Context: an optimization exercise on an open-source flow, tuned for small area. The choices shown serve that exercise and are no tape-out recipe. Where RTL was checked, it was by simulation tests only, not by an equivalence proof against the original. Some runs may be left out. An edit can pass the tests and still lose a function that they never use. The RTL of runs 2 to 6 was laid out without a check of its function. Power figures rest on the tool's default switching activity, not on a simulated workload.

$ cat flow/design.v
`timescale 1ns / 1ps
module L1_L2_Cache_System (
  input clk, reset,
  input cpu_req, cpu_write,
  input [31:0] cpu_addr,
  input [31:0] cpu_write_data,
  output reg [31:0] cpu_read_data,
  output reg L1_hit, L1_miss,
  output reg L2_hit, L2_miss,
  output reg [31:0] L1_hit_count,
  output reg [31:0] L1_miss_count,
  output reg [31:0] L2_hit_count,
  output reg [31:0] L2_miss_count,
  output reg mem_req_to_main,
  output reg mem_write_to_main,
  output reg [31:0] mem_addr_to_main,
  output reg [31:0] mem_write_data_to_main,
  input [31:0] mem_read_data_from_main
);
  reg [26*64-1:0] l2_tag;    
  reg [32*64-1:0] l2_data;   
  reg [3*16-1:0]  l2_st;     
  reg [2*16-1:0]  l1_way;    
  reg [32*16-1:0] l1_data;
  reg [31:0]      l2_rd;     
  reg        p_req, p_write, p_hit;
  reg [1:0]  p_way;
  reg [31:0] p_addr, p_wdata;
  wire [3:0]  c_idx = cpu_addr[5:2];
  wire [25:0] c_tag = cpu_addr[31:6];
  wire [3:0]  p_idx = p_addr[5:2];
  wire [25:0] p_tag = p_addr[31:6];
  wire [2:0] c_st = l2_st[c_idx*3 +: 3];
  wire [2:0] p_st = l2_st[p_idx*3 +: 3];
  wire [3:0] c_valid = {c_st[2],
                        c_st[2] | (c_st[1:0] == 2'd3),
                        c_st[2] | c_st[1],
                        c_st[2] | (c_st[1:0] != 2'd0)};
  wire [3:0] cmp;
  genvar w;
  generate
    for (w = 0; w < 4; w = w + 1) begin : g_cmp
      assign cmp[w] = c_valid[w] && (l2_tag[({c_idx, w[1:0]})*26 +: 26] == c_tag);
    end
  endgenerate
  wire       p_miss = p_req & ~p_hit;
  wire       p_at   = p_req && (p_idx == c_idx);
  wire       same   = p_at && (p_tag == c_tag);
  wire [1:0] victim = p_st[1:0];
  wire       alloc_here = p_miss && (p_idx == c_idx);
  wire [3:0] kill   = alloc_here ? (4'b0001 << victim) : 4'b0000;
  wire [3:0] hitv   = cmp & ~kill;
  wire       new_hit = same & p_miss;
  wire       l2e_hit = new_hit | (|hitv);
  wire [1:0] l2e_way = new_hit ? victim : {hitv[3] | hitv[2], hitv[3] | hitv[1]};
  wire [1:0] c_l1way = l1_way[c_idx*2 +: 2];
  wire       l1hit   = p_at ? same : cmp[c_l1way];
  wire       issue   = cpu_req & (cpu_write | ~l1hit);
  always @(posedge clk or posedge reset) begin
    if (reset) begin
      L1_hit <= 1'b0;
      L1_miss <= 1'b0;
      L1_hit_count <= 32'd0;
      L1_miss_count <= 32'd0;
      cpu_read_data <= 32'd0;
      p_req <= 1'b0;
      p_write <= 1'b0;
    end else begin
      L1_hit <= cpu_req & l1hit;
      L1_miss <= cpu_req & ~l1hit;
      L1_hit_count <= L1_hit_count + {31'd0, cpu_req & l1hit};
      L1_miss_count <= L1_miss_count + {31'd0, cpu_req & ~l1hit};
      if (cpu_req & ~cpu_write)
        cpu_read_data <= l1hit ? l1_data[c_idx*32 +: 32] : l2_rd;
      p_req <= issue;
      p_write <= cpu_req & cpu_write;
    end
  end
  always @(posedge clk) begin
    if (issue) begin
      p_addr <= {cpu_addr[31:2], l1hit ? cpu_addr[1:0] : 2'b00};
      p_hit <= l2e_hit;
      p_way <= l2e_way;
    end
    if (cpu_req & cpu_write)
      p_wdata <= cpu_write_data;
  end
  genvar i;
  generate
    for (i = 0; i < 16; i = i + 1) begin : g_l1
      always @(posedge clk)
        if (issue && c_idx == i)
          l1_data[i*32 +: 32] <= cpu_write ? cpu_write_data : l2_rd;
    end
  endgenerate
  wire [1:0] u = p_hit ? p_way : victim;
  wire       l2_issue = p_req & (p_write | ~p_hit);
  wire [31:0] l2_wdata = p_write ? p_wdata : mem_read_data_from_main;
  always @(posedge clk or posedge reset) begin
    if (reset) begin
      L2_hit <= 1'b0;
      L2_miss <= 1'b0;
      L2_hit_count <= 32'd0;
      L2_miss_count <= 32'd0;
      mem_req_to_main <= 1'b0;
      mem_write_to_main <= 1'b0;
      mem_addr_to_main <= 32'd0;
      mem_write_data_to_main <= 32'd0;
      l2_rd <= 32'd0;
    end else begin
      L2_hit <= p_req & p_hit;
      L2_miss <= p_miss;
      L2_hit_count <= L2_hit_count + {31'd0, p_req & p_hit};
      L2_miss_count <= L2_miss_count + {31'd0, p_miss};
      mem_req_to_main <= l2_issue;
      mem_write_to_main <= p_write;
      if (l2_issue)
        mem_addr_to_main <= p_addr;
      if (p_write)
        mem_write_data_to_main <= p_wdata;
      if (p_req & ~p_write)
        l2_rd <= p_hit ? l2_data[{p_idx, p_way}*32 +: 32] : mem_read_data_from_main;
    end
  end
  genvar s;
  generate
    for (s = 0; s < 16; s = s + 1) begin : g_set
      always @(posedge clk or posedge reset) begin
        if (reset)
          l2_st[s*3 +: 3] <= 3'd0;
        else if (p_miss && p_idx == s)
          l2_st[s*3 +: 3] <= {l2_st[s*3+2] | (l2_st[s*3 +: 2] == 2'd3), l2_st[s*3 +: 2] + 2'd1};
      end
      always @(posedge clk)
        if (p_req && p_idx == s)
          l1_way[s*2 +: 2] <= u;
      for (w = 0; w < 4; w = w + 1) begin : g_way
        always @(posedge clk) begin
          if (p_miss && p_idx == s && u == w)
            l2_tag[(s*4+w)*26 +: 26] <= p_tag;
          if (l2_issue && p_idx == s && u == w)
            l2_data[(s*4+w)*32 +: 32] <= l2_wdata;
        end
      end
    end
  endgenerate
endmodule
$ cat flow/run.sh
#!/bin/bash
# synth_recipe.tcl (not shown) runs the flow's synth.tcl, then flattens the netlist and writes it again
# the make line also repeats each setting of config.mk as NAME=value (left out here)
make -C /OpenROAD-flow-scripts/flow DESIGN_CONFIG=/design/flow/config.mk WORK_HOME=/design/flow/orfs CLKGATE_MAP_FILE= SYNTH_SCRIPT=/design/flow/synth_recipe.tcl finish
$ cat flow/config.mk
export PLATFORM = sky130hd
export DESIGN_NAME = L1_L2_Cache_System
export DESIGN_NICKNAME = L1_L2_Cache_System
export VERILOG_FILES = /design/flow/design.v
export SDC_FILE = /design/flow/constraint.sdc
export NUM_CORES = 8
export LEC_CHECK = 0
export CAP_MARGIN = 20
export CORE_MARGIN = 2
export CORE_UTILIZATION = 35
export PLACE_DENSITY = 0.4
export SLEW_MARGIN = 20
$ cat flow/constraint.sdc
create_clock -name core_clock -period 12.0 [get_ports {clk}]
set_input_delay 2.4000 -clock core_clock [delete_from_list [all_inputs] [get_ports {clk}]]
set_output_delay 2.4000 -clock core_clock [all_outputs]
set_load 0.01 [all_outputs]
==> results.toml, run 1 <==
[power]
comb_cell_power_uw = 3050
p_leak_uw = 0.0695
power_density_nw_per_um2 = 174
pwr-share-seq_pct = 49.1
pg_seq_uw = 18400
power_frac_comb_pct = 8.2
p_switching_uw = 8980
pwr-share-clk_pct = 42.7

[placement]
gp_congestion = 0.838

[hold_path]
holdPathStages = 1
whs_endpoint = "L1_hit_count[31]"

[die]
core_area_um2 = 521000
fp.dieW_um = 728
die_y_um = 728
rows = 265
ios = 330

[route]
num_vias = 96700
highest_layer = "met5"
met1Wirelength_mm = 277
routed_wl_mm = 639
met3_length_mm = 32.7
drc = 0
route.met2.wl_mm = 311

[sta]
slew_headroom_pct = 20.6
fin_crit_ns = 8.90
slew_viol_final = 0
setup_viol = 0
tightest_slew_ns = 1.19
period_share_pct = 74.2

[setup_path]
r2r-start = "l2_st[10]"
worstSetupEndpoint = "L1_miss_count[31]"
cp_slowest_cell = "a21boi_2"
cp.required_ns = 12.94
r2r_end = "L1_miss_count[31]"
path_max_fanout = 53
arrival_ns = 9.83
critPathMaxStageDelay_ns = 0.82
end_kind = "flip-flop"
path_cells = "buf_8 -> buf_4 -> buf_4 -> mux4_2 -> and3_1 -> nor4_1 -> nand3_1 -> nand4_1 -> nor4_1 -> nand4_1 -> o2111ai_4 -> a21boi_2 -> and2_1 -> ha_1 -> and3_1 -> and3_1 -> and4_1 -> nor2b_1 -> inv_1 -> nor2_1 -> and4_1 -> nand4_1 -> xnor2_1"
critPathLaunch = "cpu_addr[3]"

[global_route]
grt_pass1_wl_mm = 865
overflow = 0
antenna_found_initial = 47
grt_pass1_vias = 98600
grt.busiest_layer = "met2"
grt_max_degree = 114

[finish]
largest_reg_flops = 2048
drive_gt1_share_pct = 24.5
nFillCells = 46300
regMostFlops = "l2_data"
top_regs = "l2_data x2048, l2_tag x1664, l1_data x512"
final_cell_mix = "edfxtp_1 (4323), mux4_2 (946), clkbuf_16 (564)"
layout_commonest_cell = "edfxtp_1"

[logic_synthesis]
synthArstFlopShare_pct = 6.73
synth.most_common_cell = "edfxtp_1"
synthesis.nets = 9312
syn-instance-count = 9188
synth_enable_flop_cells = 4323
netlist.area_leader.share_pct = 70.8
synth.largest_area_cell = "edfxtp_1"
synth_area_um2 = 183000
synth-main-ff-cell = "edfxtp_1"

[clocking]
post-cts-setup-buffer-count = 0
htree_num_levels = 6
clk_latency_ns = 1.07
clock_sinks = 4635

[run]
drv_cap = 0

[run_status]
status = "finished clean"
-- run 1: final cells by class --
type | count | area (um^2) | share of cell area (%)
inverters | 98 | 378 | 0.176
diodes | 19 | 47.5 | 0.0221
well taps | 6942 | 8690 | 4.05
clock buffers | 711 | 14700 | 6.87
multi-input cells | 3941 | 44300 | 20.7
repair buffers | 729 | 6660 | 3.10
flip-flops and latches | 4635 | 138000 | 64.1
clock inverters | 255 | 2200 | 1.03
-- run 1: stage by stage --
step           cells  hold WS, ns  setup WS [ns]  cell area (um^2)  total power (uW)
5_1_grt        17300        0.476           2.60            215000             38600
2_1_floorplan   9188        0.352          0.971            183000             20200
4_1_cts        17300        0.475           3.08            215000             37800
6_report       17300        0.473           3.10            215000             37400
3_5_place_dp   16300        0.462           1.90            198000             21800
3_3_place_gp   16300        0.457           1.77            197000             21800
-- run 1: kinds of logic (layout without fill, tap and decap cells) --
logic type	count (synthesis)	count (layout)	share of synthesized area, %
AOI/OAI and AO/OA	906	906	3.45
and+or+nand+nor	1108	1108	2.89
adders and majority gates	24	24	0.164
other	0	19	0
DFF	4635	4635	75.1
xor gates and xnor gates	259	259	1.24
buffers and inverters	612	1793	1.61
muxes	1644	1644	15.6
Run 1, cells colored by class:
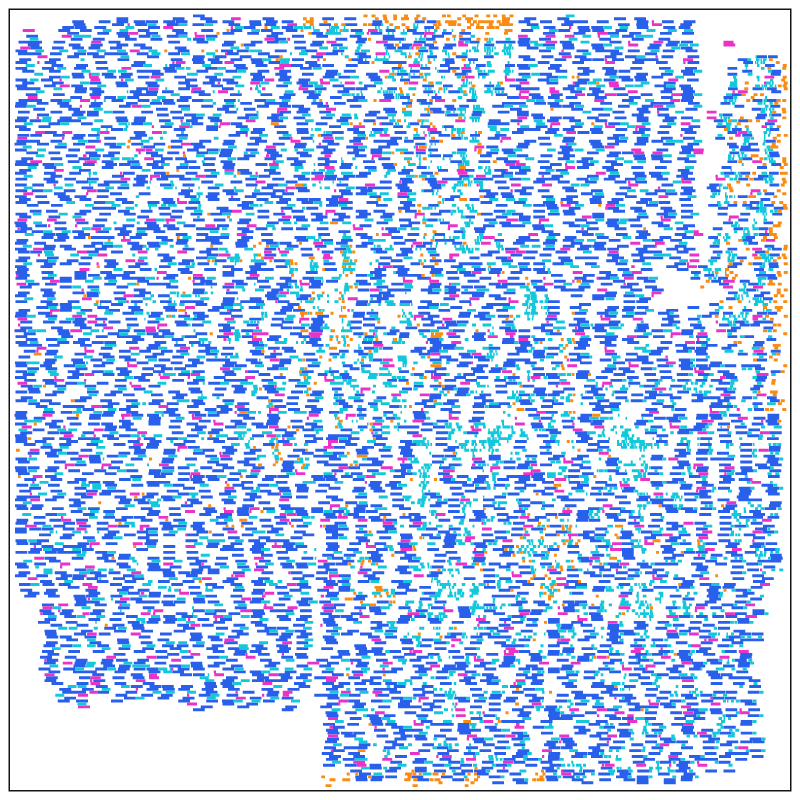
- orange: other buffers and delay cells (cells 729; share of their area 3.2%)
- cyan: combinational and other logic (cells 4039; share of their area 22%)
- blue: flops (cells 4635; share of their area 67%)
- magenta: clock drivers and dummy loads (cells 966; share of their area 8.2%)

Run 1, signal wires on met3:
Bar = 200 um. Cells faint in the background.
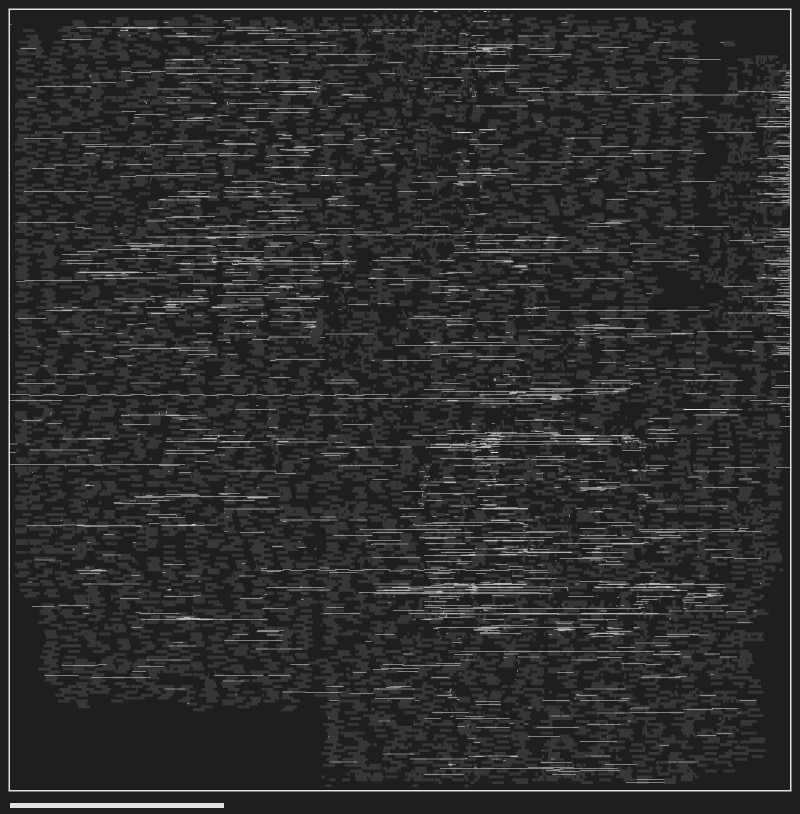
- nets with wire on the layer: 850
- wire length on this layer: 32.7 mm
- main direction: horizontal

Run 1, routing congestion map:
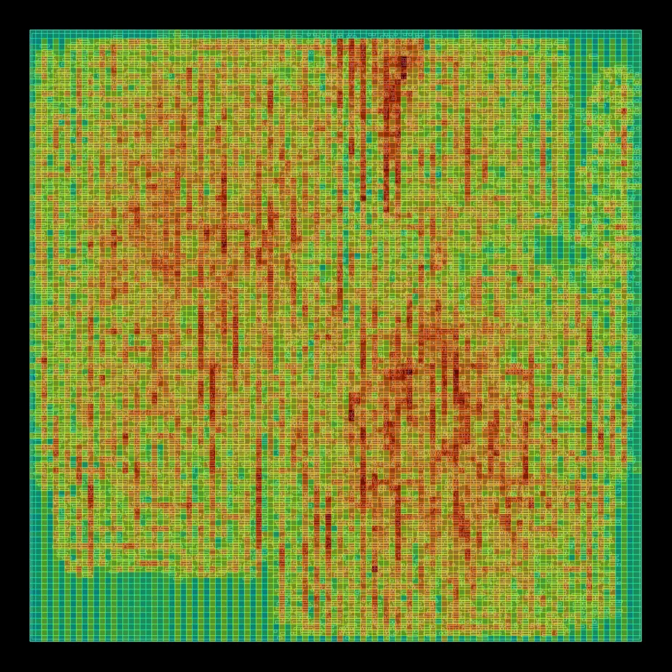
Core Util, Final: 41.2%
total track usage: 23.7%
DR WL/cell: 36.9 um
met1 usage: 32.9%
routing usage on met3: 3.17%

Run 1, ports around the boundary:
Bar = 200 um. Pins as bars across the die edge, other pins in gray.
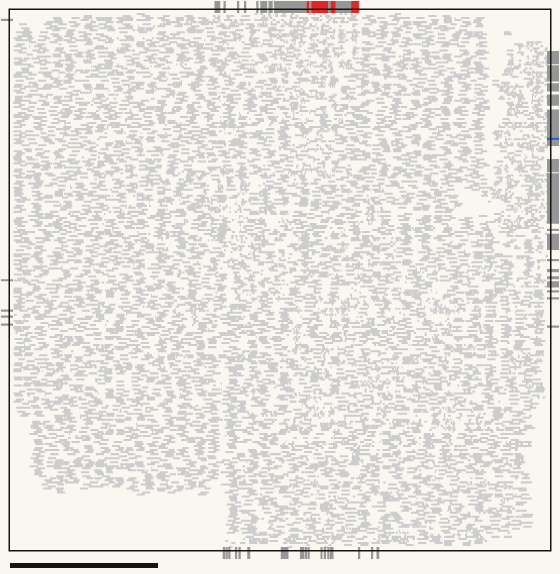
- red: cpu_write_data (pins 32; direction input; edge north)
- blue: reset (pins 1; direction input; edge east)

==> run 2, diff against run 1 <==
--- a/flow/design.v
+++ b/flow/design.v
@@ -31,4 +31,7 @@
   wire [3:0]  p_idx = p_addr[5:2];
   wire [25:0] p_tag = p_addr[31:6];
+  wire [15:0] c_sel = 16'd1 << c_idx;
+  wire [15:0] p_sel = 16'd1 << p_idx;
+  wire [3:0]  pw_sel = 4'd1 << p_way;
   wire [2:0] c_st = l2_st[c_idx*3 +: 3];
   wire [2:0] p_st = l2_st[p_idx*3 +: 3];
@@ -41,5 +44,12 @@
   generate
     for (w = 0; w < 4; w = w + 1) begin : g_cmp
-      assign cmp[w] = c_valid[w] && (l2_tag[({c_idx, w[1:0]})*26 +: 26] == c_tag);
+      reg [25:0] t;
+      integer k;
+      always @* begin
+        t = 26'd0;
+        for (k = 0; k < 16; k = k + 1)
+          t = t | (l2_tag[(k*4+w)*26 +: 26] & {26{c_sel[k]}});
+      end
+      assign cmp[w] = c_valid[w] && (t == c_tag);
     end
   endgenerate
@@ -57,4 +67,11 @@
   wire       l1hit   = p_at ? same : cmp[c_l1way];
   wire       issue   = cpu_req & (cpu_write | ~l1hit);
+  reg [31:0] l1_rdata;
+  integer k1;
+  always @* begin
+    l1_rdata = 32'd0;
+    for (k1 = 0; k1 < 16; k1 = k1 + 1)
+      l1_rdata = l1_rdata | (l1_data[k1*32 +: 32] & {32{c_sel[k1]}});
+  end
   always @(posedge clk or posedge reset) begin
     if (reset) begin
@@ -72,5 +89,5 @@
       L1_miss_count <= L1_miss_count + {31'd0, cpu_req & ~l1hit};
       if (cpu_req & ~cpu_write)
-        cpu_read_data <= l1hit ? l1_data[c_idx*32 +: 32] : l2_rd;
+        cpu_read_data <= l1hit ? l1_rdata : l2_rd;
       p_req <= issue;
       p_write <= cpu_req & cpu_write;
@@ -97,4 +114,11 @@
   wire       l2_issue = p_req & (p_write | ~p_hit);
   wire [31:0] l2_wdata = p_write ? p_wdata : mem_read_data_from_main;
+  reg [31:0] l2_rdata;
+  integer k2;
+  always @* begin
+    l2_rdata = 32'd0;
+    for (k2 = 0; k2 < 64; k2 = k2 + 1)
+      l2_rdata = l2_rdata | (l2_data[k2*32 +: 32] & {32{p_sel[k2/4] & pw_sel[k2%4]}});
+  end
   always @(posedge clk or posedge reset) begin
     if (reset) begin
@@ -120,5 +144,5 @@
         mem_write_data_to_main <= p_wdata;
       if (p_req & ~p_write)
-        l2_rd <= p_hit ? l2_data[{p_idx, p_way}*32 +: 32] : mem_read_data_from_main;
+        l2_rd <= p_hit ? l2_rdata : mem_read_data_from_main;
     end
   end
Run 2, ports around the boundary:
Bar = 200 um. Pins as bars across the die edge, other pins in gray.
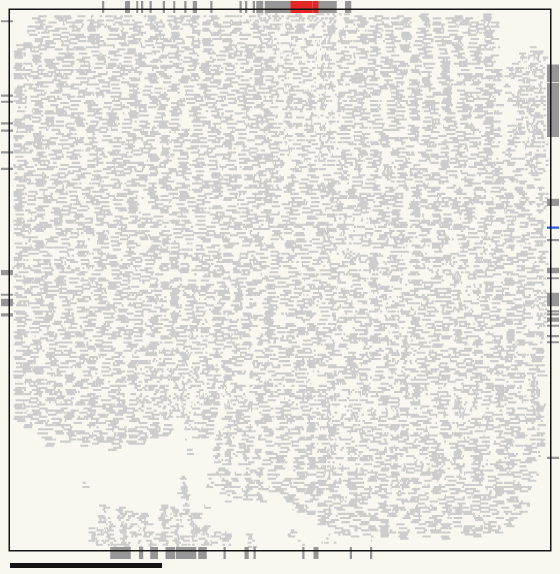
- red: cpu_write_data (pins 32; direction input; edge north)
- blue: reset (pins 1; direction input; edge east)
- all pins by edge: 129 north, 99 east, 83 south, 19 west

Run 2, signal wires on met3:
Bar = 200 um. Cells faint in the background.
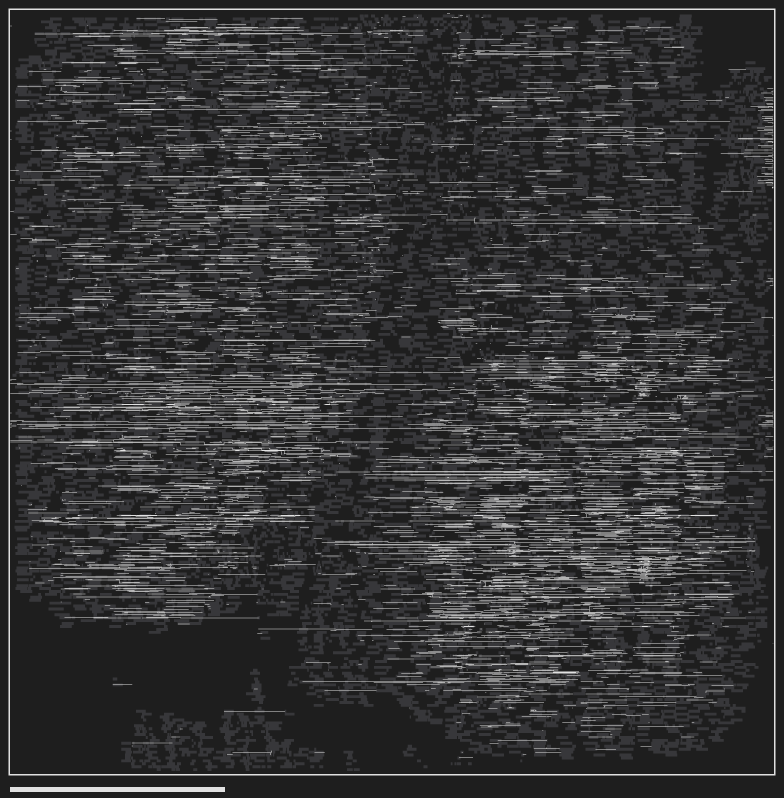
- main direction: horizontal
- longest straight run: 251 um
- share of all routed wire: 8.8%
- nets with wire on the layer: 1374
- wire length on this layer: 75.4 mm

==> run 2 against run 1 <==
Compared with the run above:
- still clean
- synthesized cell count rose by 9.0%
- routed wire length grew 33%
- hold slack got worse by 0.011 ns
- critical path type unchanged
- critical endpoint is now L1_hit_count[30]
- largest power group unchanged
==> results.toml, run 2 <==
[logic_synthesis]
synth-seq-cells = 4635
synth_simple_gate_area_share_pct = 4.84
synth_area_per_cell_um2 = 17.5
netlist_top_cells_count = "edfxtp_1 (4323), a22oi_1 (900), clkbuf_1 (406), nor2_1 (391), a221oi_1 (365)"
synth_top_family_by_area = "compound AO/OA/AOI/OAI gates"
synth_area_um2 = 175000
synthMuxAreaShare_pct = 2.89
synth_enable_flop_cells = 4323
synth_area_leaders = "edfxtp_1 (74%), dfrtp_1 (4.5%), a22oi_1 (3.9%)"
netlist.area_leader.share_pct = 74.1
synth.most_common_cell = "edfxtp_1"
synth-adder-area-share_pct = 0.171
synth-main-ff-cell = "edfxtp_1"
synth.distinct_cells = 90
synth_compound_area_share_pct = 10.4
synthesis.nets = 10100
synth.largest_area_cell = "edfxtp_1"
synthXorXnorAreaFrac_pct = 1.33
synth.yosys.seq_area_share_pct = 78.6
syn-instance-count = 10000
yosys_warnings = 1
synthArstFlopShare_pct = 6.73

[hold_path]
hp-class = "reg -> reg"
holdPathStages = 1
whs_endpoint = "l2_st[35]"
hold_path_startpoint = "l2_st[35]"

[route]
num_vias = 113000
viasPerCell = 6.31
drc = 0
met1Wirelength_mm = 337
route.met2.wl_mm = 398
drt-pass1-iter-count = 7
routed_wl_mm = 853
wl_per_cell_um = 47.6
highest_layer = "met5"
met3_length_mm = 75.4
final_antenna_net_count = 0

[sta]
period_share_pct = 75.3
tightest_slew_ns = 1.25
fin_skew_ns = 0.0598
fin_setup_tns_ns = 0
fin_crit_ns = 9.04
layout_setup_ws_ns = 2.96
setup_viol = 0
whs_ns = 0.462
slew_headroom_pct = 16.3
slew_viol_final = 0

[die]
rows = 259
fp.dieW_um = 711
die_y_um = 711
ios = 330
core_area_um2 = 498000
initial_core_util_pct = 35.2

[global_route]
overflow = 0
antenna_found_initial = 73
grt_pass1_vias = 107000
track_usage_pct = 32.8
grt_pass1_wl_mm = 1100
met1_usage_pct = 43.4
grtUsageMet2_pct = 52.7
grt.busiest_layer = "met2"
grt_max_degree = 123
grt_util_met3_pct = 6.45

[setup_path]
path_max_fanout = 52
worstSetupStartpointType = "primary input"
critical_path_class = "in -> reg"
crit_top_cell = "nor2_1"
cp.required_ns = 12.96
critPathMaxStageDelay_ns = 0.95
end_kind = "flip-flop"
worstSetupEndpoint = "L1_hit_count[30]"
cp_slowest_cell = "a2111oi_0"
worstRegToRegCells = 22
arrival_ns = 10.00
r2r-start = "l2_tag[414]"
critPathLaunch = "cpu_addr[4]"
r2r_end = "L1_hit_count[30]"

[placement]
dp_slack_ns = 2.11
dp_hpwl_mm = 499
io_buffers = 329
gp_congestion = 0.928
post-place-cells = 16900

[clocking]
cts_resized = 0
cts_tree = "built"
clk_latency_ns = 1.09
cts-root-buf = "clkbuf_16"
clk_path_buf_depth = 4
htree_num_levels = 6
clock_sinks = 4635
post-cts-setup-buffer-count = 0

[power]
pwr-share-clk_pct = 42.8
power_frac_comb_pct = 7.9
pg_seq_uw = 18400
switching_share_pct = 25.0
powerClk_uw = 16000
vdd.ir_drop.worst_v = 0.000165
comb_cell_power_uw = 2930
pwr-share-seq_pct = 49.4
p_switching_uw = 9320
p_leak_uw = 0.0666
power_leader = "sequential cells"
power.internal_uw = 28000
power_density_nw_per_um2 = 179

[finish]
finalNonFillerCells = 17900
top_regs = "l2_data x2048, l2_tag x1664, l1_data x512"
regMostFlops = "l2_data"
fin_nets = 10900
drive_gt1_share_pct = 16.9
layout_commonest_cell = "edfxtp_1"
post-route-util_pct = 41.7
final_cell_mix = "edfxtp_1 (4323), a22oi_1 (900), buf_4 (551)"
largest_reg_flops = 2048

[run_status]
status = "finished clean"

[run]
drv_cap = 0
Run 2, cells colored by class:
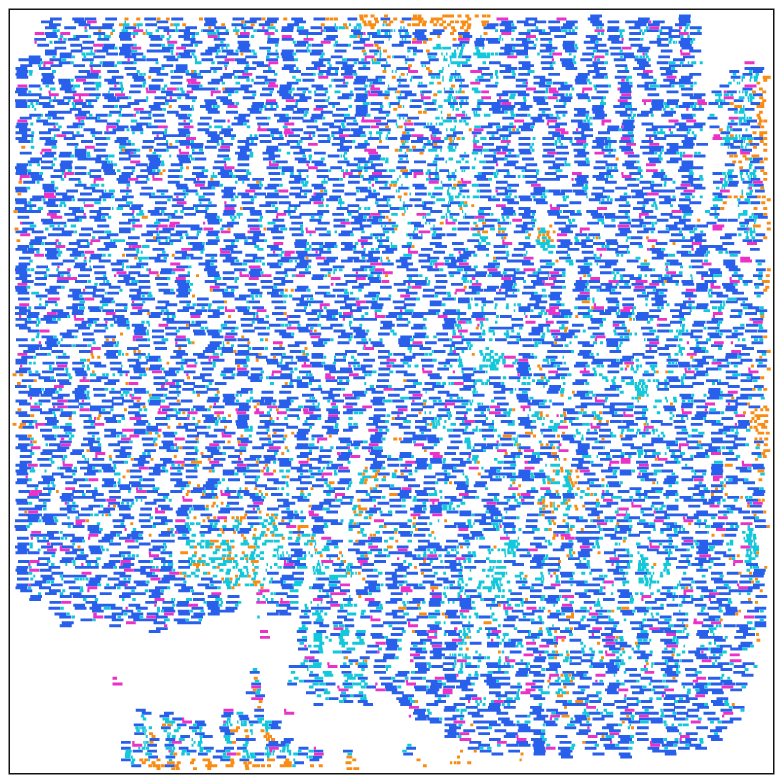
- orange: other buffers and delay cells (cells 901; share of their area 3.9%)
- blue: flops (cells 4635; share of their area 69%)
- cyan: combinational and other logic (cells 4750; share of their area 19%)
- magenta: clock drivers and dummy loads (cells 957; share of their area 8.4%)

[run 2: changes by cell type after synthesis, moves of 47 or more]
| cell | delta |
|---|---|
| mux2i_1 | -281 |
| a21oi_1 | -66 |
| nand2_1 | -59 |
| clkbuf_1 | +185 |
| nand3_1 | +116 |
| a221oi_1 | +326 |
| a22oi_1 | +686 |
| nor2_1 | +118 |
| a22o_1 | +315 |
| mux4_2 | -900 |
| a222oi_1 | +53 |
| nand4_1 | +155 |
| o21ai_0 | -47 |
| o22ai_1 | +94 |
[run 2: per-stage QoR]
step	instance area, um^2	total power (uW)
floorplan	175000	19900
CTS	208000	37400
global route	208000	38200
finish	208000	37300
detailed placement	191000	21600
global placement	191000	21600
[run 2: final cells by class]
cell class	count	area (um^2)
timing repair buffer	901	7850
clock inverter	286	2500
tap	6655	8330
fill	44500	290000
inverter	93	357
multi-input combinational	4657	36900
clock buffer	671	14200
antenna	30	75.1
sequential	4635	138000
[run 2: worst max-delay path, delay by kind of cell]
kind / cells / cell delay (ns)
buffers and inverters: 5 / 1.67
adder cells (fa/ha/maj): 2 / 0.37
XOR/XNOR: 2 / 0.50
AO/OA/AOI/OAI: 4 / 1.96
AND/OR/NAND/NOR: 12 / 2.82
==> run 3, diff against run 2 <==
--- a/flow/config.mk
+++ b/flow/config.mk
@@ -8,5 +8,8 @@
 export CAP_MARGIN = 20
 export CORE_MARGIN = 2
-export CORE_UTILIZATION = 35
-export PLACE_DENSITY = 0.4
+export CORE_UTILIZATION = 55
+export CTS_BUF_LIST = sky130_fd_sc_hd__clkbuf_16
+export CTS_CLUSTER_DIAMETER = 60
+export CTS_CLUSTER_SIZE = 30
+export PLACE_DENSITY = 0.65
 export SLEW_MARGIN = 20
Run 3, cells colored by class:
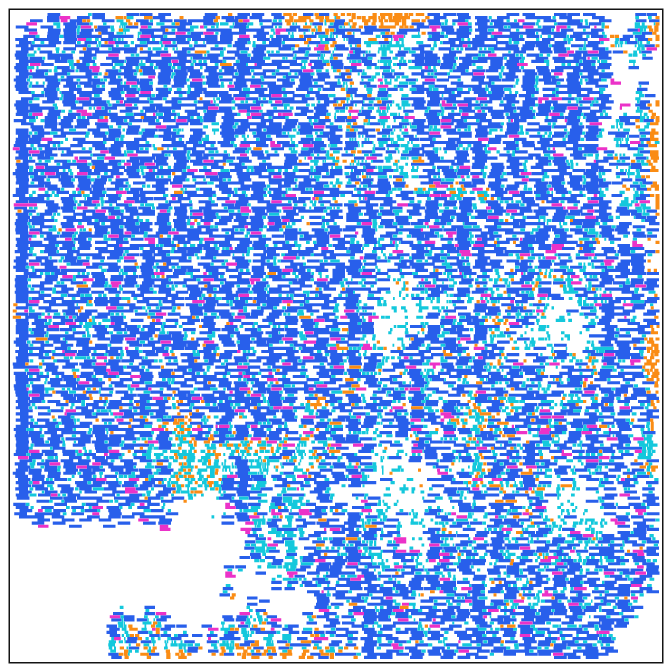
- cyan: combinational and other logic (cells 4750; share of their area 19%)
- blue: flops (cells 4635; share of their area 71%)
- orange: other buffers and delay cells (cells 859; share of their area 4.1%)
- magenta: clock drivers and dummy loads (cells 564; share of their area 5.7%)

Run 3, ports around the boundary:
Bar = 200 um. Pins as bars across the die edge, other pins in gray.
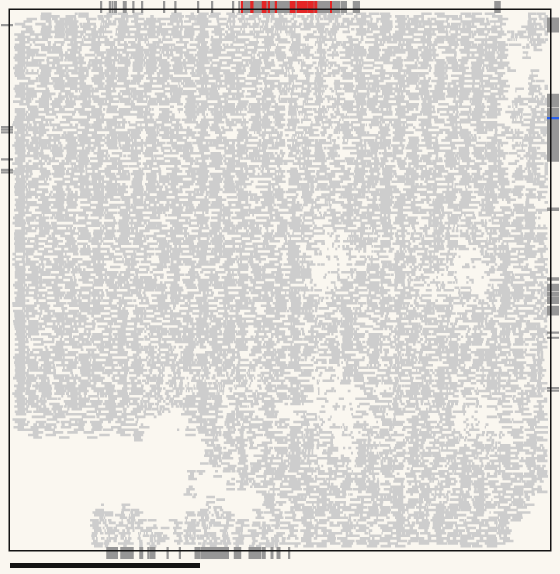
- red: cpu_write_data (pins 32; direction input; edge north)
- blue: reset (pins 1; direction input; edge east)
- all pins by edge: 141 north, 92 south, 90 east, 7 west

==> run 3 against run 2 <==
Compared with the run above:
- sequential power barely moved
- power fell by 12%
- flip-flop and latch count did not move
- synthesized cell count did not move
- final cell count fell by 16%
- setup slack got worse by 0.33 ns
- combinational power fell by 5%
- final area fell by 4.2%
- sequential share of layout area rose by 2.9 points
- non-clock buffer count fell by 42
- die area fell by 36%
- highest routed layer unchanged
==> results.toml, run 3 <==
[clocking]
clkTransAtPathRegs_ns = 0.06
clock_sinks = 4635
clk_latency_ns = 1.00
cts-root-buf = "clkbuf_16"
clk_path_buf_depth = 4
cts_tree = "built"
cts_inserted_buffers = 305
postCtsHoldBufs = 0
post-cts-setup-buffer-count = 0
cts_resized = 0
htree_num_levels = 5

[route]
final_antenna_net_count = 0
first_iter_violations = 24100
num_vias = 114000
met3_length_mm = 115
route.met2.wl_mm = 305
highest_layer = "met5"
drt-pass1-iter-count = 9
viasPerCell = 7.59
drc = 0
met1Wirelength_mm = 227
routed_wl_mm = 712

[setup_path]
critPathLaunch = "cpu_addr[5]"
path_max_fanout = 66
worst-path-buf-inv = 5
cp_slowest_cell = "nor4b_1"
r2r-start = "p_addr[4]"
critical_path_class = "in -> reg"
path_cells = "buf_8 -> buf_12 -> buf_4 -> nor4bb_4 -> buf_4 -> o2bb2ai_1 -> nor4b_1 -> o21ai_0 -> xor2_1 -> nor4_1 -> a32o_2 -> nor3_1 -> nor2_1 -> ha_1 -> ha_1 -> nand3_1 -> nor2_1 -> and3_1 -> and2_1 -> inv_1 -> nor2_1 -> nand3_1 -> nor2_1 -> xor2_1"
cp.required_ns = 12.83
worstSetupStartpointType = "primary input"
rrSetupSlack_ns = 5.33
critPathMaxStageDelay_ns = 0.96
arrival_ns = 10.20
cp_top_family = "simple AND/OR/NAND/NOR gates"
end_kind = "flip-flop"
crit_top_cell = "nor2_1"

[logic_synthesis]
netlist.area_leader.share_pct = 74.1
synth-main-ff-cell = "edfxtp_1"
yosys_warnings = 1
synth.largest_area_cell = "edfxtp_1"
synthArstFlopShare_pct = 6.73
synth.yosys.seq_area_share_pct = 78.6
netlist_top_cells_count = "edfxtp_1 (4323), a22oi_1 (900), clkbuf_1 (406), nor2_1 (391), a221oi_1 (365)"
synth.most_common_cell = "edfxtp_1"
synth.distinct_cells = 90
syn-instance-count = 10000
synth_area_leaders = "edfxtp_1 (74%), dfrtp_1 (4.5%), a22oi_1 (3.9%)"
synth-seq-cells = 4635
synth_area_per_cell_um2 = 17.5
synth_area_um2 = 175000
synth_enable_flop_cells = 4323
synthesis.nets = 10100

[finish]
fin_nets = 10700
finalNonFillerCells = 15000
final_cell_area_um2 = 199000
final_cell_mix = "edfxtp_1 (4323), a22oi_1 (900), buf_4 (482)"
drive_gt1_share_pct = 15.3
regMostFlops = "l2_data"
layout-area-overhead-vs-synth_pct = 13.7
layout_commonest_cell = "edfxtp_1"
top_regs = "l2_data x2048, l2_tag x1664, l1_data x512"
largest_reg_flops = 2048

[sta]
tightest_slew_ns = 1.36
slew_viol_final = 0
period_share_pct = 78.1
fin_setup_tns_ns = 0
hold_viol_final = 0
rsz0062_at_grt = "false"
slew_headroom_pct = 8.98
layout_setup_ws_ns = 2.63
setup_viol = 0
fin_crit_ns = 9.37
whs_ns = 0.463
fmax_mhz = 107
fin_skew_ns = 0.0942

[power]
p_leak_uw = 0.0636
power_density_nw_per_um2 = 165
p_total_uw = 32900
vdd.ir_drop.worst_v = 0.000212

[placement]
post-place-cells = 14400
io_buffers = 329
dp_slack_ns = 2.04
place_area_um2 = 188000
dp_hpwl_mm = 407
gp_congestion = 0.995

[global_route]
grt_util_met3_pct = 15.7
grt_pass1_wl_mm = 941
grtUsageMet2_pct = 63.3
overflow = 0
antenna_found_initial = 49
grt_pass1_vias = 105000
grt_max_degree = 137

[run_status]
status = "finished clean"

[die]
initial_core_util_pct = 55.2
die_y_um = 568
core_area_um2 = 318000
fp.dieArea_um2 = 323000
fp.dieW_um = 568
ios = 330
rows = 207

[hold_path]
hold_path_startpoint = "L1_miss_count[31]"
hp-class = "reg -> reg"

[run]
drv_cap = 0
Run 3, routing congestion map:
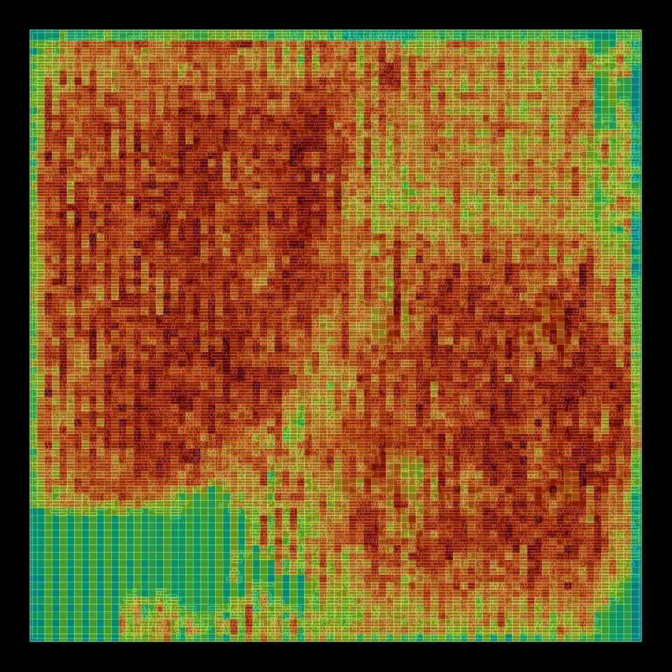
DR WL/cell: 47.4 um
total track usage: 43.5%
met1 usage: 54.5%
Core Util, Final: 62.7%
GRT Max-Usage Layer: met2

[run 3: cell counts after synthesis]
Identical to the previous run, type by type.
[run 3: power breakdown]
part	switching [uW]	total (uW)	leakage, uW	internal [uW]
Combinational	2030	2780	0.0153	748
Clock	6300	11800	0.00536	5460
Sequential	210	18400	0.0430	18200
Total	8550	32900	0.0636	24400
[run 3: cell type report]
cell class / count / area (um^2)
multi-input cells: 4657 / 36800
diodes: 34 / 85.1
inverters: 93 / 357
well taps: 4180 / 5230
clock buffers: 314 / 7860
repair buffers: 859 / 7970
clock inverters: 250 / 3160
fillers: 22100 / 118000
flip-flops and latches: 4635 / 138000
[run 3: logic make-up after synthesis]
logic type | count (synthesis) | synth area share (%)
xor gates and xnor gates | 267 | 1.33
muxes | 430 | 2.89
adders and majority gates | 24 | 0.171
DFF | 4635 | 78.6
AOI/OAI and AO/OA | 2319 | 10.4
buffers and inverters | 722 | 1.80
and+or+nand+nor | 1617 | 4.84
[run 3: final timing paths]
path,endpoint,cells past startpoint
hold / removal,L1_miss_count[31],1
min in group asynchronous,L1_hit_count[13],2
setup reg to reg,L1_hit_count[30],21
max in group asynchronous,L2_hit_count[23],3
setup / recovery,L1_hit_count[30],24
hold reg to reg,L1_miss_count[31],1
==> run 4, diff against run 3 <==
--- a/flow/config.mk
+++ b/flow/config.mk
@@ -8,8 +8,8 @@
 export CAP_MARGIN = 20
 export CORE_MARGIN = 2
-export CORE_UTILIZATION = 55
+export CORE_UTILIZATION = 62
 export CTS_BUF_LIST = sky130_fd_sc_hd__clkbuf_16
-export CTS_CLUSTER_DIAMETER = 60
-export CTS_CLUSTER_SIZE = 30
-export PLACE_DENSITY = 0.65
+export CTS_CLUSTER_DIAMETER = 90
+export CTS_CLUSTER_SIZE = 26
+export PLACE_DENSITY = 0.72
 export SLEW_MARGIN = 20
Run 4, ports around the boundary:
Bar = 200 um. Pins as bars across the die edge, other pins in gray.
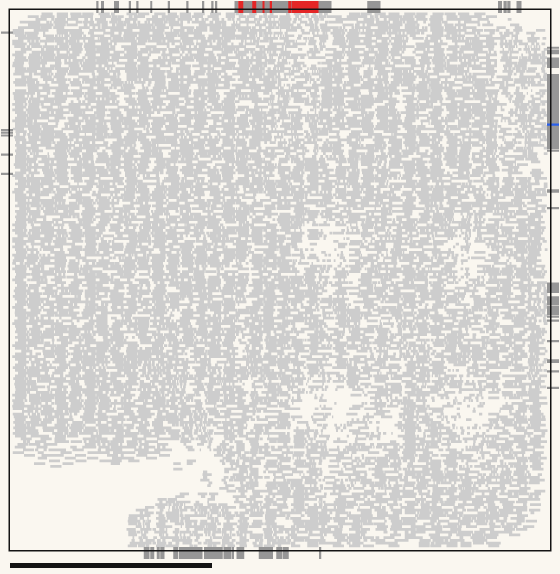
- red: cpu_write_data (pins 32; direction input; edge north)
- blue: reset (pins 1; direction input; edge east)
- all pins by edge: 137 north, 95 east, 92 south, 6 west

Run 4, routing congestion map:
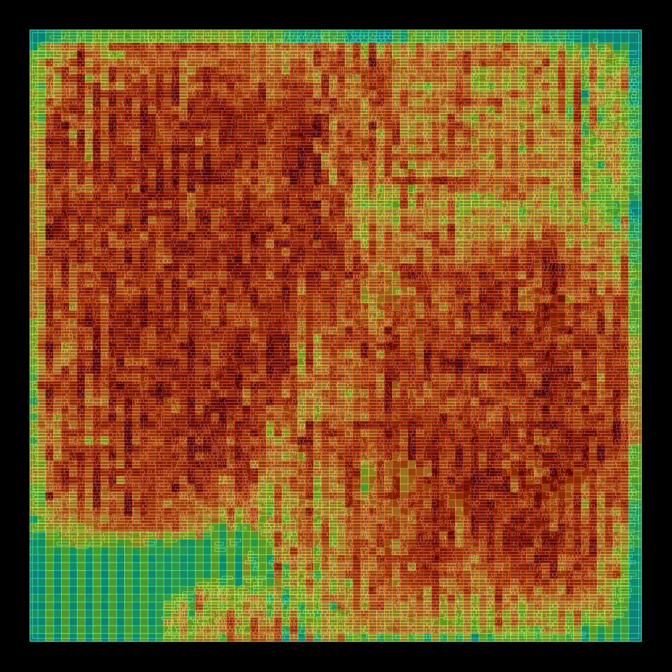
grt met2 use: 67.1%
total track usage: 47.2%

==> run 4 against run 3 <==
Compared with the run above:
- die area fell by 11%
- sequential power hardly changed
- hold slack better by 0.0099 ns
- routed wire length decreased by 3.9%
- flip-flop and latch count stayed put
- register-to-register slack better by 0.09 ns
- largest cell class unchanged
- clock-buffer cell count shrank 105
- final area down 3.0%
==> results.toml, run 4 <==
[route]
viasPerCell = 7.97
num_vias = 114000
first_iter_violations = 24300
wl_per_cell_um = 47.9
routed_wl_mm = 684
final_antenna_net_count = 0
drc = 0

[logic_synthesis]
synth.most_common_cell = "edfxtp_1"
netlist_top_cells_count = "edfxtp_1 (4323), a22oi_1 (900), clkbuf_1 (406), nor2_1 (391), a221oi_1 (365)"
yosys_warnings = 1
synth-main-ff-cell = "edfxtp_1"
synth.yosys.seq_area_share_pct = 78.6
synthArstFlopShare_pct = 6.73
syn-instance-count = 10000
synth.largest_area_cell = "edfxtp_1"
synth_area_um2 = 175000
synthesis.nets = 10100

[power]
pwr-share-seq_pct = 62.8
p_leak_uw = 0.0612
vdd.ir_drop.worst_v = 0.000163
power_leader = "sequential cells"
power_frac_comb_pct = 9.4
p_switching_uw = 7130
power_density_nw_per_um2 = 151
powerClk_uw = 8140
pwr-share-clk_pct = 27.8
pg_seq_uw = 18300
power.internal_uw = 22100

[die]
fp.dieW_um = 536
initial_core_util_pct = 62.2
die_y_um = 536
rows = 195
ios = 330

[sta]
hold_viol_final = 0
tightest_slew_ns = 1.34
rsz0062_at_grt = "false"
slew_viol_final = 0
period_share_pct = 78.1
whs_ns = 0.473
fin_setup_tns_ns = 0
slew_headroom_pct = 10.5
fmax_mhz = 107

[finish]
layout_commonest_cell = "edfxtp_1"
layout-area-overhead-vs-synth_pct = 10.3
largest_reg_flops = 2048
final_cell_area_um2 = 193000
nFillCells = 18100
post-route-util_pct = 68.6
regMostFlops = "l2_data"
drive_gt1_share_pct = 12.5

[clocking]
clk_latency_ns = 0.99
clk_path_buf_depth = 4
htree_num_levels = 4
cts-root-buf = "clkbuf_16"
cts_inserted_buffers = 205
post-cts-setup-buffer-count = 0
cts_resized = 0
cts_tree = "built"
postCtsHoldBufs = 0
clock_sinks = 4635
clkTransAtPathRegs_ns = 0.10

[placement]
dp_hpwl_mm = 388
place_area_um2 = 187000
dp_slack_ns = 2.10
post-place-cells = 13900
gp_congestion = 1.03

[setup_path]
worstRegToRegCells = 21
cp_slowest_cell = "nand2_1"
path_cells = "buf_8 -> inv_2 -> nand2_1 -> o22ai_1 -> nor4_1 -> xnor2_1 -> or4_1 -> or3_1 -> o31ai_4 -> nor3_1 -> nor2_1 -> ha_1 -> ha_1 -> nand3_1 -> nor2_1 -> and3_1 -> and2_1 -> inv_1 -> nor2_1 -> nand3_1 -> nor2_1 -> xor2_1"
arrival_ns = 10.22
r2r-start = "p_addr[4]"
cp.required_ns = 12.85
r2r_end = "L1_miss_count[28]"
rrSetupSlack_ns = 5.42
critical_path_class = "in -> reg"
worst-path-buf-inv = 3
critPathLaunch = "cpu_addr[2]"
critPathMaxStageDelay_ns = 1.06
worstSetupEndpoint = "L1_hit_count[30]"
crit_top_cell = "nor2_1"

[global_route]
grt_max_degree = 137
antenna_found_initial = 49
grt_pass1_wl_mm = 906

[hold_path]
hp-class = "reg -> reg"
holdPathStages = 1

[run_status]
status = "finished clean"
Run 4, cells colored by class:
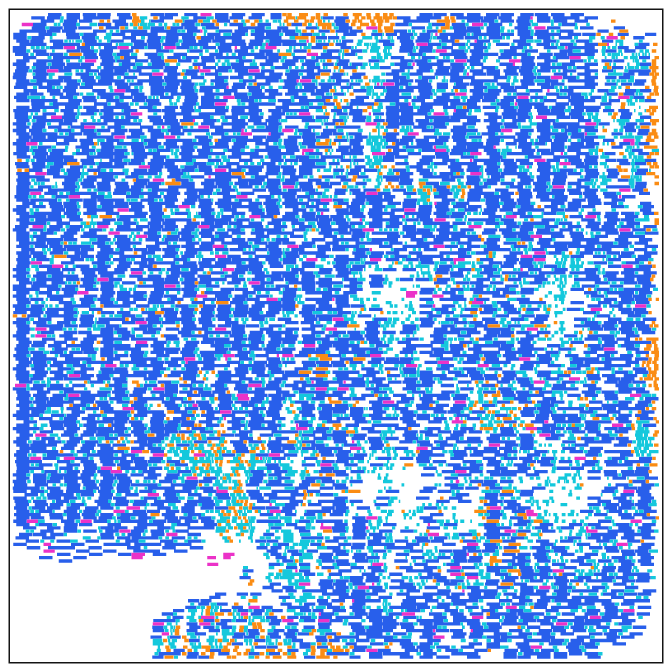
- blue: flops (cells 4635; share of their area 73%)
- cyan: combinational and other logic (cells 4750; share of their area 20%)
- magenta: clock drivers and dummy loads (cells 295; share of their area 3.1%)
- orange: other buffers and delay cells (cells 817; share of their area 4.2%)

## run 4: cell counts after synthesis
No cell type changed its count.
## run 4: area by class of cell
type / instances / area [um^2] / share of cell area (%)
Tap cell: 3743 / 4680 / 2.42
Timing Repair Buffer: 817 / 7820 / 4.05
Antenna cell: 38 / 95.1 / 0.0492
Sequential cell: 4635 / 138000 / 71.3
Clock buffer: 209 / 5230 / 2.71
Inverter: 93 / 362 / 0.187
Multi-Input combinational cell: 4657 / 36800 / 19.1
Clock inverter: 86 / 524 / 0.271
## run 4: logic make-up after synthesis
family | Yosys count | share of synthesized area [%]
AOI/OAI and AO/OA | 2319 | 10.4
xor gates and xnor gates | 267 | 1.33
adders and majority gates | 24 | 0.171
buffers and inverters | 722 | 1.80
DFF | 4635 | 78.6
muxes | 430 | 2.89
and+or+nand+nor | 1617 | 4.84
## run 4: metal layers
metal / GRT usage [%] / part of all wire, % / routed length (um) / up-vias
met5: 0.283 / 0.062 / 422 / -
li1: - / - / - / 41700
met4: 35.3 / 10 / 68300 / 44
met3: 19.6 / 18 / 124000 / 3407
met1: 58.1 / 30 / 206000 / 56000
met2: 67.1 / 42 / 286000 / 12700
==> run 5, diff against run 4 <==
--- a/flow/design.v
+++ b/flow/design.v
@@ -18,4 +18,14 @@
   input [31:0] mem_read_data_from_main
 );
+  function [31:0] count_up(input [31:0] c, input en);
+    reg [31:0] t;
+    integer b;
+    begin
+      t[0] = 1'b1;
+      for (b = 1; b < 32; b = b + 1)
+        t[b] = t[b-1] & c[b-1];
+      count_up = c ^ (t & {32{en}});
+    end
+  endfunction
   reg [26*64-1:0] l2_tag;    
   reg [32*64-1:0] l2_data;   
@@ -65,5 +75,5 @@
   wire [1:0] l2e_way = new_hit ? victim : {hitv[3] | hitv[2], hitv[3] | hitv[1]};
   wire [1:0] c_l1way = l1_way[c_idx*2 +: 2];
-  wire       l1hit   = p_at ? same : cmp[c_l1way];
+  wire       l1hit   = p_at ? same : |(cmp & (4'd1 << c_l1way));
   wire       issue   = cpu_req & (cpu_write | ~l1hit);
   reg [31:0] l1_rdata;
@@ -86,6 +96,6 @@
       L1_hit <= cpu_req & l1hit;
       L1_miss <= cpu_req & ~l1hit;
-      L1_hit_count <= L1_hit_count + {31'd0, cpu_req & l1hit};
-      L1_miss_count <= L1_miss_count + {31'd0, cpu_req & ~l1hit};
+      L1_hit_count <= count_up(L1_hit_count, cpu_req & l1hit);
+      L1_miss_count <= count_up(L1_miss_count, cpu_req & ~l1hit);
       if (cpu_req & ~cpu_write)
         cpu_read_data <= l1hit ? l1_rdata : l2_rd;
@@ -135,6 +145,6 @@
       L2_hit <= p_req & p_hit;
       L2_miss <= p_miss;
-      L2_hit_count <= L2_hit_count + {31'd0, p_req & p_hit};
-      L2_miss_count <= L2_miss_count + {31'd0, p_miss};
+      L2_hit_count <= count_up(L2_hit_count, p_req & p_hit);
+      L2_miss_count <= count_up(L2_miss_count, p_miss);
       mem_req_to_main <= l2_issue;
       mem_write_to_main <= p_write;
==> flow/flow/run.sh (new file) <==
#!/bin/bash
# Own layout flow: the standard flow (standard.sh, all steps) with two changes:
#  - Yosys's ABC technology mapping uses an area-oriented script (flow/abc_area.script, delay
#    relaxed) in place of ORFS's abc_speed.script; the rest of synthesis, and so every register's
#    name and cell type, is unchanged.
#  - the port buffers inserted by buffer_ports are sky130_fd_sc_hd__buf_1.
#  - RECOVER_POWER=100: after global routing, cells on paths with positive slack are downsized.
# Each tool's output is in ORFS's own logs (orfs/logs/...); make's output is in flow_make.log.
set -euo pipefail
W=$PWD
rm -rf "$W/scripts_own"
cp -r "$FLOW_HOME/scripts" "$W/scripts_own"
cp "$W/flow/abc_area.script" "$W/scripts_own/abc_speed.script"
export SCRIPTS_DIR="$W/scripts_own"
export BUFFER_PORTS_ARGS="-buffer_cell sky130_fd_sc_hd__buf_1"
export RECOVER_POWER=100
bash "$W/standard.sh" > "$W/flow_make.log" 2>&1
==> flow/flow/abc_area.script (new file) <==
&get -n
&st
&dch -f
&nf -a -R 1000
&st
&dch -f
&nf -a -R 1000
&st
&dch -f
&nf -a -R 1000
&put
topo
==> flow/standard.sh (new file) <==
#!/bin/bash
# synth_recipe.tcl (not shown) runs the flow's synth.tcl, then flattens the netlist and writes it again
# the make line also repeats each setting of config.mk as NAME=value (left out here)
make -C /OpenROAD-flow-scripts/flow DESIGN_CONFIG=/design/flow/config.mk WORK_HOME=/design/flow/orfs CLKGATE_MAP_FILE= SYNTH_SCRIPT=/design/flow/synth_recipe.tcl "${@:-finish}"
removed: flow/run.sh
Run 5, cells colored by class:
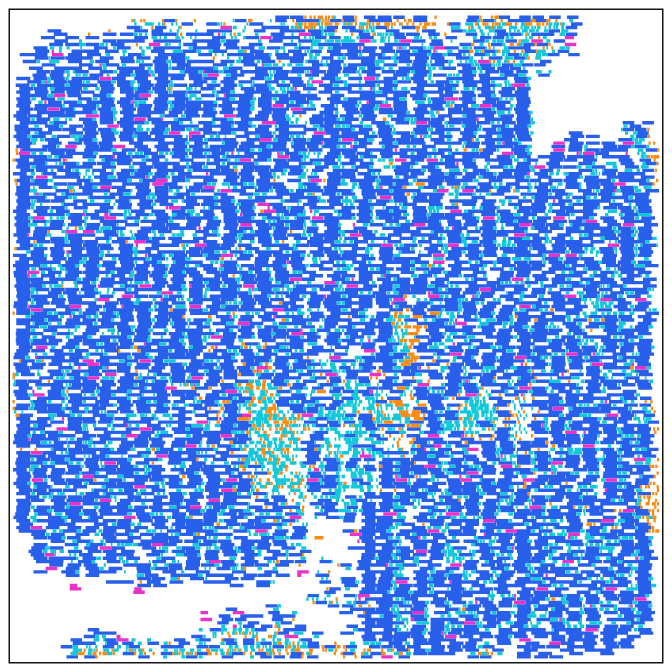
- orange: other buffers and delay cells (cells 721; share of their area 2.1%)
- magenta: clock drivers and dummy loads (cells 356; share of their area 3.4%)
- cyan: combinational and other logic (cells 4180; share of their area 17%)
- blue: flops (cells 4635; share of their area 78%)

Run 5, routing congestion map:
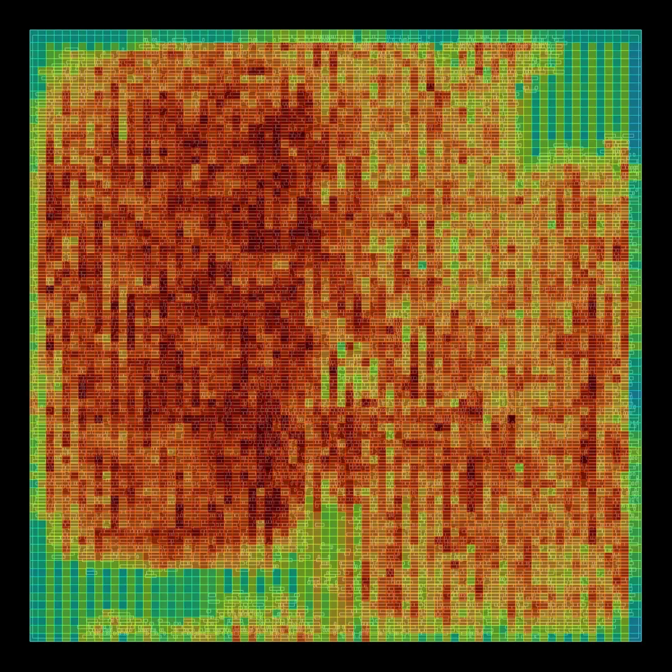
total track usage: 43.5%
grt met2 use: 63.4%

==> run 5 against run 4 <==
Compared with the run above:
- clock skew is 0.019 ns higher
- the layout now fails its checks (max-capacitance violations, max-slew violations)
- maximum frequency down 14%
- power shrank 1.5%
- die area shrank 5.3%
- setup slack worse by 1.5 ns
- combinational power shrank 24%
- critical path depth decreased by 16
- sequential share of layout area increased by 4.8 points
- hold slack better by 0.0013 ns
- non-clock buffer count decreased by 96
==> results.toml, run 5 <==
[run_status]
status = "finished with violations"
violations = "max-capacitance violations, max-slew violations"

[sta]
slew_viol_final = 7301
slew_headroom_pct = -270
fmax_mhz = 91.9
rsz0062_at_grt = "false"
tightest_slew_ns = 5.55
fin_setup_tns_ns = 0
hold_viol_final = 0
period_share_pct = 90.7

[setup_path]
critPathLaunch = "p_write"
cp.required_ns = 12.50
worstSetupEndpoint = "l2_data[1540]"
worst-path-buf-inv = 2
cp_slowest_cell = "nor2_1"
arrival_ns = 11.39
worstRegToRegCells = 6
crit_top_cell = "clkbuf_1"
r2r_end = "l2_data[1540]"
r2r-start = "p_write"
path_cells = "nand2b_1 -> and2_2 -> clkbuf_1 -> nand2_1 -> nor2_1 -> clkbuf_1"
critical_path_class = "reg -> reg"

[placement]
post-place-cells = 13000
place_area_um2 = 177000
gp_congestion = 0.902

[finish]
layout.nonclk_buf_share_pct = 2.02
buffers = 721
diodes = 35
regArea_um2 = 138000
nFillCells = 17000
final_cell_area_um2 = 181000
inv_count = 101
multiInputGateArea_um2 = 28900
layout_commonest_cell = "edfxtp_1"
top_regs = "l2_data x2048, l2_tag x1664, l1_data x512"
layout-area-overhead-vs-synth_pct = 9.15
post-route-util_pct = 68.2
drive_gt1_share_pct = 5.48
seq_area_share_pct = 76.0
largest_cell_class = "flip-flops and latches"
clk_share_pct = 3.30
clkbuf_count = 212
regMostFlops = "l2_data"
largest_reg_flops = 2048

[hold_path]
holdPathStages = 1
hp-class = "reg -> reg"

[logic_synthesis]
synth-main-ff-cell = "edfxtp_1"
synthXorXnorAreaFrac_pct = 1.03
synth.most_common_cell = "edfxtp_1"
synth_compound_area_share_pct = 10.1
synthMuxAreaShare_pct = 0.523
syn-instance-count = 8815
synth.yosys.seq_area_share_pct = 83.0
synth-adder-area-share_pct = 0.151
synth_area_um2 = 166000
yosys_warnings = 1
synthesis.nets = 8935
netlist_top_cells_count = "edfxtp_1 (4323), a22oi_1 (796), a222oi_1 (630), nand2_1 (550), nor2_1 (394)"
synth_top_family_by_area = "compound AO/OA/AOI/OAI gates"
synth.largest_area_cell = "edfxtp_1"
synth_simple_gate_area_share_pct = 5.03
synthArstFlopShare_pct = 6.73

[global_route]
grt_max_degree = 140
antenna_found_initial = 39
grt_pass1_wl_mm = 804

[die]
rows = 189
initial_core_util_pct = 62.5
nWellTaps = 3533
ios = 330
fp.dieW_um = 521
die_y_um = 521

[route]
viasPerCell = 7.89
first_iter_violations = 24700
drc = 0
final_antenna_net_count = 0
wl_per_cell_um = 44.4
routed_wl_mm = 598

[clocking]
htree_num_levels = 4
postCtsHoldBufs = 0
post-cts-setup-buffer-count = 0
cts_resized = 0
clock_sinks = 4635
cts_tree = "built"
clk_path_buf_depth = 4
clkTransAtPathRegs_ns = 0.10

[power]
power_density_nw_per_um2 = 159
switching_share_pct = 23.6
power.internal_uw = 22000
pg_seq_uw = 18600
pwr-share-seq_pct = 64.5
powerClk_uw = 8120
p_leak_uw = 0.0564
pwr-share-clk_pct = 28.2
power_frac_comb_pct = 7.3
vdd.ir_drop.worst_v = 0.000150
p_switching_uw = 6810

[run]
drv_cap = 234
Run 5, ports around the boundary:
Bar = 200 um. Pins as bars across the die edge, other pins in gray.
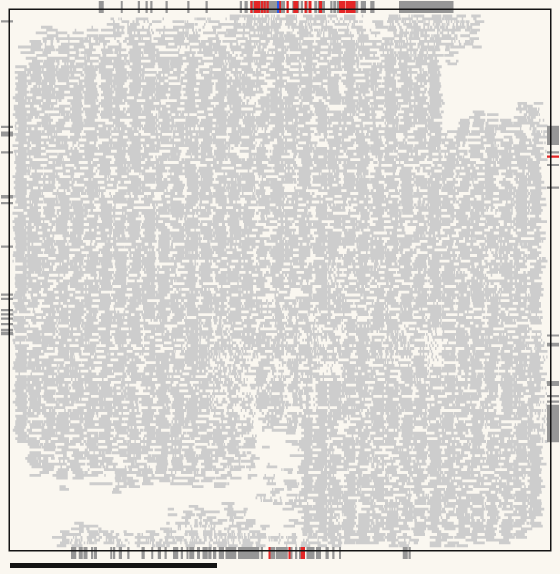
- red: cpu_write_data (pins 32; direction input; edge 27 north, 4 south, 1 east)
- blue: reset (pins 1; direction input; edge north)

-- run 5: changes by cell type in the layout (fill, tap and decap cells not counted), moves of 245 or more --
cell | previous run | this run
clkdlybuf4s50_1 | 321 | 0
nand2_1 | 279 | 550
a222oi_1 | 55 | 630
clkbuf_1 | 0 | 245
buf_4 | 438 | 151
buf_1 | 0 | 301
-- run 5: kinds of logic after synthesis --
logic type	after synthesis
XOR/XNOR	196
flip-flops	4635
adder cells (fa/ha/maj)	20
multiplexers	77
buffers and inverters	101
AO/OA/AOI/OAI	2024
AND/OR/NAND/NOR	1762
-- run 5: through the flow --
step                hold slack, ns  setup WS (ns)
global route                 0.499           1.62
floorplan                    0.437         0.0203
finish                       0.474           1.12
detailed placement           0.455           2.49
global placement             0.448           2.67
CTS                          0.477           3.46
-- run 5: per-layer routing --
metal	GRT usage [%]	vias up	routed length [um]
met5	0.193	-	703
met4	28.8	42	54900
met3	16.8	2970	110000
met2	63.4	11800	255000
met1	54.8	52000	177000
li1	-	39400	-
-- run 5: power by group through the flow --
stage	clock, uW	combinational, uW	sequential, uW
2_1_floorplan	0	888	18900
3_3_place_gp	0	2040	18900
3_5_place_dp	0	2120	18900
4_1_cts	8040	2130	18500
==> run 6, diff against run 5 <==
--- a/flow/flow/run.sh
+++ b/flow/flow/run.sh
@@ -5,5 +5,4 @@
 #    name and cell type, is unchanged.
 #  - the port buffers inserted by buffer_ports are sky130_fd_sc_hd__buf_1.
-#  - RECOVER_POWER=100: after global routing, cells on paths with positive slack are downsized.
 # Each tool's output is in ORFS's own logs (orfs/logs/...); make's output is in flow_make.log.
 set -euo pipefail
@@ -14,4 +13,3 @@
 export SCRIPTS_DIR="$W/scripts_own"
 export BUFFER_PORTS_ARGS="-buffer_cell sky130_fd_sc_hd__buf_1"
-export RECOVER_POWER=100
 bash "$W/standard.sh" > "$W/flow_make.log" 2>&1
Run 6, cells colored by class:
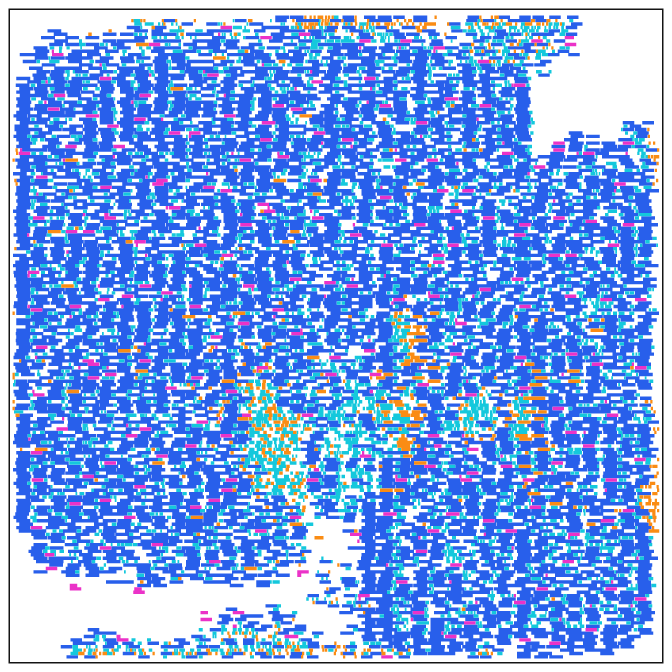
- cyan: combinational and other logic (cells 4180; share of their area 17%)
- blue: flops (cells 4635; share of their area 77%)
- magenta: clock drivers and dummy loads (cells 356; share of their area 3.3%)
- orange: other buffers and delay cells (cells 721; share of their area 3.1%)

Run 6, routing congestion map:
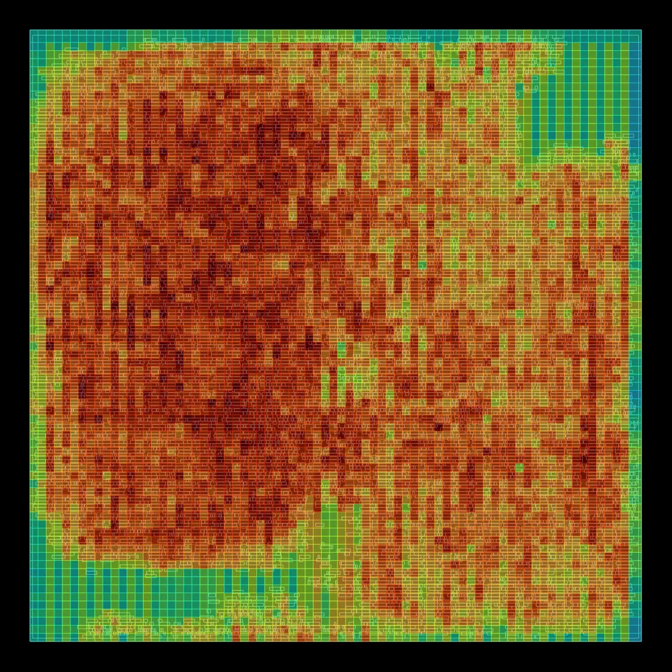
met1 usage: 54.8%
Core Util, Final: 69.3%
DR WL/cell: 44.4 um

==> run 6 against run 5 <==
Compared with the run above:
- now clean on timing, DRC and antenna
- synthesized area unchanged
- hold slack hardly changed
- utilization is 1.1 points higher
- final cell count is essentially flat
==> results.toml, run 6 <==
[sta]
period_share_pct = 73.1
rsz0062_at_grt = "false"
whs_ns = 0.474
slew_viol_final = 0
fin_setup_tns_ns = 0
hold_viol_final = 0
slew_headroom_pct = 10.6
tightest_slew_ns = 1.34
layout_setup_ws_ns = 3.23

[route]
first_iter_violations = 26100
met3_length_mm = 109
viasPerCell = 7.91
route.met2.wl_mm = 257
met1Wirelength_mm = 179
highest_layer = "met5"
routed_wl_mm = 598

[clocking]
clkTransAtPathRegs_ns = 0.10
cts_resized = 0
clock_sinks = 4635
post-cts-setup-buffer-count = 0
htree_num_levels = 4
cts_tree = "built"
postCtsHoldBufs = 0
clk_path_buf_depth = 4

[finish]
top_regs = "l2_data x2048, l2_tag x1664, l1_data x512"
layout-area-overhead-vs-synth_pct = 11.0
regMostFlops = "l2_data"
layout_commonest_cell = "edfxtp_1"
drive_gt1_share_pct = 9.05
largest_reg_flops = 2048
nFillCells = 16400
final_cell_area_um2 = 184000

[die]
die_y_um = 521
initial_core_util_pct = 62.5
rows = 189
fp.dieW_um = 521
ios = 330

[logic_synthesis]
synthMuxAreaShare_pct = 0.523
synth_simple_gate_area_share_pct = 5.03
synth.largest_area_cell = "edfxtp_1"
synthArstFlopShare_pct = 6.73
synth.most_common_cell = "edfxtp_1"
netlist_top_cells_count = "edfxtp_1 (4323), a22oi_1 (796), a222oi_1 (630), nand2_1 (550), nor2_1 (394)"
synth_compound_area_share_pct = 10.1
synth_area_um2 = 166000
synth-main-ff-cell = "edfxtp_1"
synth-adder-area-share_pct = 0.151
yosys_warnings = 1
syn-instance-count = 8815

[run_status]
status = "finished clean"

[setup_path]
worst-path-buf-inv = 3
cp_slowest_cell = "nor2_4"
r2r_end = "l2_data[1636]"
critical_path_class = "in -> reg"
cp.required_ns = 12.78
worstRegToRegCells = 10
arrival_ns = 9.55
r2r-start = "p_addr[3]"
path_cells = "buf_1 -> nand2_1 -> nor2_4 -> buf_12 -> a22oi_1 -> and4_1 -> nand4_1 -> xor2_1 -> nor4_1 -> nand3_1 -> nor3_1 -> nand4_1 -> o21ai_0 -> nand3_1 -> o21ai_4 -> and2_0 -> buf_4 -> and3_1 -> and2_0 -> nand3_1 -> nor2_1 -> and2_0 -> nand4_1 -> xnor2_1"

[global_route]
grt_pass1_wl_mm = 804
grt.busiest_layer = "met2"
grt_util_met3_pct = 16.8
grtUsageMet2_pct = 63.4
antenna_found_initial = 34
track_usage_pct = 43.5
grt_max_degree = 140

[power]
power_frac_comb_pct = 7.8
switching_share_pct = 23.9
pwr-share-clk_pct = 28.2
vdd.ir_drop.worst_v = 0.000153
p_switching_uw = 6900
pwr-share-seq_pct = 64.1
p_leak_uw = 0.0577
power.internal_uw = 22000
power_density_nw_per_um2 = 157

[hold_path]
hp-class = "reg -> reg"
holdPathStages = 1
hold_path_startpoint = "p_addr[0]"

[placement]
post-place-cells = 13000
place_area_um2 = 177000
gp_congestion = 0.902

[run]
drv_cap = 0
Run 6, ports around the boundary:
Bar = 200 um. Pins as bars across the die edge, other pins in gray.
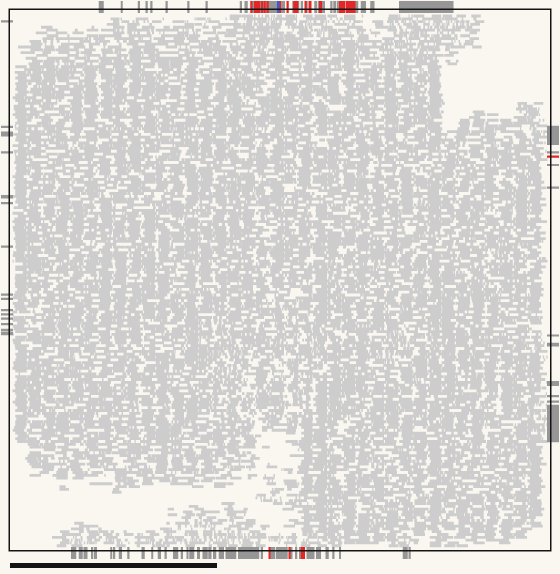
- blue: reset (pins 1; direction input; edge north)
- red: cpu_write_data (pins 32; direction input; edge 27 north, 4 south, 1 east)

-- run 6: power groups by stage --
stage               clock network [uW]  logic [uW]  registers [uW]
floorplan                            0         888           18900
global placement                     0        2040           18900
detailed placement                   0        2120           18900
CTS                               8040        2130           18500
global route                      8550        2310           18500
finish                            8140        2240           18500
-- run 6: final cells by class --
cell class / instances / area (um^2) / share of cell area [%]
Inverter: 101 / 387 / 0.210
Clock inverter: 144 / 672 / 0.365
Clock buffer: 212 / 5310 / 2.88
Multi-Input combinational cell: 4079 / 30000 / 16.3
Tap cell: 3533 / 4420 / 2.40
Sequential cell: 4635 / 138000 / 74.8
Timing Repair Buffer: 721 / 5590 / 3.04
Antenna cell: 33 / 82.6 / 0.0449
-- run 6: worst max-delay path by stage --
stage	startpoint	endpoint	slack (ns)	cells after the start
after floorplan	cpu_addr[4]	l1_data[100]	0.02	17
after global placement	cpu_addr[5]	L1_hit_count[30]	2.67	26
after detailed placement	cpu_addr[2]	L1_hit_count[30]	2.49	24
after CTS	cpu_addr[2]	L1_hit_count[31]	3.46	24
after global routing	cpu_addr[3]	L1_hit_count[31]	2.94	25
final	cpu_addr[2]	L1_hit_count[31]	3.23	24
==> run 7, diff against run 6 <==
--- a/flow/design.v
+++ b/flow/design.v
@@ -170,10 +170,9 @@
           l1_way[s*2 +: 2] <= u;
       for (w = 0; w < 4; w = w + 1) begin : g_way
-        always @(posedge clk) begin
-          if (p_miss && p_idx == s && u == w)
+        always @(posedge clk)
+          if (l2_issue && p_idx == s && u == w) begin
             l2_tag[(s*4+w)*26 +: 26] <= p_tag;
-          if (l2_issue && p_idx == s && u == w)
             l2_data[(s*4+w)*32 +: 32] <= l2_wdata;
-        end
+          end
       end
     end
==> flow/flow/abc_area.script (replaced) <==
&get -n
&st
&deepsyn -T 120
&dch -f
&nf -a -R 1000 -F 10 -A 10
&put
topo
Run 7, routing congestion map:
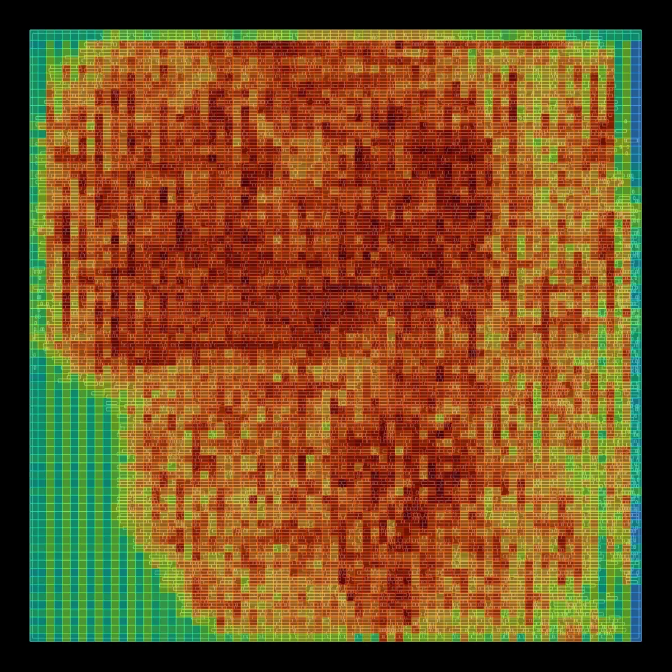
met1 usage: 59.4%
DR WL/cell: 46.6 um
routing usage on met3: 22.7%

Run 7, ports around the boundary:
Bar = 200 um. Pins as bars across the die edge, other pins in gray.
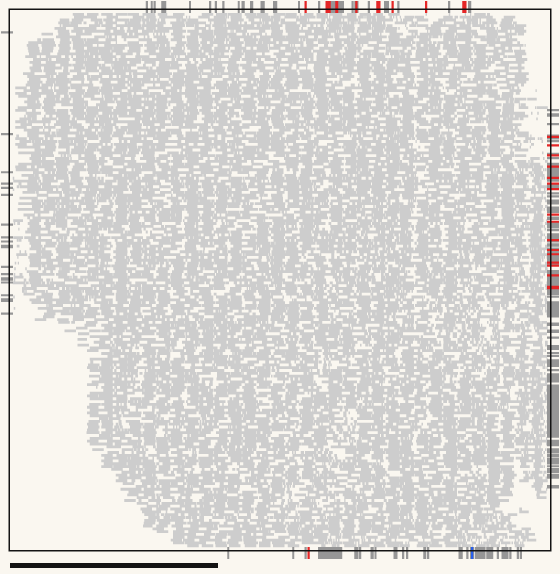
- blue: reset (pins 1; direction input; edge south)
- red: cpu_write_data (pins 32; direction input; edge 17 east, 14 north, 1 south)
- all pins by edge: 179 east, 72 south, 59 north, 20 west

==> run 7 against run 6 <==
Compared with the run above:
- still clean
- clock-buffer cell count shrank 11
- clock skew shrank 0.012 ns
- final cell count shrank 0.45%
- first-iteration DRC count grew 11%
- final area shrank 0.67%
- via count grew 2.7%
- synthesized cell count shrank 2.3%
- clock power shrank 2%
- sequential power is essentially flat
- die area shrank 0.63%
- synthesized area shrank 0.64%
- routed wire length grew 4.4%
- largest cell class unchanged
- highest routed layer unchanged
==> results.toml, run 7 <==
[clocking]
clk_path_buf_depth = 3
cts_inserted_buffers = 198
clkTransAtPathRegs_ns = 0.10
cts-root-buf = "clkbuf_16"
cts_resized = 0
clock_sinks = 4635
clk_latency_ns = 0.97
htree_num_levels = 4
postCtsHoldBufs = 0
post-cts-setup-buffer-count = 0
cts_tree = "built"

[route]
drc = 0
met1Wirelength_mm = 188
final_antenna_net_count = 0
route.met2.wl_mm = 252
num_vias = 109000
viasPerCell = 8.16
highest_layer = "met5"
drt-pass1-iter-count = 14
met3_length_mm = 134
routed_wl_mm = 624
first_iter_violations = 29100

[global_route]
overflow = 0
grt.busiest_layer = "met2"
grt_max_degree = 94
antenna_found_initial = 43
track_usage_pct = 45.5
grtUsageMet2_pct = 61.8
grt_pass1_wl_mm = 830
grt_pass1_vias = 98700

[power]
pwr-share-clk_pct = 27.7
power_frac_comb_pct = 7.6
switching_share_pct = 24.0
p_leak_uw = 0.0578
comb_cell_power_uw = 2190
pg_seq_uw = 18600
power.internal_uw = 21900
vdd.ir_drop.worst_v = 0.000184
p_switching_uw = 6910
power_leader = "sequential cells"
power_density_nw_per_um2 = 157
powerClk_uw = 7970
p_total_uw = 28800
pwr-share-seq_pct = 64.7

[die]
die_y_um = 520
rows = 189
core_area_um2 = 265000
fp.dieW_um = 520
ios = 330
initial_core_util_pct = 62.2
fp.dieArea_um2 = 270000

[finish]
post-route-util_pct = 69.0
largest_reg_flops = 2048
drive_gt1_share_pct = 9.65
layout_commonest_cell = "edfxtp_1"
layout-area-overhead-vs-synth_pct = 10.9
regMostFlops = "l2_data"
top_regs = "l2_data x2048, l2_tag x1664, l1_data x512"
finalNonFillerCells = 13400
fin_nets = 9773
final_cell_mix = "edfxtp_1 (4323), a222oi_1 (687), a22oi_1 (652)"

[run]
drv_cap = 0

[setup_path]
end_kind = "flip-flop"
crit_top_cell = "and3_1"
critPathLaunch = "cpu_addr[3]"
worstSetupEndpoint = "L1_hit_count[30]"
cp_slowest_cell = "a221oi_1"
worstSetupStartpointType = "primary input"
rrSetupSlack_ns = 3.20
worstRegToRegCells = 32
r2r-start = "l2_tag[191]"
critPathMaxStageDelay_ns = 0.70
worst-path-buf-inv = 4
cp.required_ns = 12.83
path_max_fanout = 30
critical_path_class = "in -> reg"
path_depth = 36
r2r_end = "L1_hit_count[30]"
arrival_ns = 12.41
cp_top_family = "simple AND/OR/NAND/NOR gates"

[logic_synthesis]
synthArstFlopShare_pct = 6.73
netlist.area_leader.share_pct = 78.8
synth.most_common_cell = "edfxtp_1"
syn-instance-count = 8616
synth-seq-cells = 4635
synth_enable_flop_cells = 4323
synthesis.nets = 8736
synth.yosys.seq_area_share_pct = 83.5
synth_area_um2 = 165000
synth-main-ff-cell = "edfxtp_1"
synth_area_leaders = "edfxtp_1 (79%), dfrtp_1 (4.7%), a222oi_1 (4.2%)"
yosys_warnings = 1
synth_area_per_cell_um2 = 19.1
netlist_top_cells_count = "edfxtp_1 (4323), a222oi_1 (687), a22oi_1 (652), nor2_1 (511), nand2_1 (431)"
synth.largest_area_cell = "edfxtp_1"
synth.distinct_cells = 40

[sta]
fin_skew_ns = 0.0698
hold_viol_final = 0
rsz0062_at_grt = "false"
fin_setup_tns_ns = 0
setup_viol = 0
slew_viol_final = 0
tightest_slew_ns = 1.31
slew_headroom_pct = 12.6
fin_crit_ns = 11.58
fmax_mhz = 86.3
period_share_pct = 96.5

[placement]
dp_hpwl_mm = 337
post-place-cells = 13000
io_buffers = 329
gp_congestion = 0.954

[hold_path]
whs_endpoint = "mem_addr_to_main[0]"
hold_path_startpoint = "p_addr[0]"
holdPathStages = 1
hp-class = "reg -> reg"

[run_status]
status = "finished clean"
Run 7, signal wires on met3:
Bar = 200 um. Cells faint in the background.
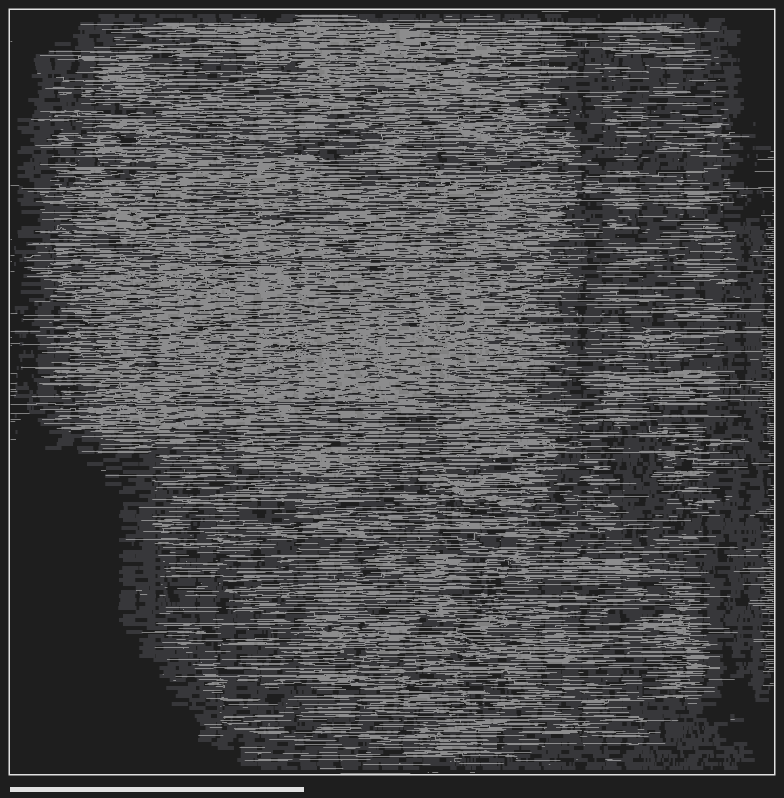
- main direction: horizontal
- wire length on this layer: 134 mm
- nets with wire on the layer: 1706
- longest straight run: 323 um
- share of all routed wire: 21%

-- run 7: cells by family (layout without fill, tap and decap cells) --
family          count (synthesis)  count (layout)  synth area share [%]
compound gates               1975            1975                  10.1
buf+inv                        81            1264                 0.184
fa+ha+maj                      20              20                 0.152
xor+xnor                      168             168                 0.893
mux                            56              56                 0.383
simple gates                 1681            1681                  4.78
other cells                     0              66                     0
flops                        4635            4635                  83.5
-- run 7: final cells by class --
cell class | instances | area [um^2]
Sequential cell | 4635 | 138000
Fill cell | 16600 | 82000
Multi-Input combinational cell | 3900 | 28400
Timing Repair Buffer | 837 | 6120
Clock buffer | 201 | 5030
Tap cell | 3533 | 4420
Clock inverter | 145 | 777
Inverter | 81 | 313
Antenna cell | 66 | 165
-- run 7: metrics by stage --
| step | hold slack, ns | area (um^2) | setup WS (ns) |
|---|---|---|---|
| final | 0.470 | 183000 | 0.418 |
| after CTS | 0.474 | 182000 | 0.599 |
| after detailed placement | 0.451 | 176000 | -0.317 |
| after global routing | 0.482 | 183000 | 0.00564 |
| after floorplan | 0.423 | 165000 | 0.126 |
| after global placement | 0.436 | 176000 | -0.211 |
==> run 8, diff against run 7 <==
==> flow/flow/abc_area.script (replaced) <==
&get -n
&st
&dch -f
&nf -a -R 1000
&st
&dch -f
&nf -a -R 1000
&st
&dch -f
&nf -a -R 1000
&put
topo
--- a/flow/config.mk
+++ b/flow/config.mk
@@ -12,4 +12,5 @@
 export CTS_CLUSTER_DIAMETER = 90
 export CTS_CLUSTER_SIZE = 26
+export GPL_TIMING_DRIVEN = 0
 export PLACE_DENSITY = 0.72
 export SLEW_MARGIN = 20
Run 8, ports around the boundary:
Bar = 200 um. Pins as bars across the die edge, other pins in gray.
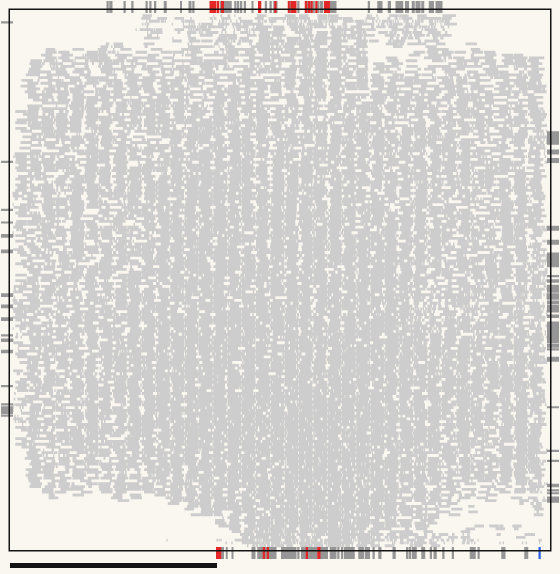
- blue: reset (pins 1; direction input; edge south)
- red: cpu_write_data (pins 32; direction input; edge 24 north, 8 south)
- all pins by edge: 110 north, 109 south, 84 east, 27 west

Run 8, cells colored by class:
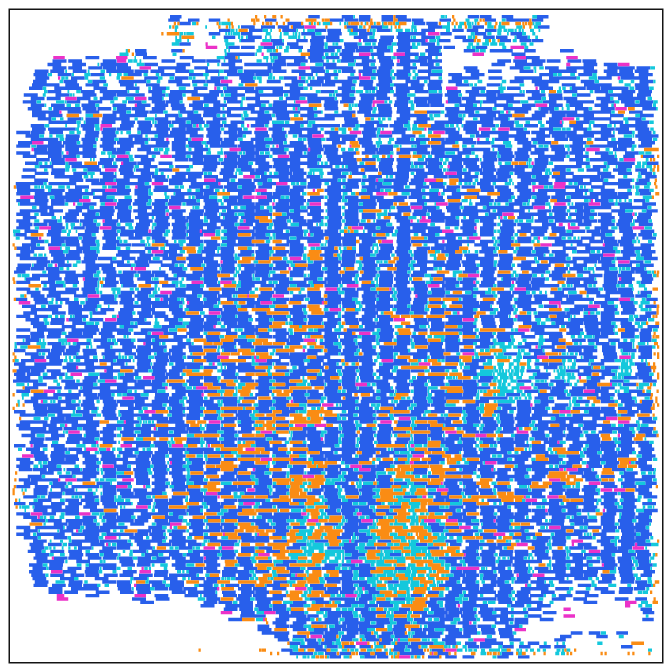
- cyan: combinational and other logic (cells 4138; share of their area 15%)
- blue: flops (cells 4635; share of their area 71%)
- magenta: clock drivers and dummy loads (cells 369; share of their area 3.1%)
- orange: other buffers and delay cells (cells 1193; share of their area 10%)

==> run 8 against run 7 <==
Compared with the run above:
- via count grew 5.1%
- setup slack gained 0.27 ns
- combinational power grew about 20%
- die area grew 0.48%
- clock-buffer cell count grew 6
- critical endpoint is now L1_hit_count[31]
==> results.toml, run 8 <==
[run_status]
status = "finished clean"

[clocking]
cts_resized = 0
cts_tree = "built"
clkTransAtPathRegs_ns = 0.09
clk_latency_ns = 0.95
cts_inserted_buffers = 199
clock_sinks = 4635
cts-root-buf = "clkbuf_16"
htree_num_levels = 4
postCtsHoldBufs = 0
post-cts-setup-buffer-count = 0

[finish]
regMostFlops = "l2_data"
top_regs = "l2_data x2048, l2_tag x1664, l1_data x512"
layout_commonest_cell = "edfxtp_1"
final_cell_mix = "edfxtp_1 (4323), a22oi_1 (794), a222oi_1 (617)"
drive_gt1_share_pct = 12.8
layout-area-overhead-vs-synth_pct = 19.5
largest_reg_flops = 2048
fin_nets = 10300
final_cell_area_um2 = 198000

[route]
route.met2.wl_mm = 278
drt-pass1-iter-count = 17
drc = 0
first_iter_violations = 28700
routed_wl_mm = 682
met1Wirelength_mm = 184
met3_length_mm = 133
highest_layer = "met5"
final_antenna_net_count = 0
viasPerCell = 8.25
num_vias = 115000

[die]
core_area_um2 = 265000
die_y_um = 521
rows = 189
fp.dieArea_um2 = 271000
fp.dieW_um = 521

[sta]
slew_headroom_pct = 9.98
fin_skew_ns = 0.0641
layout_setup_ws_ns = 0.684
fin_crit_ns = 11.32
tightest_slew_ns = 1.34
fin_setup_tns_ns = 0
fmax_mhz = 88.4
slew_viol_final = 0
period_share_pct = 94.3
whs_ns = 0.491
rsz0062_at_grt = "false"
hold_viol_final = 0

[logic_synthesis]
synth.distinct_cells = 49
synth-adder-area-share_pct = 0.151
synth-seq-cells = 4635
syn-instance-count = 8773
synth_compound_area_share_pct = 10.0
yosys_warnings = 1
synthMuxAreaShare_pct = 0.517
synth.largest_area_cell = "edfxtp_1"
netlist_top_cells_count = "edfxtp_1 (4323), a22oi_1 (794), a222oi_1 (617), nand2_1 (539), nor2_1 (355)"
synth_area_leaders = "edfxtp_1 (78%), dfrtp_1 (4.7%), a222oi_1 (3.7%)"
synthesis.nets = 8893
synthArstFlopShare_pct = 6.73
synth_top_family_by_area = "compound AO/OA/AOI/OAI gates"
synthXorXnorAreaFrac_pct = 1.00
netlist.area_leader.share_pct = 78.4
synth_area_per_cell_um2 = 18.9
synth_simple_gate_area_share_pct = 4.97
synth_enable_flop_cells = 4323
synth_area_um2 = 166000

[placement]
dp_hpwl_mm = 450
place_area_um2 = 192000
io_buffers = 329
post-place-cells = 13500
dp_slack_ns = -0.0840
gp_congestion = 0.890

[setup_path]
critPathLaunch = "cpu_addr[3]"
worstSetupStartpointType = "primary input"
critical_path_class = "in -> reg"
end_kind = "flip-flop"
path_depth = 24
cp_top_family = "simple AND/OR/NAND/NOR gates"
r2r_end = "l1_data[425]"
worstRegToRegCells = 22
r2r-start = "l2_st[8]"
cp.required_ns = 12.81
arrival_ns = 12.13
path_max_fanout = 25
cp_slowest_cell = "nor2_2"
rrSetupSlack_ns = 3.81
critPathMaxStageDelay_ns = 1.01

[hold_path]
whs_endpoint = "L1_hit_count[31]"
hp-class = "reg -> reg"
holdPathStages = 1
hold_path_startpoint = "L1_hit_count[31]"

[power]
power_density_nw_per_um2 = 149
p_leak_uw = 0.0633
vdd.ir_drop.worst_v = 0.000177
p_total_uw = 29400

[global_route]
track_usage_pct = 50.2
grtUsageMet2_pct = 69.2
grt_max_degree = 72
met1_usage_pct = 56.1
grt_pass1_vias = 106000
grt_util_met3_pct = 26.9
overflow = 0
grt_pass1_wl_mm = 909
antenna_found_initial = 67

[run]
drv_cap = 0
Run 8, signal wires on met3:
Bar = 200 um. Cells faint in the background.
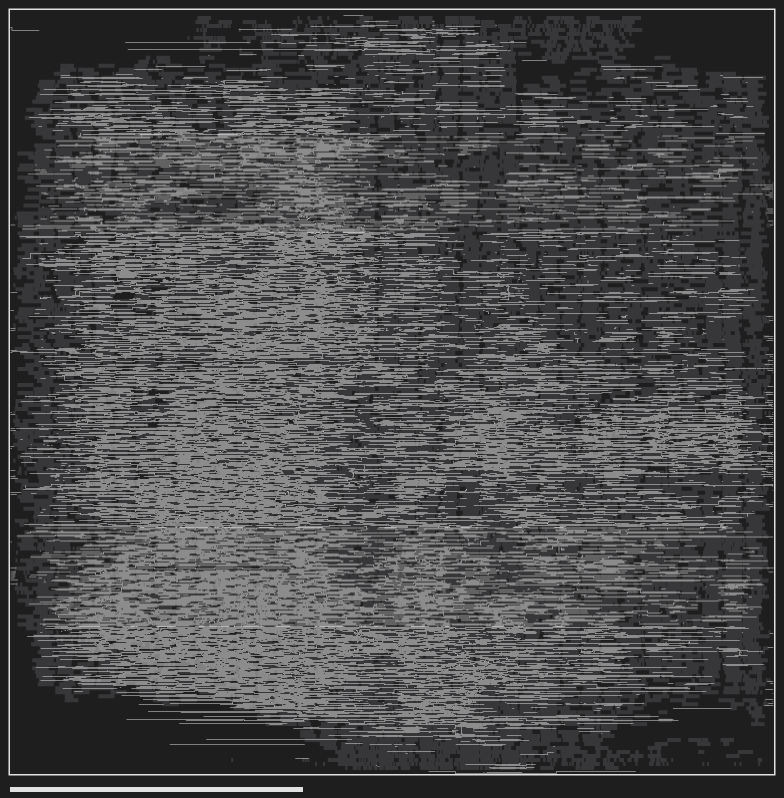
- share of all routed wire: 19%
- wire length on this layer: 133 mm

-- run 8: worst register-to-register path: stages, from the launching register on --
cell and delay [ns]:
dfrtp_1 0.41, a22oi_1 0.28, a21oi_1 0.19, or4_1 0.94
nor2_1 0.64, a21oi_1 0.11, o221ai_1 0.15, a2111oi_0 0.13
nand3_1 0.13, nor4_1 0.07, nand3_1 0.46, o211ai_1 0.28
a32o_4 0.53, buf_12 0.26, nor2_2 0.88, nor2_4 0.20
buf_12 0.24, nor3_2 0.89, buf_6 0.26, buf_4 0.22
buf_4 0.21, buf_4 0.22, buf_6 0.18
-- run 8: power by group --
part           total, uW  leakage [uW]  switching [uW]  internal (uW)
clock network       8120       0.00342            4920           3200
logic               2620        0.0169            1860            761
registers          18700        0.0431             409          18300
-- run 8: cell type report --
class / instances / area, um^2
Clock inverter: 162 / 766
Timing Repair Buffer: 1193 / 20100
Antenna cell: 59 / 148
Inverter: 101 / 385
Tap cell: 3533 / 4420
Fill cell: 14100 / 67500
Multi-Input combinational cell: 4037 / 29300
Clock buffer: 207 / 5180
Sequential cell: 4635 / 138000
==> run 9, diff against run 8 <==
--- a/flow/config.mk
+++ b/flow/config.mk
@@ -12,5 +12,4 @@
 export CTS_CLUSTER_DIAMETER = 90
 export CTS_CLUSTER_SIZE = 26
-export GPL_TIMING_DRIVEN = 0
 export PLACE_DENSITY = 0.72
 export SLEW_MARGIN = 20
Run 9, routing congestion map:
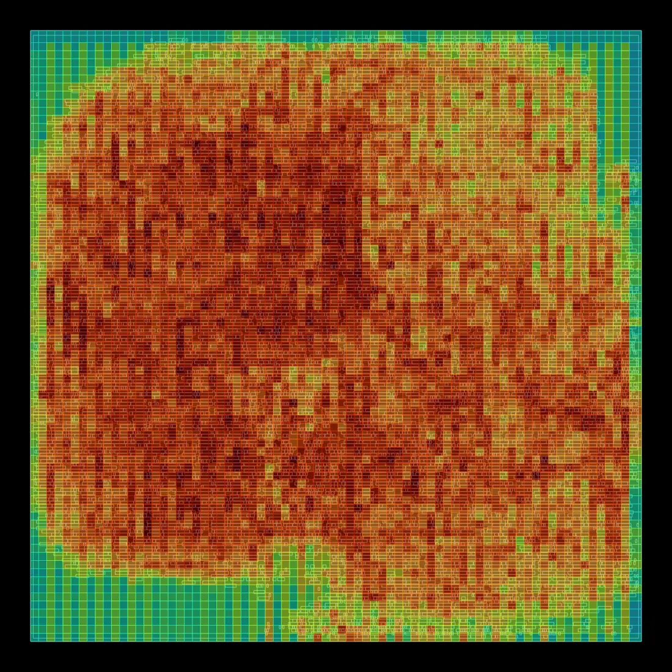
grt met2 use: 64.3%
met1 usage: 58.1%
routing usage on met3: 17.8%

Run 9, signal wires on met3:
Bar = 200 um. Cells faint in the background.
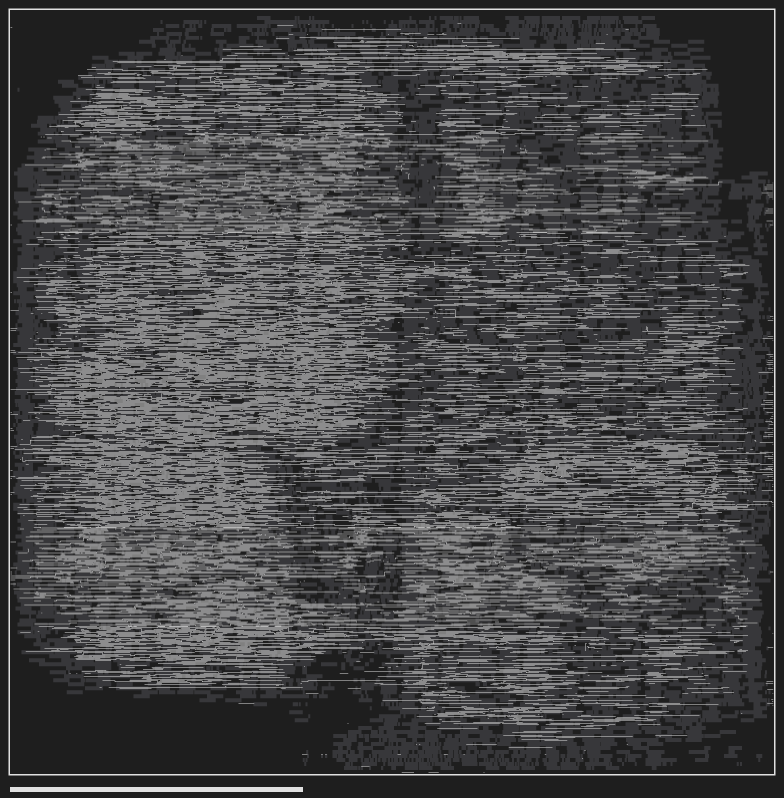
- longest straight run: 233 um
- share of all routed wire: 19%
- main direction: horizontal
- nets with wire on the layer: 1620

==> run 9 against run 8 <==
Compared with the run above:
- non-clock buffer count is 436 lower
- first-iteration DRC count is 1.9% lower
- critical path type unchanged
- power is 1.6% lower
- highest routed layer unchanged
- sequential power hardly changed
==> results.toml, run 9 <==
[run_status]
status = "finished clean"

[route]
first_iter_violations = 28200
route.met2.wl_mm = 259
drc = 0
routed_wl_mm = 622
drt-pass1-iter-count = 14
met3_length_mm = 119
viasPerCell = 8.03
highest_layer = "met5"
met1Wirelength_mm = 185
final_antenna_net_count = 0

[setup_path]
path_max_fanout = 60
worstRegToRegCells = 9
critPathLaunch = "cpu_addr[3]"
critical_path_class = "in -> reg"
end_kind = "flip-flop"
worstSetupStartpointType = "primary input"
r2r_end = "l2_data[2001]"
r2r-start = "p_addr[2]"
cp.required_ns = 12.80
arrival_ns = 10.82

[finish]
largest_cell_class = "flip-flops and latches"
fin_nets = 9850
seq_area_share_pct = 75.2
buffers = 757
layout_commonest_cell = "edfxtp_1"
multiInputGateArea_um2 = 29300
multi_input_area_share_pct = 16.0
regMostFlops = "l2_data"
multi_input_cells = 4037
inv_count = 101
seq_cells = 4635
clk_share_pct = 3.23
diodes = 44
largest_reg_flops = 2048
final_cell_mix = "edfxtp_1 (4323), a22oi_1 (794), a222oi_1 (617)"
layout-area-overhead-vs-synth_pct = 10.5
regArea_um2 = 138000
clkbuf_count = 205
drive_gt1_share_pct = 8.76
layout.nonclk_buf_share_pct = 2.90

[sta]
fmax_mhz = 99.8
tightest_slew_ns = 1.37
whs_ns = 0.477
slew_viol_final = 0
hold_viol_final = 0
slew_headroom_pct = 8.60
fin_crit_ns = 10.02
fin_skew_ns = 0.0442
period_share_pct = 83.5
fin_setup_tns_ns = 0
rsz0062_at_grt = "false"

[logic_synthesis]
synth-adder-area-share_pct = 0.151
synth.yosys.seq_area_share_pct = 83.1
synthesis.nets = 8893
synth_enable_flop_cells = 4323
yosys_warnings = 1
syn-instance-count = 8773
synthXorXnorAreaFrac_pct = 1.00
synthMuxAreaShare_pct = 0.517
netlist.area_leader.share_pct = 78.4
synth.distinct_cells = 49
synth_simple_gate_area_share_pct = 4.97
synth_area_um2 = 166000
synth_area_leaders = "edfxtp_1 (78%), dfrtp_1 (4.7%), a222oi_1 (3.7%)"
synth_top_family_by_area = "compound AO/OA/AOI/OAI gates"
synth_compound_area_share_pct = 10.0
synth-seq-cells = 4635
netlist_top_cells_count = "edfxtp_1 (4323), a22oi_1 (794), a222oi_1 (617), nand2_1 (539), nor2_1 (355)"
synth_area_per_cell_um2 = 18.9
synth.largest_area_cell = "edfxtp_1"

[power]
power_leader = "sequential cells"
pg_seq_uw = 18600
power_frac_comb_pct = 7.9
power_density_nw_per_um2 = 158
vdd.ir_drop.worst_v = 0.000175
pwr-share-seq_pct = 64.4
powerClk_uw = 8020
power.internal_uw = 22000
p_switching_uw = 6960
pwr-share-clk_pct = 27.7
comb_cell_power_uw = 2300
p_leak_uw = 0.0578
switching_share_pct = 24.1

[clocking]
postCtsHoldBufs = 0
clkTransAtPathRegs_ns = 0.10
cts_tree = "built"
htree_num_levels = 4
clk_latency_ns = 0.94
cts_inserted_buffers = 198
post-cts-setup-buffer-count = 0
cts-root-buf = "clkbuf_16"
clock_sinks = 4635
cts_resized = 0

[global_route]
track_usage_pct = 45.4
antenna_found_initial = 39
grt_pass1_vias = 99300
overflow = 0
grt_pass1_wl_mm = 831
grt_max_degree = 101

[hold_path]
holdPathStages = 1
whs_endpoint = "l2_st[44]"
hp-class = "reg -> reg"
hold_path_startpoint = "l2_st[44]"

[placement]
gp_congestion = 0.951
dp_hpwl_mm = 339
place_area_um2 = 177000
io_buffers = 329

[die]
core_area_um2 = 265000
die_y_um = 521
nWellTaps = 3533
rows = 189
fp.dieArea_um2 = 271000
fp.dieW_um = 521

[run]
drv_cap = 0
Run 9, ports around the boundary:
Bar = 200 um. Pins as bars across the die edge, other pins in gray.
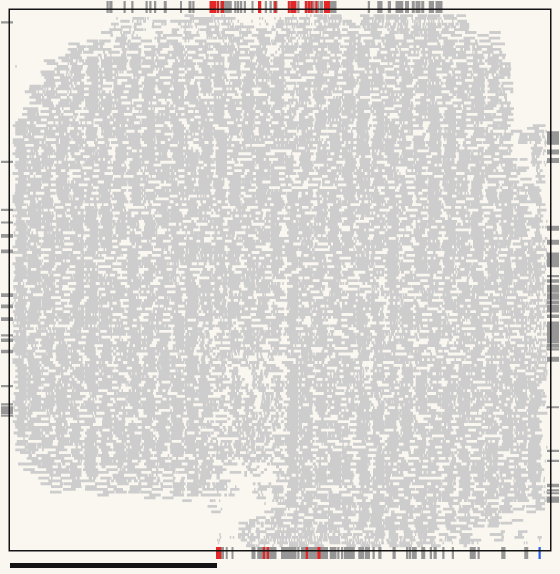
- red: cpu_write_data (pins 32; direction input; edge 24 north, 8 south)
- blue: reset (pins 1; direction input; edge south)

==> run 9: cell counts after synthesis <==
Identical to the previous run, type by type.
==> run 9: kinds of logic (layout without fill, tap and decap cells) <==
logic type,after synthesis,in the layout
other,0,44
AO/OA/AOI/OAI,2023,2023
XOR/XNOR,190,190
flip-flops,4635,4635
multiplexers,76,76
AND/OR/NAND/NOR,1728,1728
buffers and inverters,101,1230
adder cells (fa/ha/maj),20,20
==> run 9: critical path, cell delays in order <==
cell and delay, ns:
buf_1 0.63, clkinv_1 0.35, nand2_1 0.65, nor2_4 0.33, buf_12 0.36, buf_4 0.27
a222oi_1 0.36, nand3_1 0.13, nor2_1 0.46, o22ai_1 0.25, nor4_1 0.81, nand4_1 0.24
nor4_1 0.32, a211o_1 0.26, a32o_4 0.73, and2_0 0.45, nand4_1 0.37, nor2_1 0.25
and2_0 0.25, and3_1 0.22, and2_0 0.28, nand4_1 0.18, nor2b_1 0.16
==> run 9: stage by stage <==
stage | std cells | total power, uW
4_1_cts | 13400 | 28700
5_1_grt | 13400 | 29400
2_1_floorplan | 8773 | 19900
3_5_place_dp | 13100 | 21100
6_report | 13500 | 28900
3_3_place_gp | 13000 | 21000
==> run 10, diff against run 9 <==
--- a/flow/config.mk
+++ b/flow/config.mk
@@ -10,6 +10,6 @@
 export CORE_UTILIZATION = 62
 export CTS_BUF_LIST = sky130_fd_sc_hd__clkbuf_16
-export CTS_CLUSTER_DIAMETER = 90
-export CTS_CLUSTER_SIZE = 26
+export CTS_CLUSTER_DIAMETER = 100
+export CTS_CLUSTER_SIZE = 30
 export PLACE_DENSITY = 0.72
 export SLEW_MARGIN = 20
Run 10, cells colored by class:
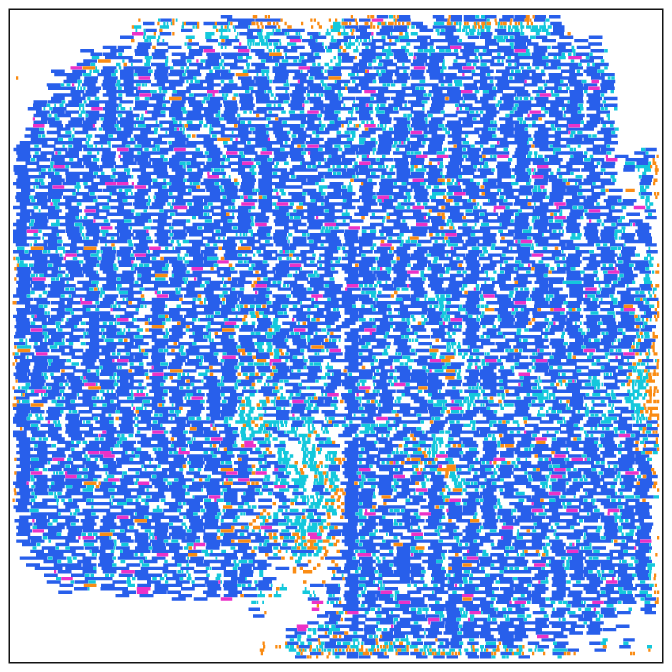
- blue: flops (cells 4635; share of their area 77%)
- orange: other buffers and delay cells (cells 758; share of their area 3.0%)
- cyan: combinational and other logic (cells 4138; share of their area 17%)
- magenta: clock drivers and dummy loads (cells 323; share of their area 2.9%)

Run 10, ports around the boundary:
Bar = 200 um. Pins as bars across the die edge, other pins in gray.
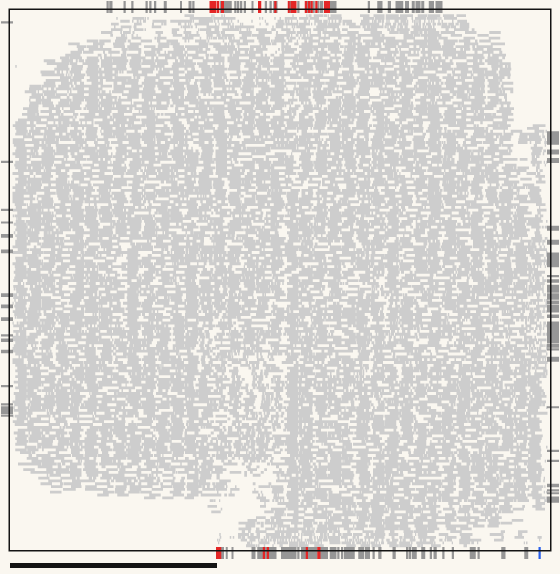
- blue: reset (pins 1; direction input; edge south)
- red: cpu_write_data (pins 32; direction input; edge 24 north, 8 south)

==> run 10 against run 9 <==
Compared with the run above:
- critical path depth unchanged
- clock-buffer cell count shrank 24
- sequential power is essentially flat
- first-iteration DRC count up 0.12%
- synthesized cell count did not move
- setup slack gained 0.022 ns
- sequential share of layout area is 0.28 points higher
- power shrank 1.5%
- flip-flop and latch count did not move
- hold slack gained 0.0022 ns
- still clean on timing, DRC and antenna
- final cell count down 0.30%
- final area shrank 0.38%
- critical endpoint unchanged
==> results.toml, run 10 <==
[logic_synthesis]
synthArstFlopShare_pct = 6.73
synth.yosys.seq_area_share_pct = 83.1
synth_area_per_cell_um2 = 18.9
synth.largest_area_cell = "edfxtp_1"
synth.distinct_cells = 49
synth_area_um2 = 166000
yosys_warnings = 1
syn-instance-count = 8773
netlist_top_cells_count = "edfxtp_1 (4323), a22oi_1 (794), a222oi_1 (617), nand2_1 (539), nor2_1 (355)"
netlist.area_leader.share_pct = 78.4
synth_area_leaders = "edfxtp_1 (78%), dfrtp_1 (4.7%), a222oi_1 (3.7%)"
synthesis.nets = 8893
synth.most_common_cell = "edfxtp_1"
synth-seq-cells = 4635
synth_enable_flop_cells = 4323
synth-main-ff-cell = "edfxtp_1"

[hold_path]
hp-class = "reg -> reg"
hold_path_startpoint = "L1_hit_count[31]"
holdPathStages = 1
whs_endpoint = "L1_hit_count[31]"

[setup_path]
arrival_ns = 10.80
end_kind = "flip-flop"
path_max_fanout = 60
cp_slowest_cell = "nor4_1"
critPathMaxStageDelay_ns = 0.84
critical_path_class = "in -> reg"
worstSetupStartpointType = "primary input"
path_cells = "buf_1 -> clkinv_1 -> nand2_1 -> nor2_4 -> buf_12 -> buf_4 -> a222oi_1 -> nand3_1 -> nor2_1 -> o22ai_1 -> nor4_1 -> nand4_1 -> nor4_1 -> a211o_1 -> a32o_4 -> and2_0 -> nand4_1 -> nor2_1 -> and2_0 -> and3_1 -> and2_0 -> nand4_1 -> nor2b_1"
r2r-start = "p_addr[3]"
rrSetupSlack_ns = 4.84
cp_top_family = "simple AND/OR/NAND/NOR gates"
worstRegToRegCells = 9
critPathLaunch = "cpu_addr[3]"
cp.required_ns = 12.80
r2r_end = "l2_data[2011]"
worst-path-buf-inv = 4

[finish]
inv_count = 101
multi_input_cells = 4037
multiInputGateArea_um2 = 29300
diodes = 52
final_cell_mix = "edfxtp_1 (4323), a22oi_1 (794), a222oi_1 (617)"
clk_share_pct = 2.85
nFillCells = 16900
fin_nets = 9828
finalNonFillerCells = 13400
layout-area-overhead-vs-synth_pct = 10.1
clkbuf_count = 181
largest_reg_flops = 2048
final_cell_area_um2 = 182000
regMostFlops = "l2_data"
seq_area_share_pct = 75.5
layout_commonest_cell = "edfxtp_1"
drive_gt1_share_pct = 8.51
layout.nonclk_buf_share_pct = 2.92
seq_cells = 4635
top_regs = "l2_data x2048, l2_tag x1664, l1_data x512"
multi_input_area_share_pct = 16.0
buffers = 758
largest_cell_class = "flip-flops and latches"
regArea_um2 = 138000

[power]
pwr-share-clk_pct = 26.6
p_switching_uw = 6890
p_leak_uw = 0.0573
pwr-share-seq_pct = 65.3
power_leader = "sequential cells"
comb_cell_power_uw = 2300
pg_seq_uw = 18600
power.internal_uw = 21600
vdd.ir_drop.worst_v = 0.000177
powerClk_uw = 7590
power_density_nw_per_um2 = 156
p_total_uw = 28500
power_frac_comb_pct = 8.1
switching_share_pct = 24.2

[sta]
rsz0062_at_grt = "false"
fin_setup_tns_ns = 0
slew_headroom_pct = 14.6
hold_viol_final = 0
fin_crit_ns = 10.0
whs_ns = 0.480
period_share_pct = 83.3
tightest_slew_ns = 1.28
fin_skew_ns = 0.0453
fmax_mhz = 100
setup_viol = 0
slew_viol_final = 0
layout_setup_ws_ns = 2.00

[route]
final_antenna_net_count = 0
num_vias = 109000
first_iter_violations = 28200
drt-pass1-iter-count = 14
drc = 0
viasPerCell = 8.08
routed_wl_mm = 623
wl_per_cell_um = 46.3

[placement]
dp_slack_ns = 1.55
post-place-cells = 13100
dp_hpwl_mm = 339
io_buffers = 329
gp_congestion = 0.951
place_area_um2 = 177000

[clocking]
clock_sinks = 4635
cts_resized = 0
htree_num_levels = 4
cts_inserted_buffers = 175
clk_latency_ns = 0.93
clkTransAtPathRegs_ns = 0.11
clk_path_buf_depth = 3
postCtsHoldBufs = 0
cts_tree = "built"
cts-root-buf = "clkbuf_16"
post-cts-setup-buffer-count = 0

[die]
rows = 189
initial_core_util_pct = 62.4
ios = 330
die_y_um = 521
fp.dieW_um = 521
nWellTaps = 3533
fp.dieArea_um2 = 271000
core_area_um2 = 265000

[global_route]
antenna_found_initial = 39
grt_pass1_wl_mm = 830
grt_max_degree = 101
overflow = 0
grt_pass1_vias = 99000

[run]
drv_cap = 0

[run_status]
status = "finished clean"
Run 10, routing congestion map:
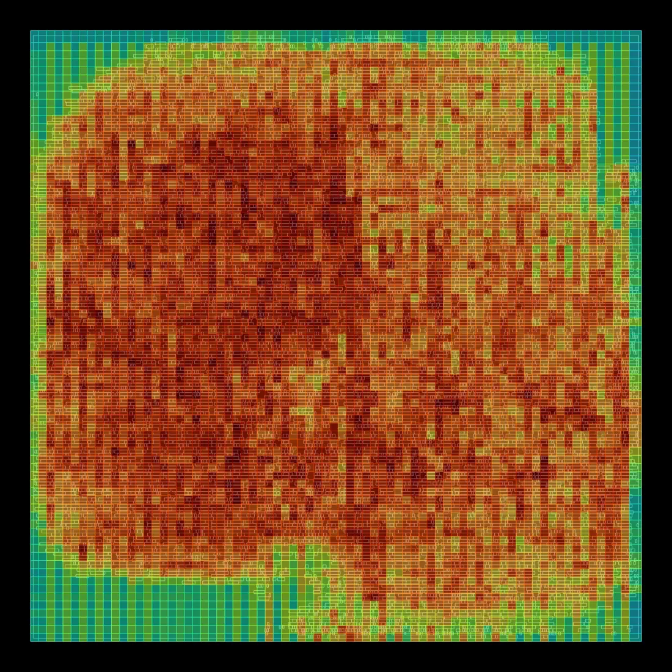
routing usage on met3: 17.2%
Core Util, Final: 68.7%
total track usage: 45.4%
met1 usage: 58.0%

[run 10: cells by family (layout without fill, tap and decap cells)]
logic type	Yosys count	count (layout)	share of synthesized area (%)
adders and majority gates	20	20	0.151
and+or+nand+nor	1728	1728	4.97
DFF	4635	4635	83.1
other	0	52	0
buffers and inverters	101	1182	0.229
AOI/OAI and AO/OA	2023	2023	10.0
xor gates and xnor gates	190	190	1.00
muxes	76	76	0.517
[run 10: worst max path at each step]
| stage | endpoint | slack [ns] | cells past startpoint |
|---|---|---|---|
| detailed placement | L1_hit_count[30] | 1.55 | 22 |
| finish | L1_hit_count[30] | 2.00 | 23 |
| global placement | p_addr[10] | 1.57 | 17 |
| floorplan | l1_data[448] | 0.50 | 15 |
| global route | L1_hit_count[30] | 1.83 | 23 |
| CTS | L1_hit_count[30] | 2.50 | 22 |
[run 10: per-layer routing]
layer,global-route usage [%],vias up,wire [um]
met5,0.649,-,559
met4,31.0,34,57300
met3,17.2,3155,118000
met2,64.8,13100,262000
met1,58.0,53000,184000
li1,-,39400,-
==> run 11, diff against run 10 <==
==> flow/flow/abc_area.script (replaced) <==
&get -n
&st
&deepsyn -T 120
&dch -f
&nf -a -R 1000 -F 10 -A 10
&put
topo
--- a/flow/config.mk
+++ b/flow/config.mk
@@ -8,8 +8,8 @@
 export CAP_MARGIN = 20
 export CORE_MARGIN = 2
-export CORE_UTILIZATION = 62
+export CORE_UTILIZATION = 66
 export CTS_BUF_LIST = sky130_fd_sc_hd__clkbuf_16
-export CTS_CLUSTER_DIAMETER = 100
-export CTS_CLUSTER_SIZE = 30
-export PLACE_DENSITY = 0.72
+export CTS_CLUSTER_DIAMETER = 80
+export CTS_CLUSTER_SIZE = 22
+export PLACE_DENSITY = 0.76
 export SLEW_MARGIN = 20
Run 11, signal wires on met3:
Bar = 200 um. Cells faint in the background.
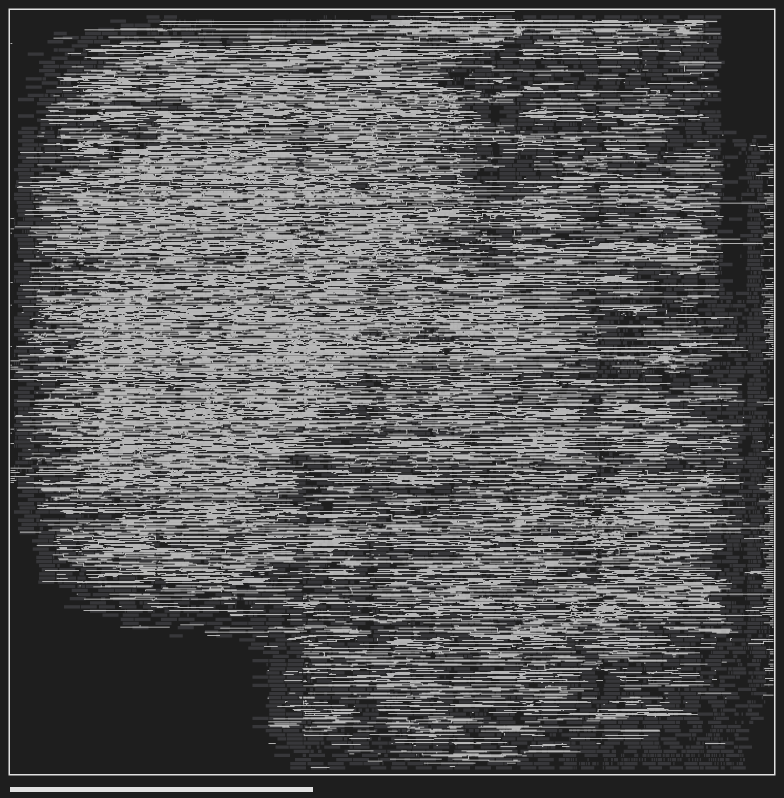
- longest straight run: 316 um
- nets with wire on the layer: 1829
- main direction: horizontal
- share of all routed wire: 22%

Run 11, routing congestion map:
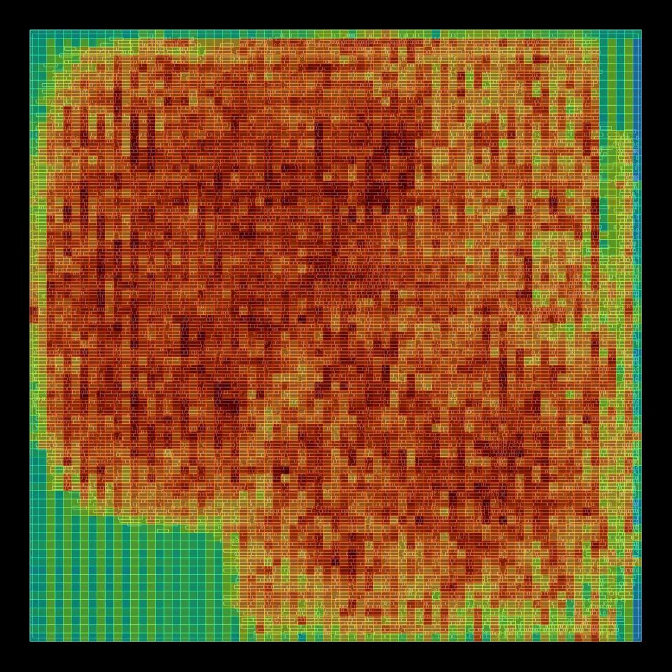
met1 usage: 59.8%
total track usage: 47.5%
DR WL/cell: 46.2 um
grt met2 use: 64.3%

==> run 11 against run 10 <==
Compared with the run above:
- the layout now fails its checks (antenna violations)
- utilization rose by 5.0 points
- sequential share of layout area fell by 0.37 points
- sequential power barely moved
- register-to-register slack got worse by 1.0 ns
- power rose by 3.3%
- global-route usage rose by 2.1 points
- highest routed layer unchanged
- combinational power fell by 5%
- clock-buffer cell count rose by 53
- synthesized area fell by 0.49%
- final cell count fell by 1.5%
==> results.toml, run 11 <==
[run]
drv_cap = 0

[global_route]
grt_pass1_wl_mm = 820
overflow = 0
grt_max_degree = 118

[die]
die_y_um = 504
rows = 183
initial_core_util_pct = 66.3
core_area_um2 = 248000
fp.dieArea_um2 = 254000

[sta]
fin_setup_tns_ns = 0
slew_viol_final = 0
fmax_mhz = 90.0
whs_ns = 0.467
period_share_pct = 92.6
tightest_slew_ns = 1.34
fin_skew_ns = 0.0586
rsz0062_at_grt = "false"
setup_viol = 0
layout_setup_ws_ns = 0.889
slew_headroom_pct = 10.5
hold_viol_final = 0

[logic_synthesis]
yosys_warnings = 1
synth_area_um2 = 165000
synth.most_common_cell = "edfxtp_1"
syn-instance-count = 8616
synth_simple_gate_area_share_pct = 4.78
synthesis.nets = 8736
synth-seq-cells = 4635
netlist_top_cells_count = "edfxtp_1 (4323), a222oi_1 (687), a22oi_1 (652), nor2_1 (511), nand2_1 (431)"
synth_enable_flop_cells = 4323
synth_top_family_by_area = "compound AO/OA/AOI/OAI gates"
synth.yosys.seq_area_share_pct = 83.5
synthMuxAreaShare_pct = 0.383
synthXorXnorAreaFrac_pct = 0.893
netlist.area_leader.share_pct = 78.8
synth-adder-area-share_pct = 0.152
synthArstFlopShare_pct = 6.73
synth.largest_area_cell = "edfxtp_1"
synth-main-ff-cell = "edfxtp_1"

[setup_path]
r2r_end = "L1_hit_count[30]"
arrival_ns = 11.95
cp.required_ns = 12.84
end_kind = "flip-flop"
worstSetupStartpointType = "primary input"
cp_slowest_cell = "nor4_1"
critical_path_class = "in -> reg"
worstRegToRegCells = 34
cp_top_family = "simple AND/OR/NAND/NOR gates"
worst-path-buf-inv = 5
path_depth = 38

[placement]
place_area_um2 = 175000
post-place-cells = 12700
io_buffers = 329
dp_slack_ns = 0.410
gp_congestion = 0.954
dp_hpwl_mm = 330

[finish]
final_cell_mix = "edfxtp_1 (4323), a222oi_1 (687), a22oi_1 (652)"
top_regs = "l2_data x2048, l2_tag x1664, l1_data x512"
post-route-util_pct = 73.8
layout_commonest_cell = "edfxtp_1"
fin_nets = 9787
drive_gt1_share_pct = 9.73
largest_reg_flops = 2048
layout-area-overhead-vs-synth_pct = 11.2
final_cell_area_um2 = 183000
regMostFlops = "l2_data"

[route]
num_vias = 110000
routed_wl_mm = 611
viasPerCell = 8.31
final_antenna_net_count = 1
drt-pass1-iter-count = 17
drc = 0
first_iter_violations = 29700

[clocking]
clock_sinks = 4635
clk_latency_ns = 0.96
htree_num_levels = 4
cts_tree = "built"
clk_path_buf_depth = 3
cts_inserted_buffers = 231
post-cts-setup-buffer-count = 0

[power]
p_switching_uw = 7070
power.internal_uw = 22400
power_frac_comb_pct = 7.4
pg_seq_uw = 18600
switching_share_pct = 24.0
powerClk_uw = 8600
comb_cell_power_uw = 2180
pwr-share-clk_pct = 29.2
power_leader = "sequential cells"

[run_status]
violations = "antenna violations"
status = "finished with violations"

[hold_path]
holdPathStages = 1
hold_path_startpoint = "p_addr[1]"
Run 11, cells colored by class:
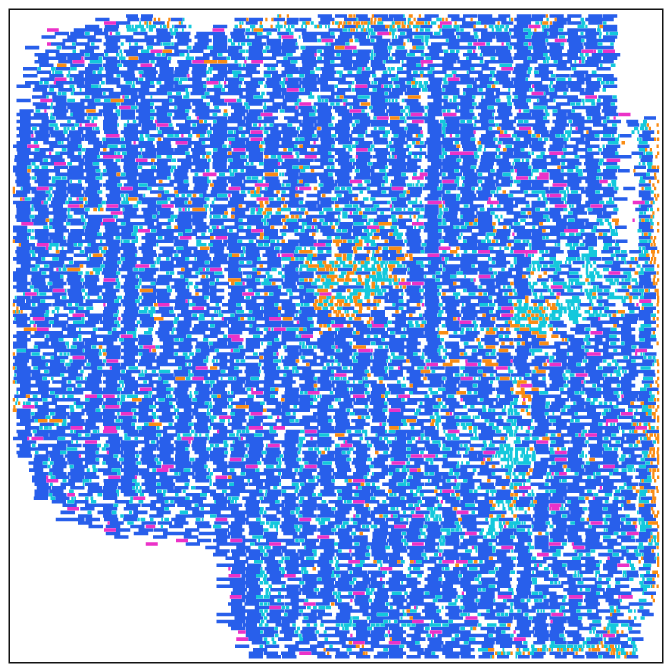
- orange: other buffers and delay cells (cells 818; share of their area 3.2%)
- cyan: combinational and other logic (cells 3981; share of their area 16%)
- magenta: clock drivers and dummy loads (cells 414; share of their area 3.8%)
- blue: flops (cells 4635; share of their area 77%)

## run 11: worst register-to-register path, delay by kind of cell (launching register included)
family / cells / cell delay, ns
simple gates: 27 / 5.84
compound gates: 6 / 1.65
flops: 1 / 0.38
buf+inv: 1 / 0.21
## run 11: final cells by class
| class | instances | area, um^2 |
|---|---|---|
| fillers | 14000 | 65200 |
| diodes | 60 | 150 |
| inverters | 81 | 312 |
| flip-flops and latches | 4635 | 138000 |
| multi-input cells | 3900 | 28400 |
| repair buffers | 818 | 5760 |
| clock inverters | 180 | 982 |
| clock buffers | 234 | 5860 |
| well taps | 3330 | 4170 |
## run 11: cell families after synthesis
group / after synthesis
AO/OA/AOI/OAI: 1975
XOR/XNOR: 168
adder cells (fa/ha/maj): 20
buffers and inverters: 81
flip-flops: 4635
multiplexers: 56
AND/OR/NAND/NOR: 1681
## run 11: layer usage
metal | up-vias | share of wire [%] | track usage, %
met3 | 3658 | 22 | 24.1
met5 | - | 0.20 | 1.97
met1 | 52400 | 29 | 59.8
met4 | 46 | 9.3 | 32.0
li1 | 39200 | - | -
met2 | 14600 | 40 | 64.3

==> notes/layouts.md <==
Pictures saved along the way, in no particular order.

Signal wires on met3.
Bar = 200 um. Cells faint in the background.
panel A
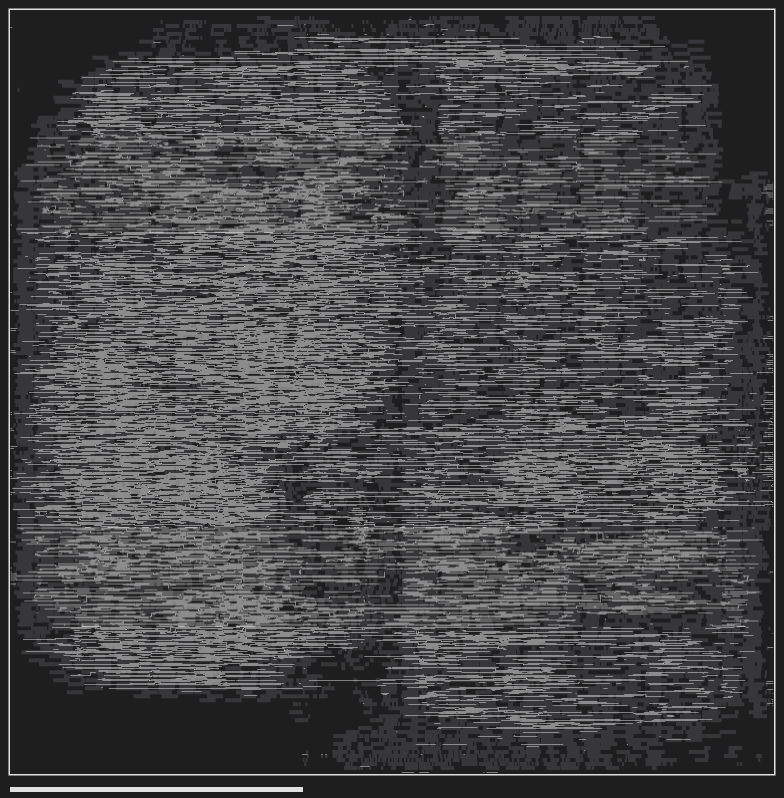
panel B
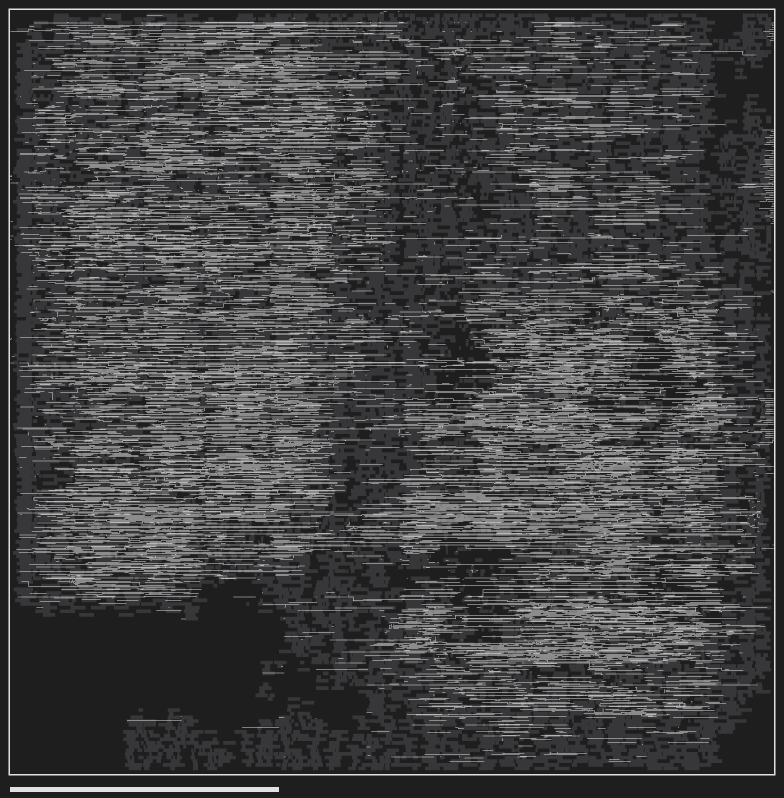
panel C
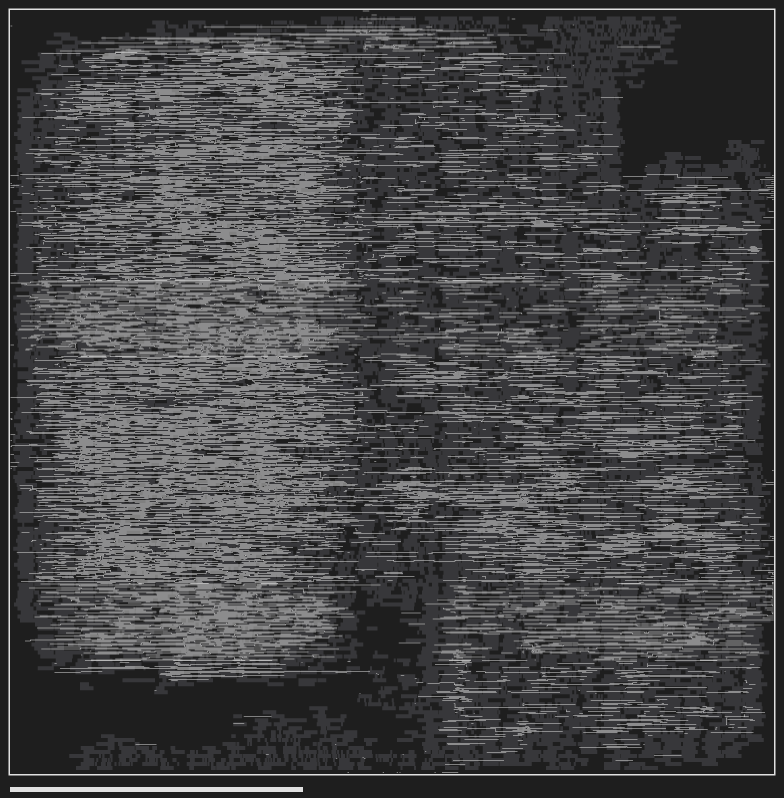
panel B -> run 3
panel A -> run 10
panel C -> run 6
The one with the largest die is panel B.

Key to panel B:
- main direction: horizontal
- share of all routed wire: 16%
- wire length on this layer: 115 mm
- nets with wire on the layer: 1711

==> port drivers added, routing unchanged <==
Ports are ideal in the flow. The routed layouts listed here were re-timed in OpenROAD.
Step 1, drivers: a clkbuf_16 drives clk and a buf_2 each remaining input, both assumed.
Step 2 also shifts input and output timing later by t, the mid clock arrival at the registers, as if the neighbouring blocks saw the same clock.
a / b / c = no drivers / after step 1 / after step 2; a / b = the first two.
| run | t (ns) | setup WS [ns] | worst setup path after step 2 | worst data-port slew with drivers (ns) | pins driven straight from the clock port |
|---|---|---|---|---|---|
| run 1 | 1.163 | 3.102 / 3.167 / 2.004 | input to register | 0.22 | 1 |
| run 2 | 1.183 | 2.959 / 3.026 / 1.842 | input to register | 0.35 | 1 |
| run 3 | 1.082 | 2.633 / 2.701 / 1.619 | input to register | 0.14 | 1 |
| run 4 | 1.067 | 2.634 / 2.695 / 1.628 | input to register | 0.13 | 1 |
| run 5 | 1.055 | 1.117 / 1.117 / 0.574 | input to register | 0.19 | 1 |
| run 6 | 1.048 | 3.226 / 3.141 / 2.094 | input to register | 0.20 | 1 |
| run 7 | 1.032 | 0.418 / 0.492 / -0.541 | input to register | 0.24 | 1 |
| run 8 | 1.034 | 0.684 / 0.670 / -0.364 | input to register | 0.19 | 1 |
| run 9 | 1.022 | 1.981 / 1.948 / 0.926 | input to register | 0.30 | 1 |
| run 10 | 1.022 | 2.004 / 1.980 / 0.958 | input to register | 0.32 | 1 |
| run 11 | 1.053 | 0.889 / 0.951 / -0.102 | input to register | 0.16 | 1 |
For run 6, which loses most, drivers alone change the setup slack by -0.085 ns; drivers and shift together by -1.132 ns.
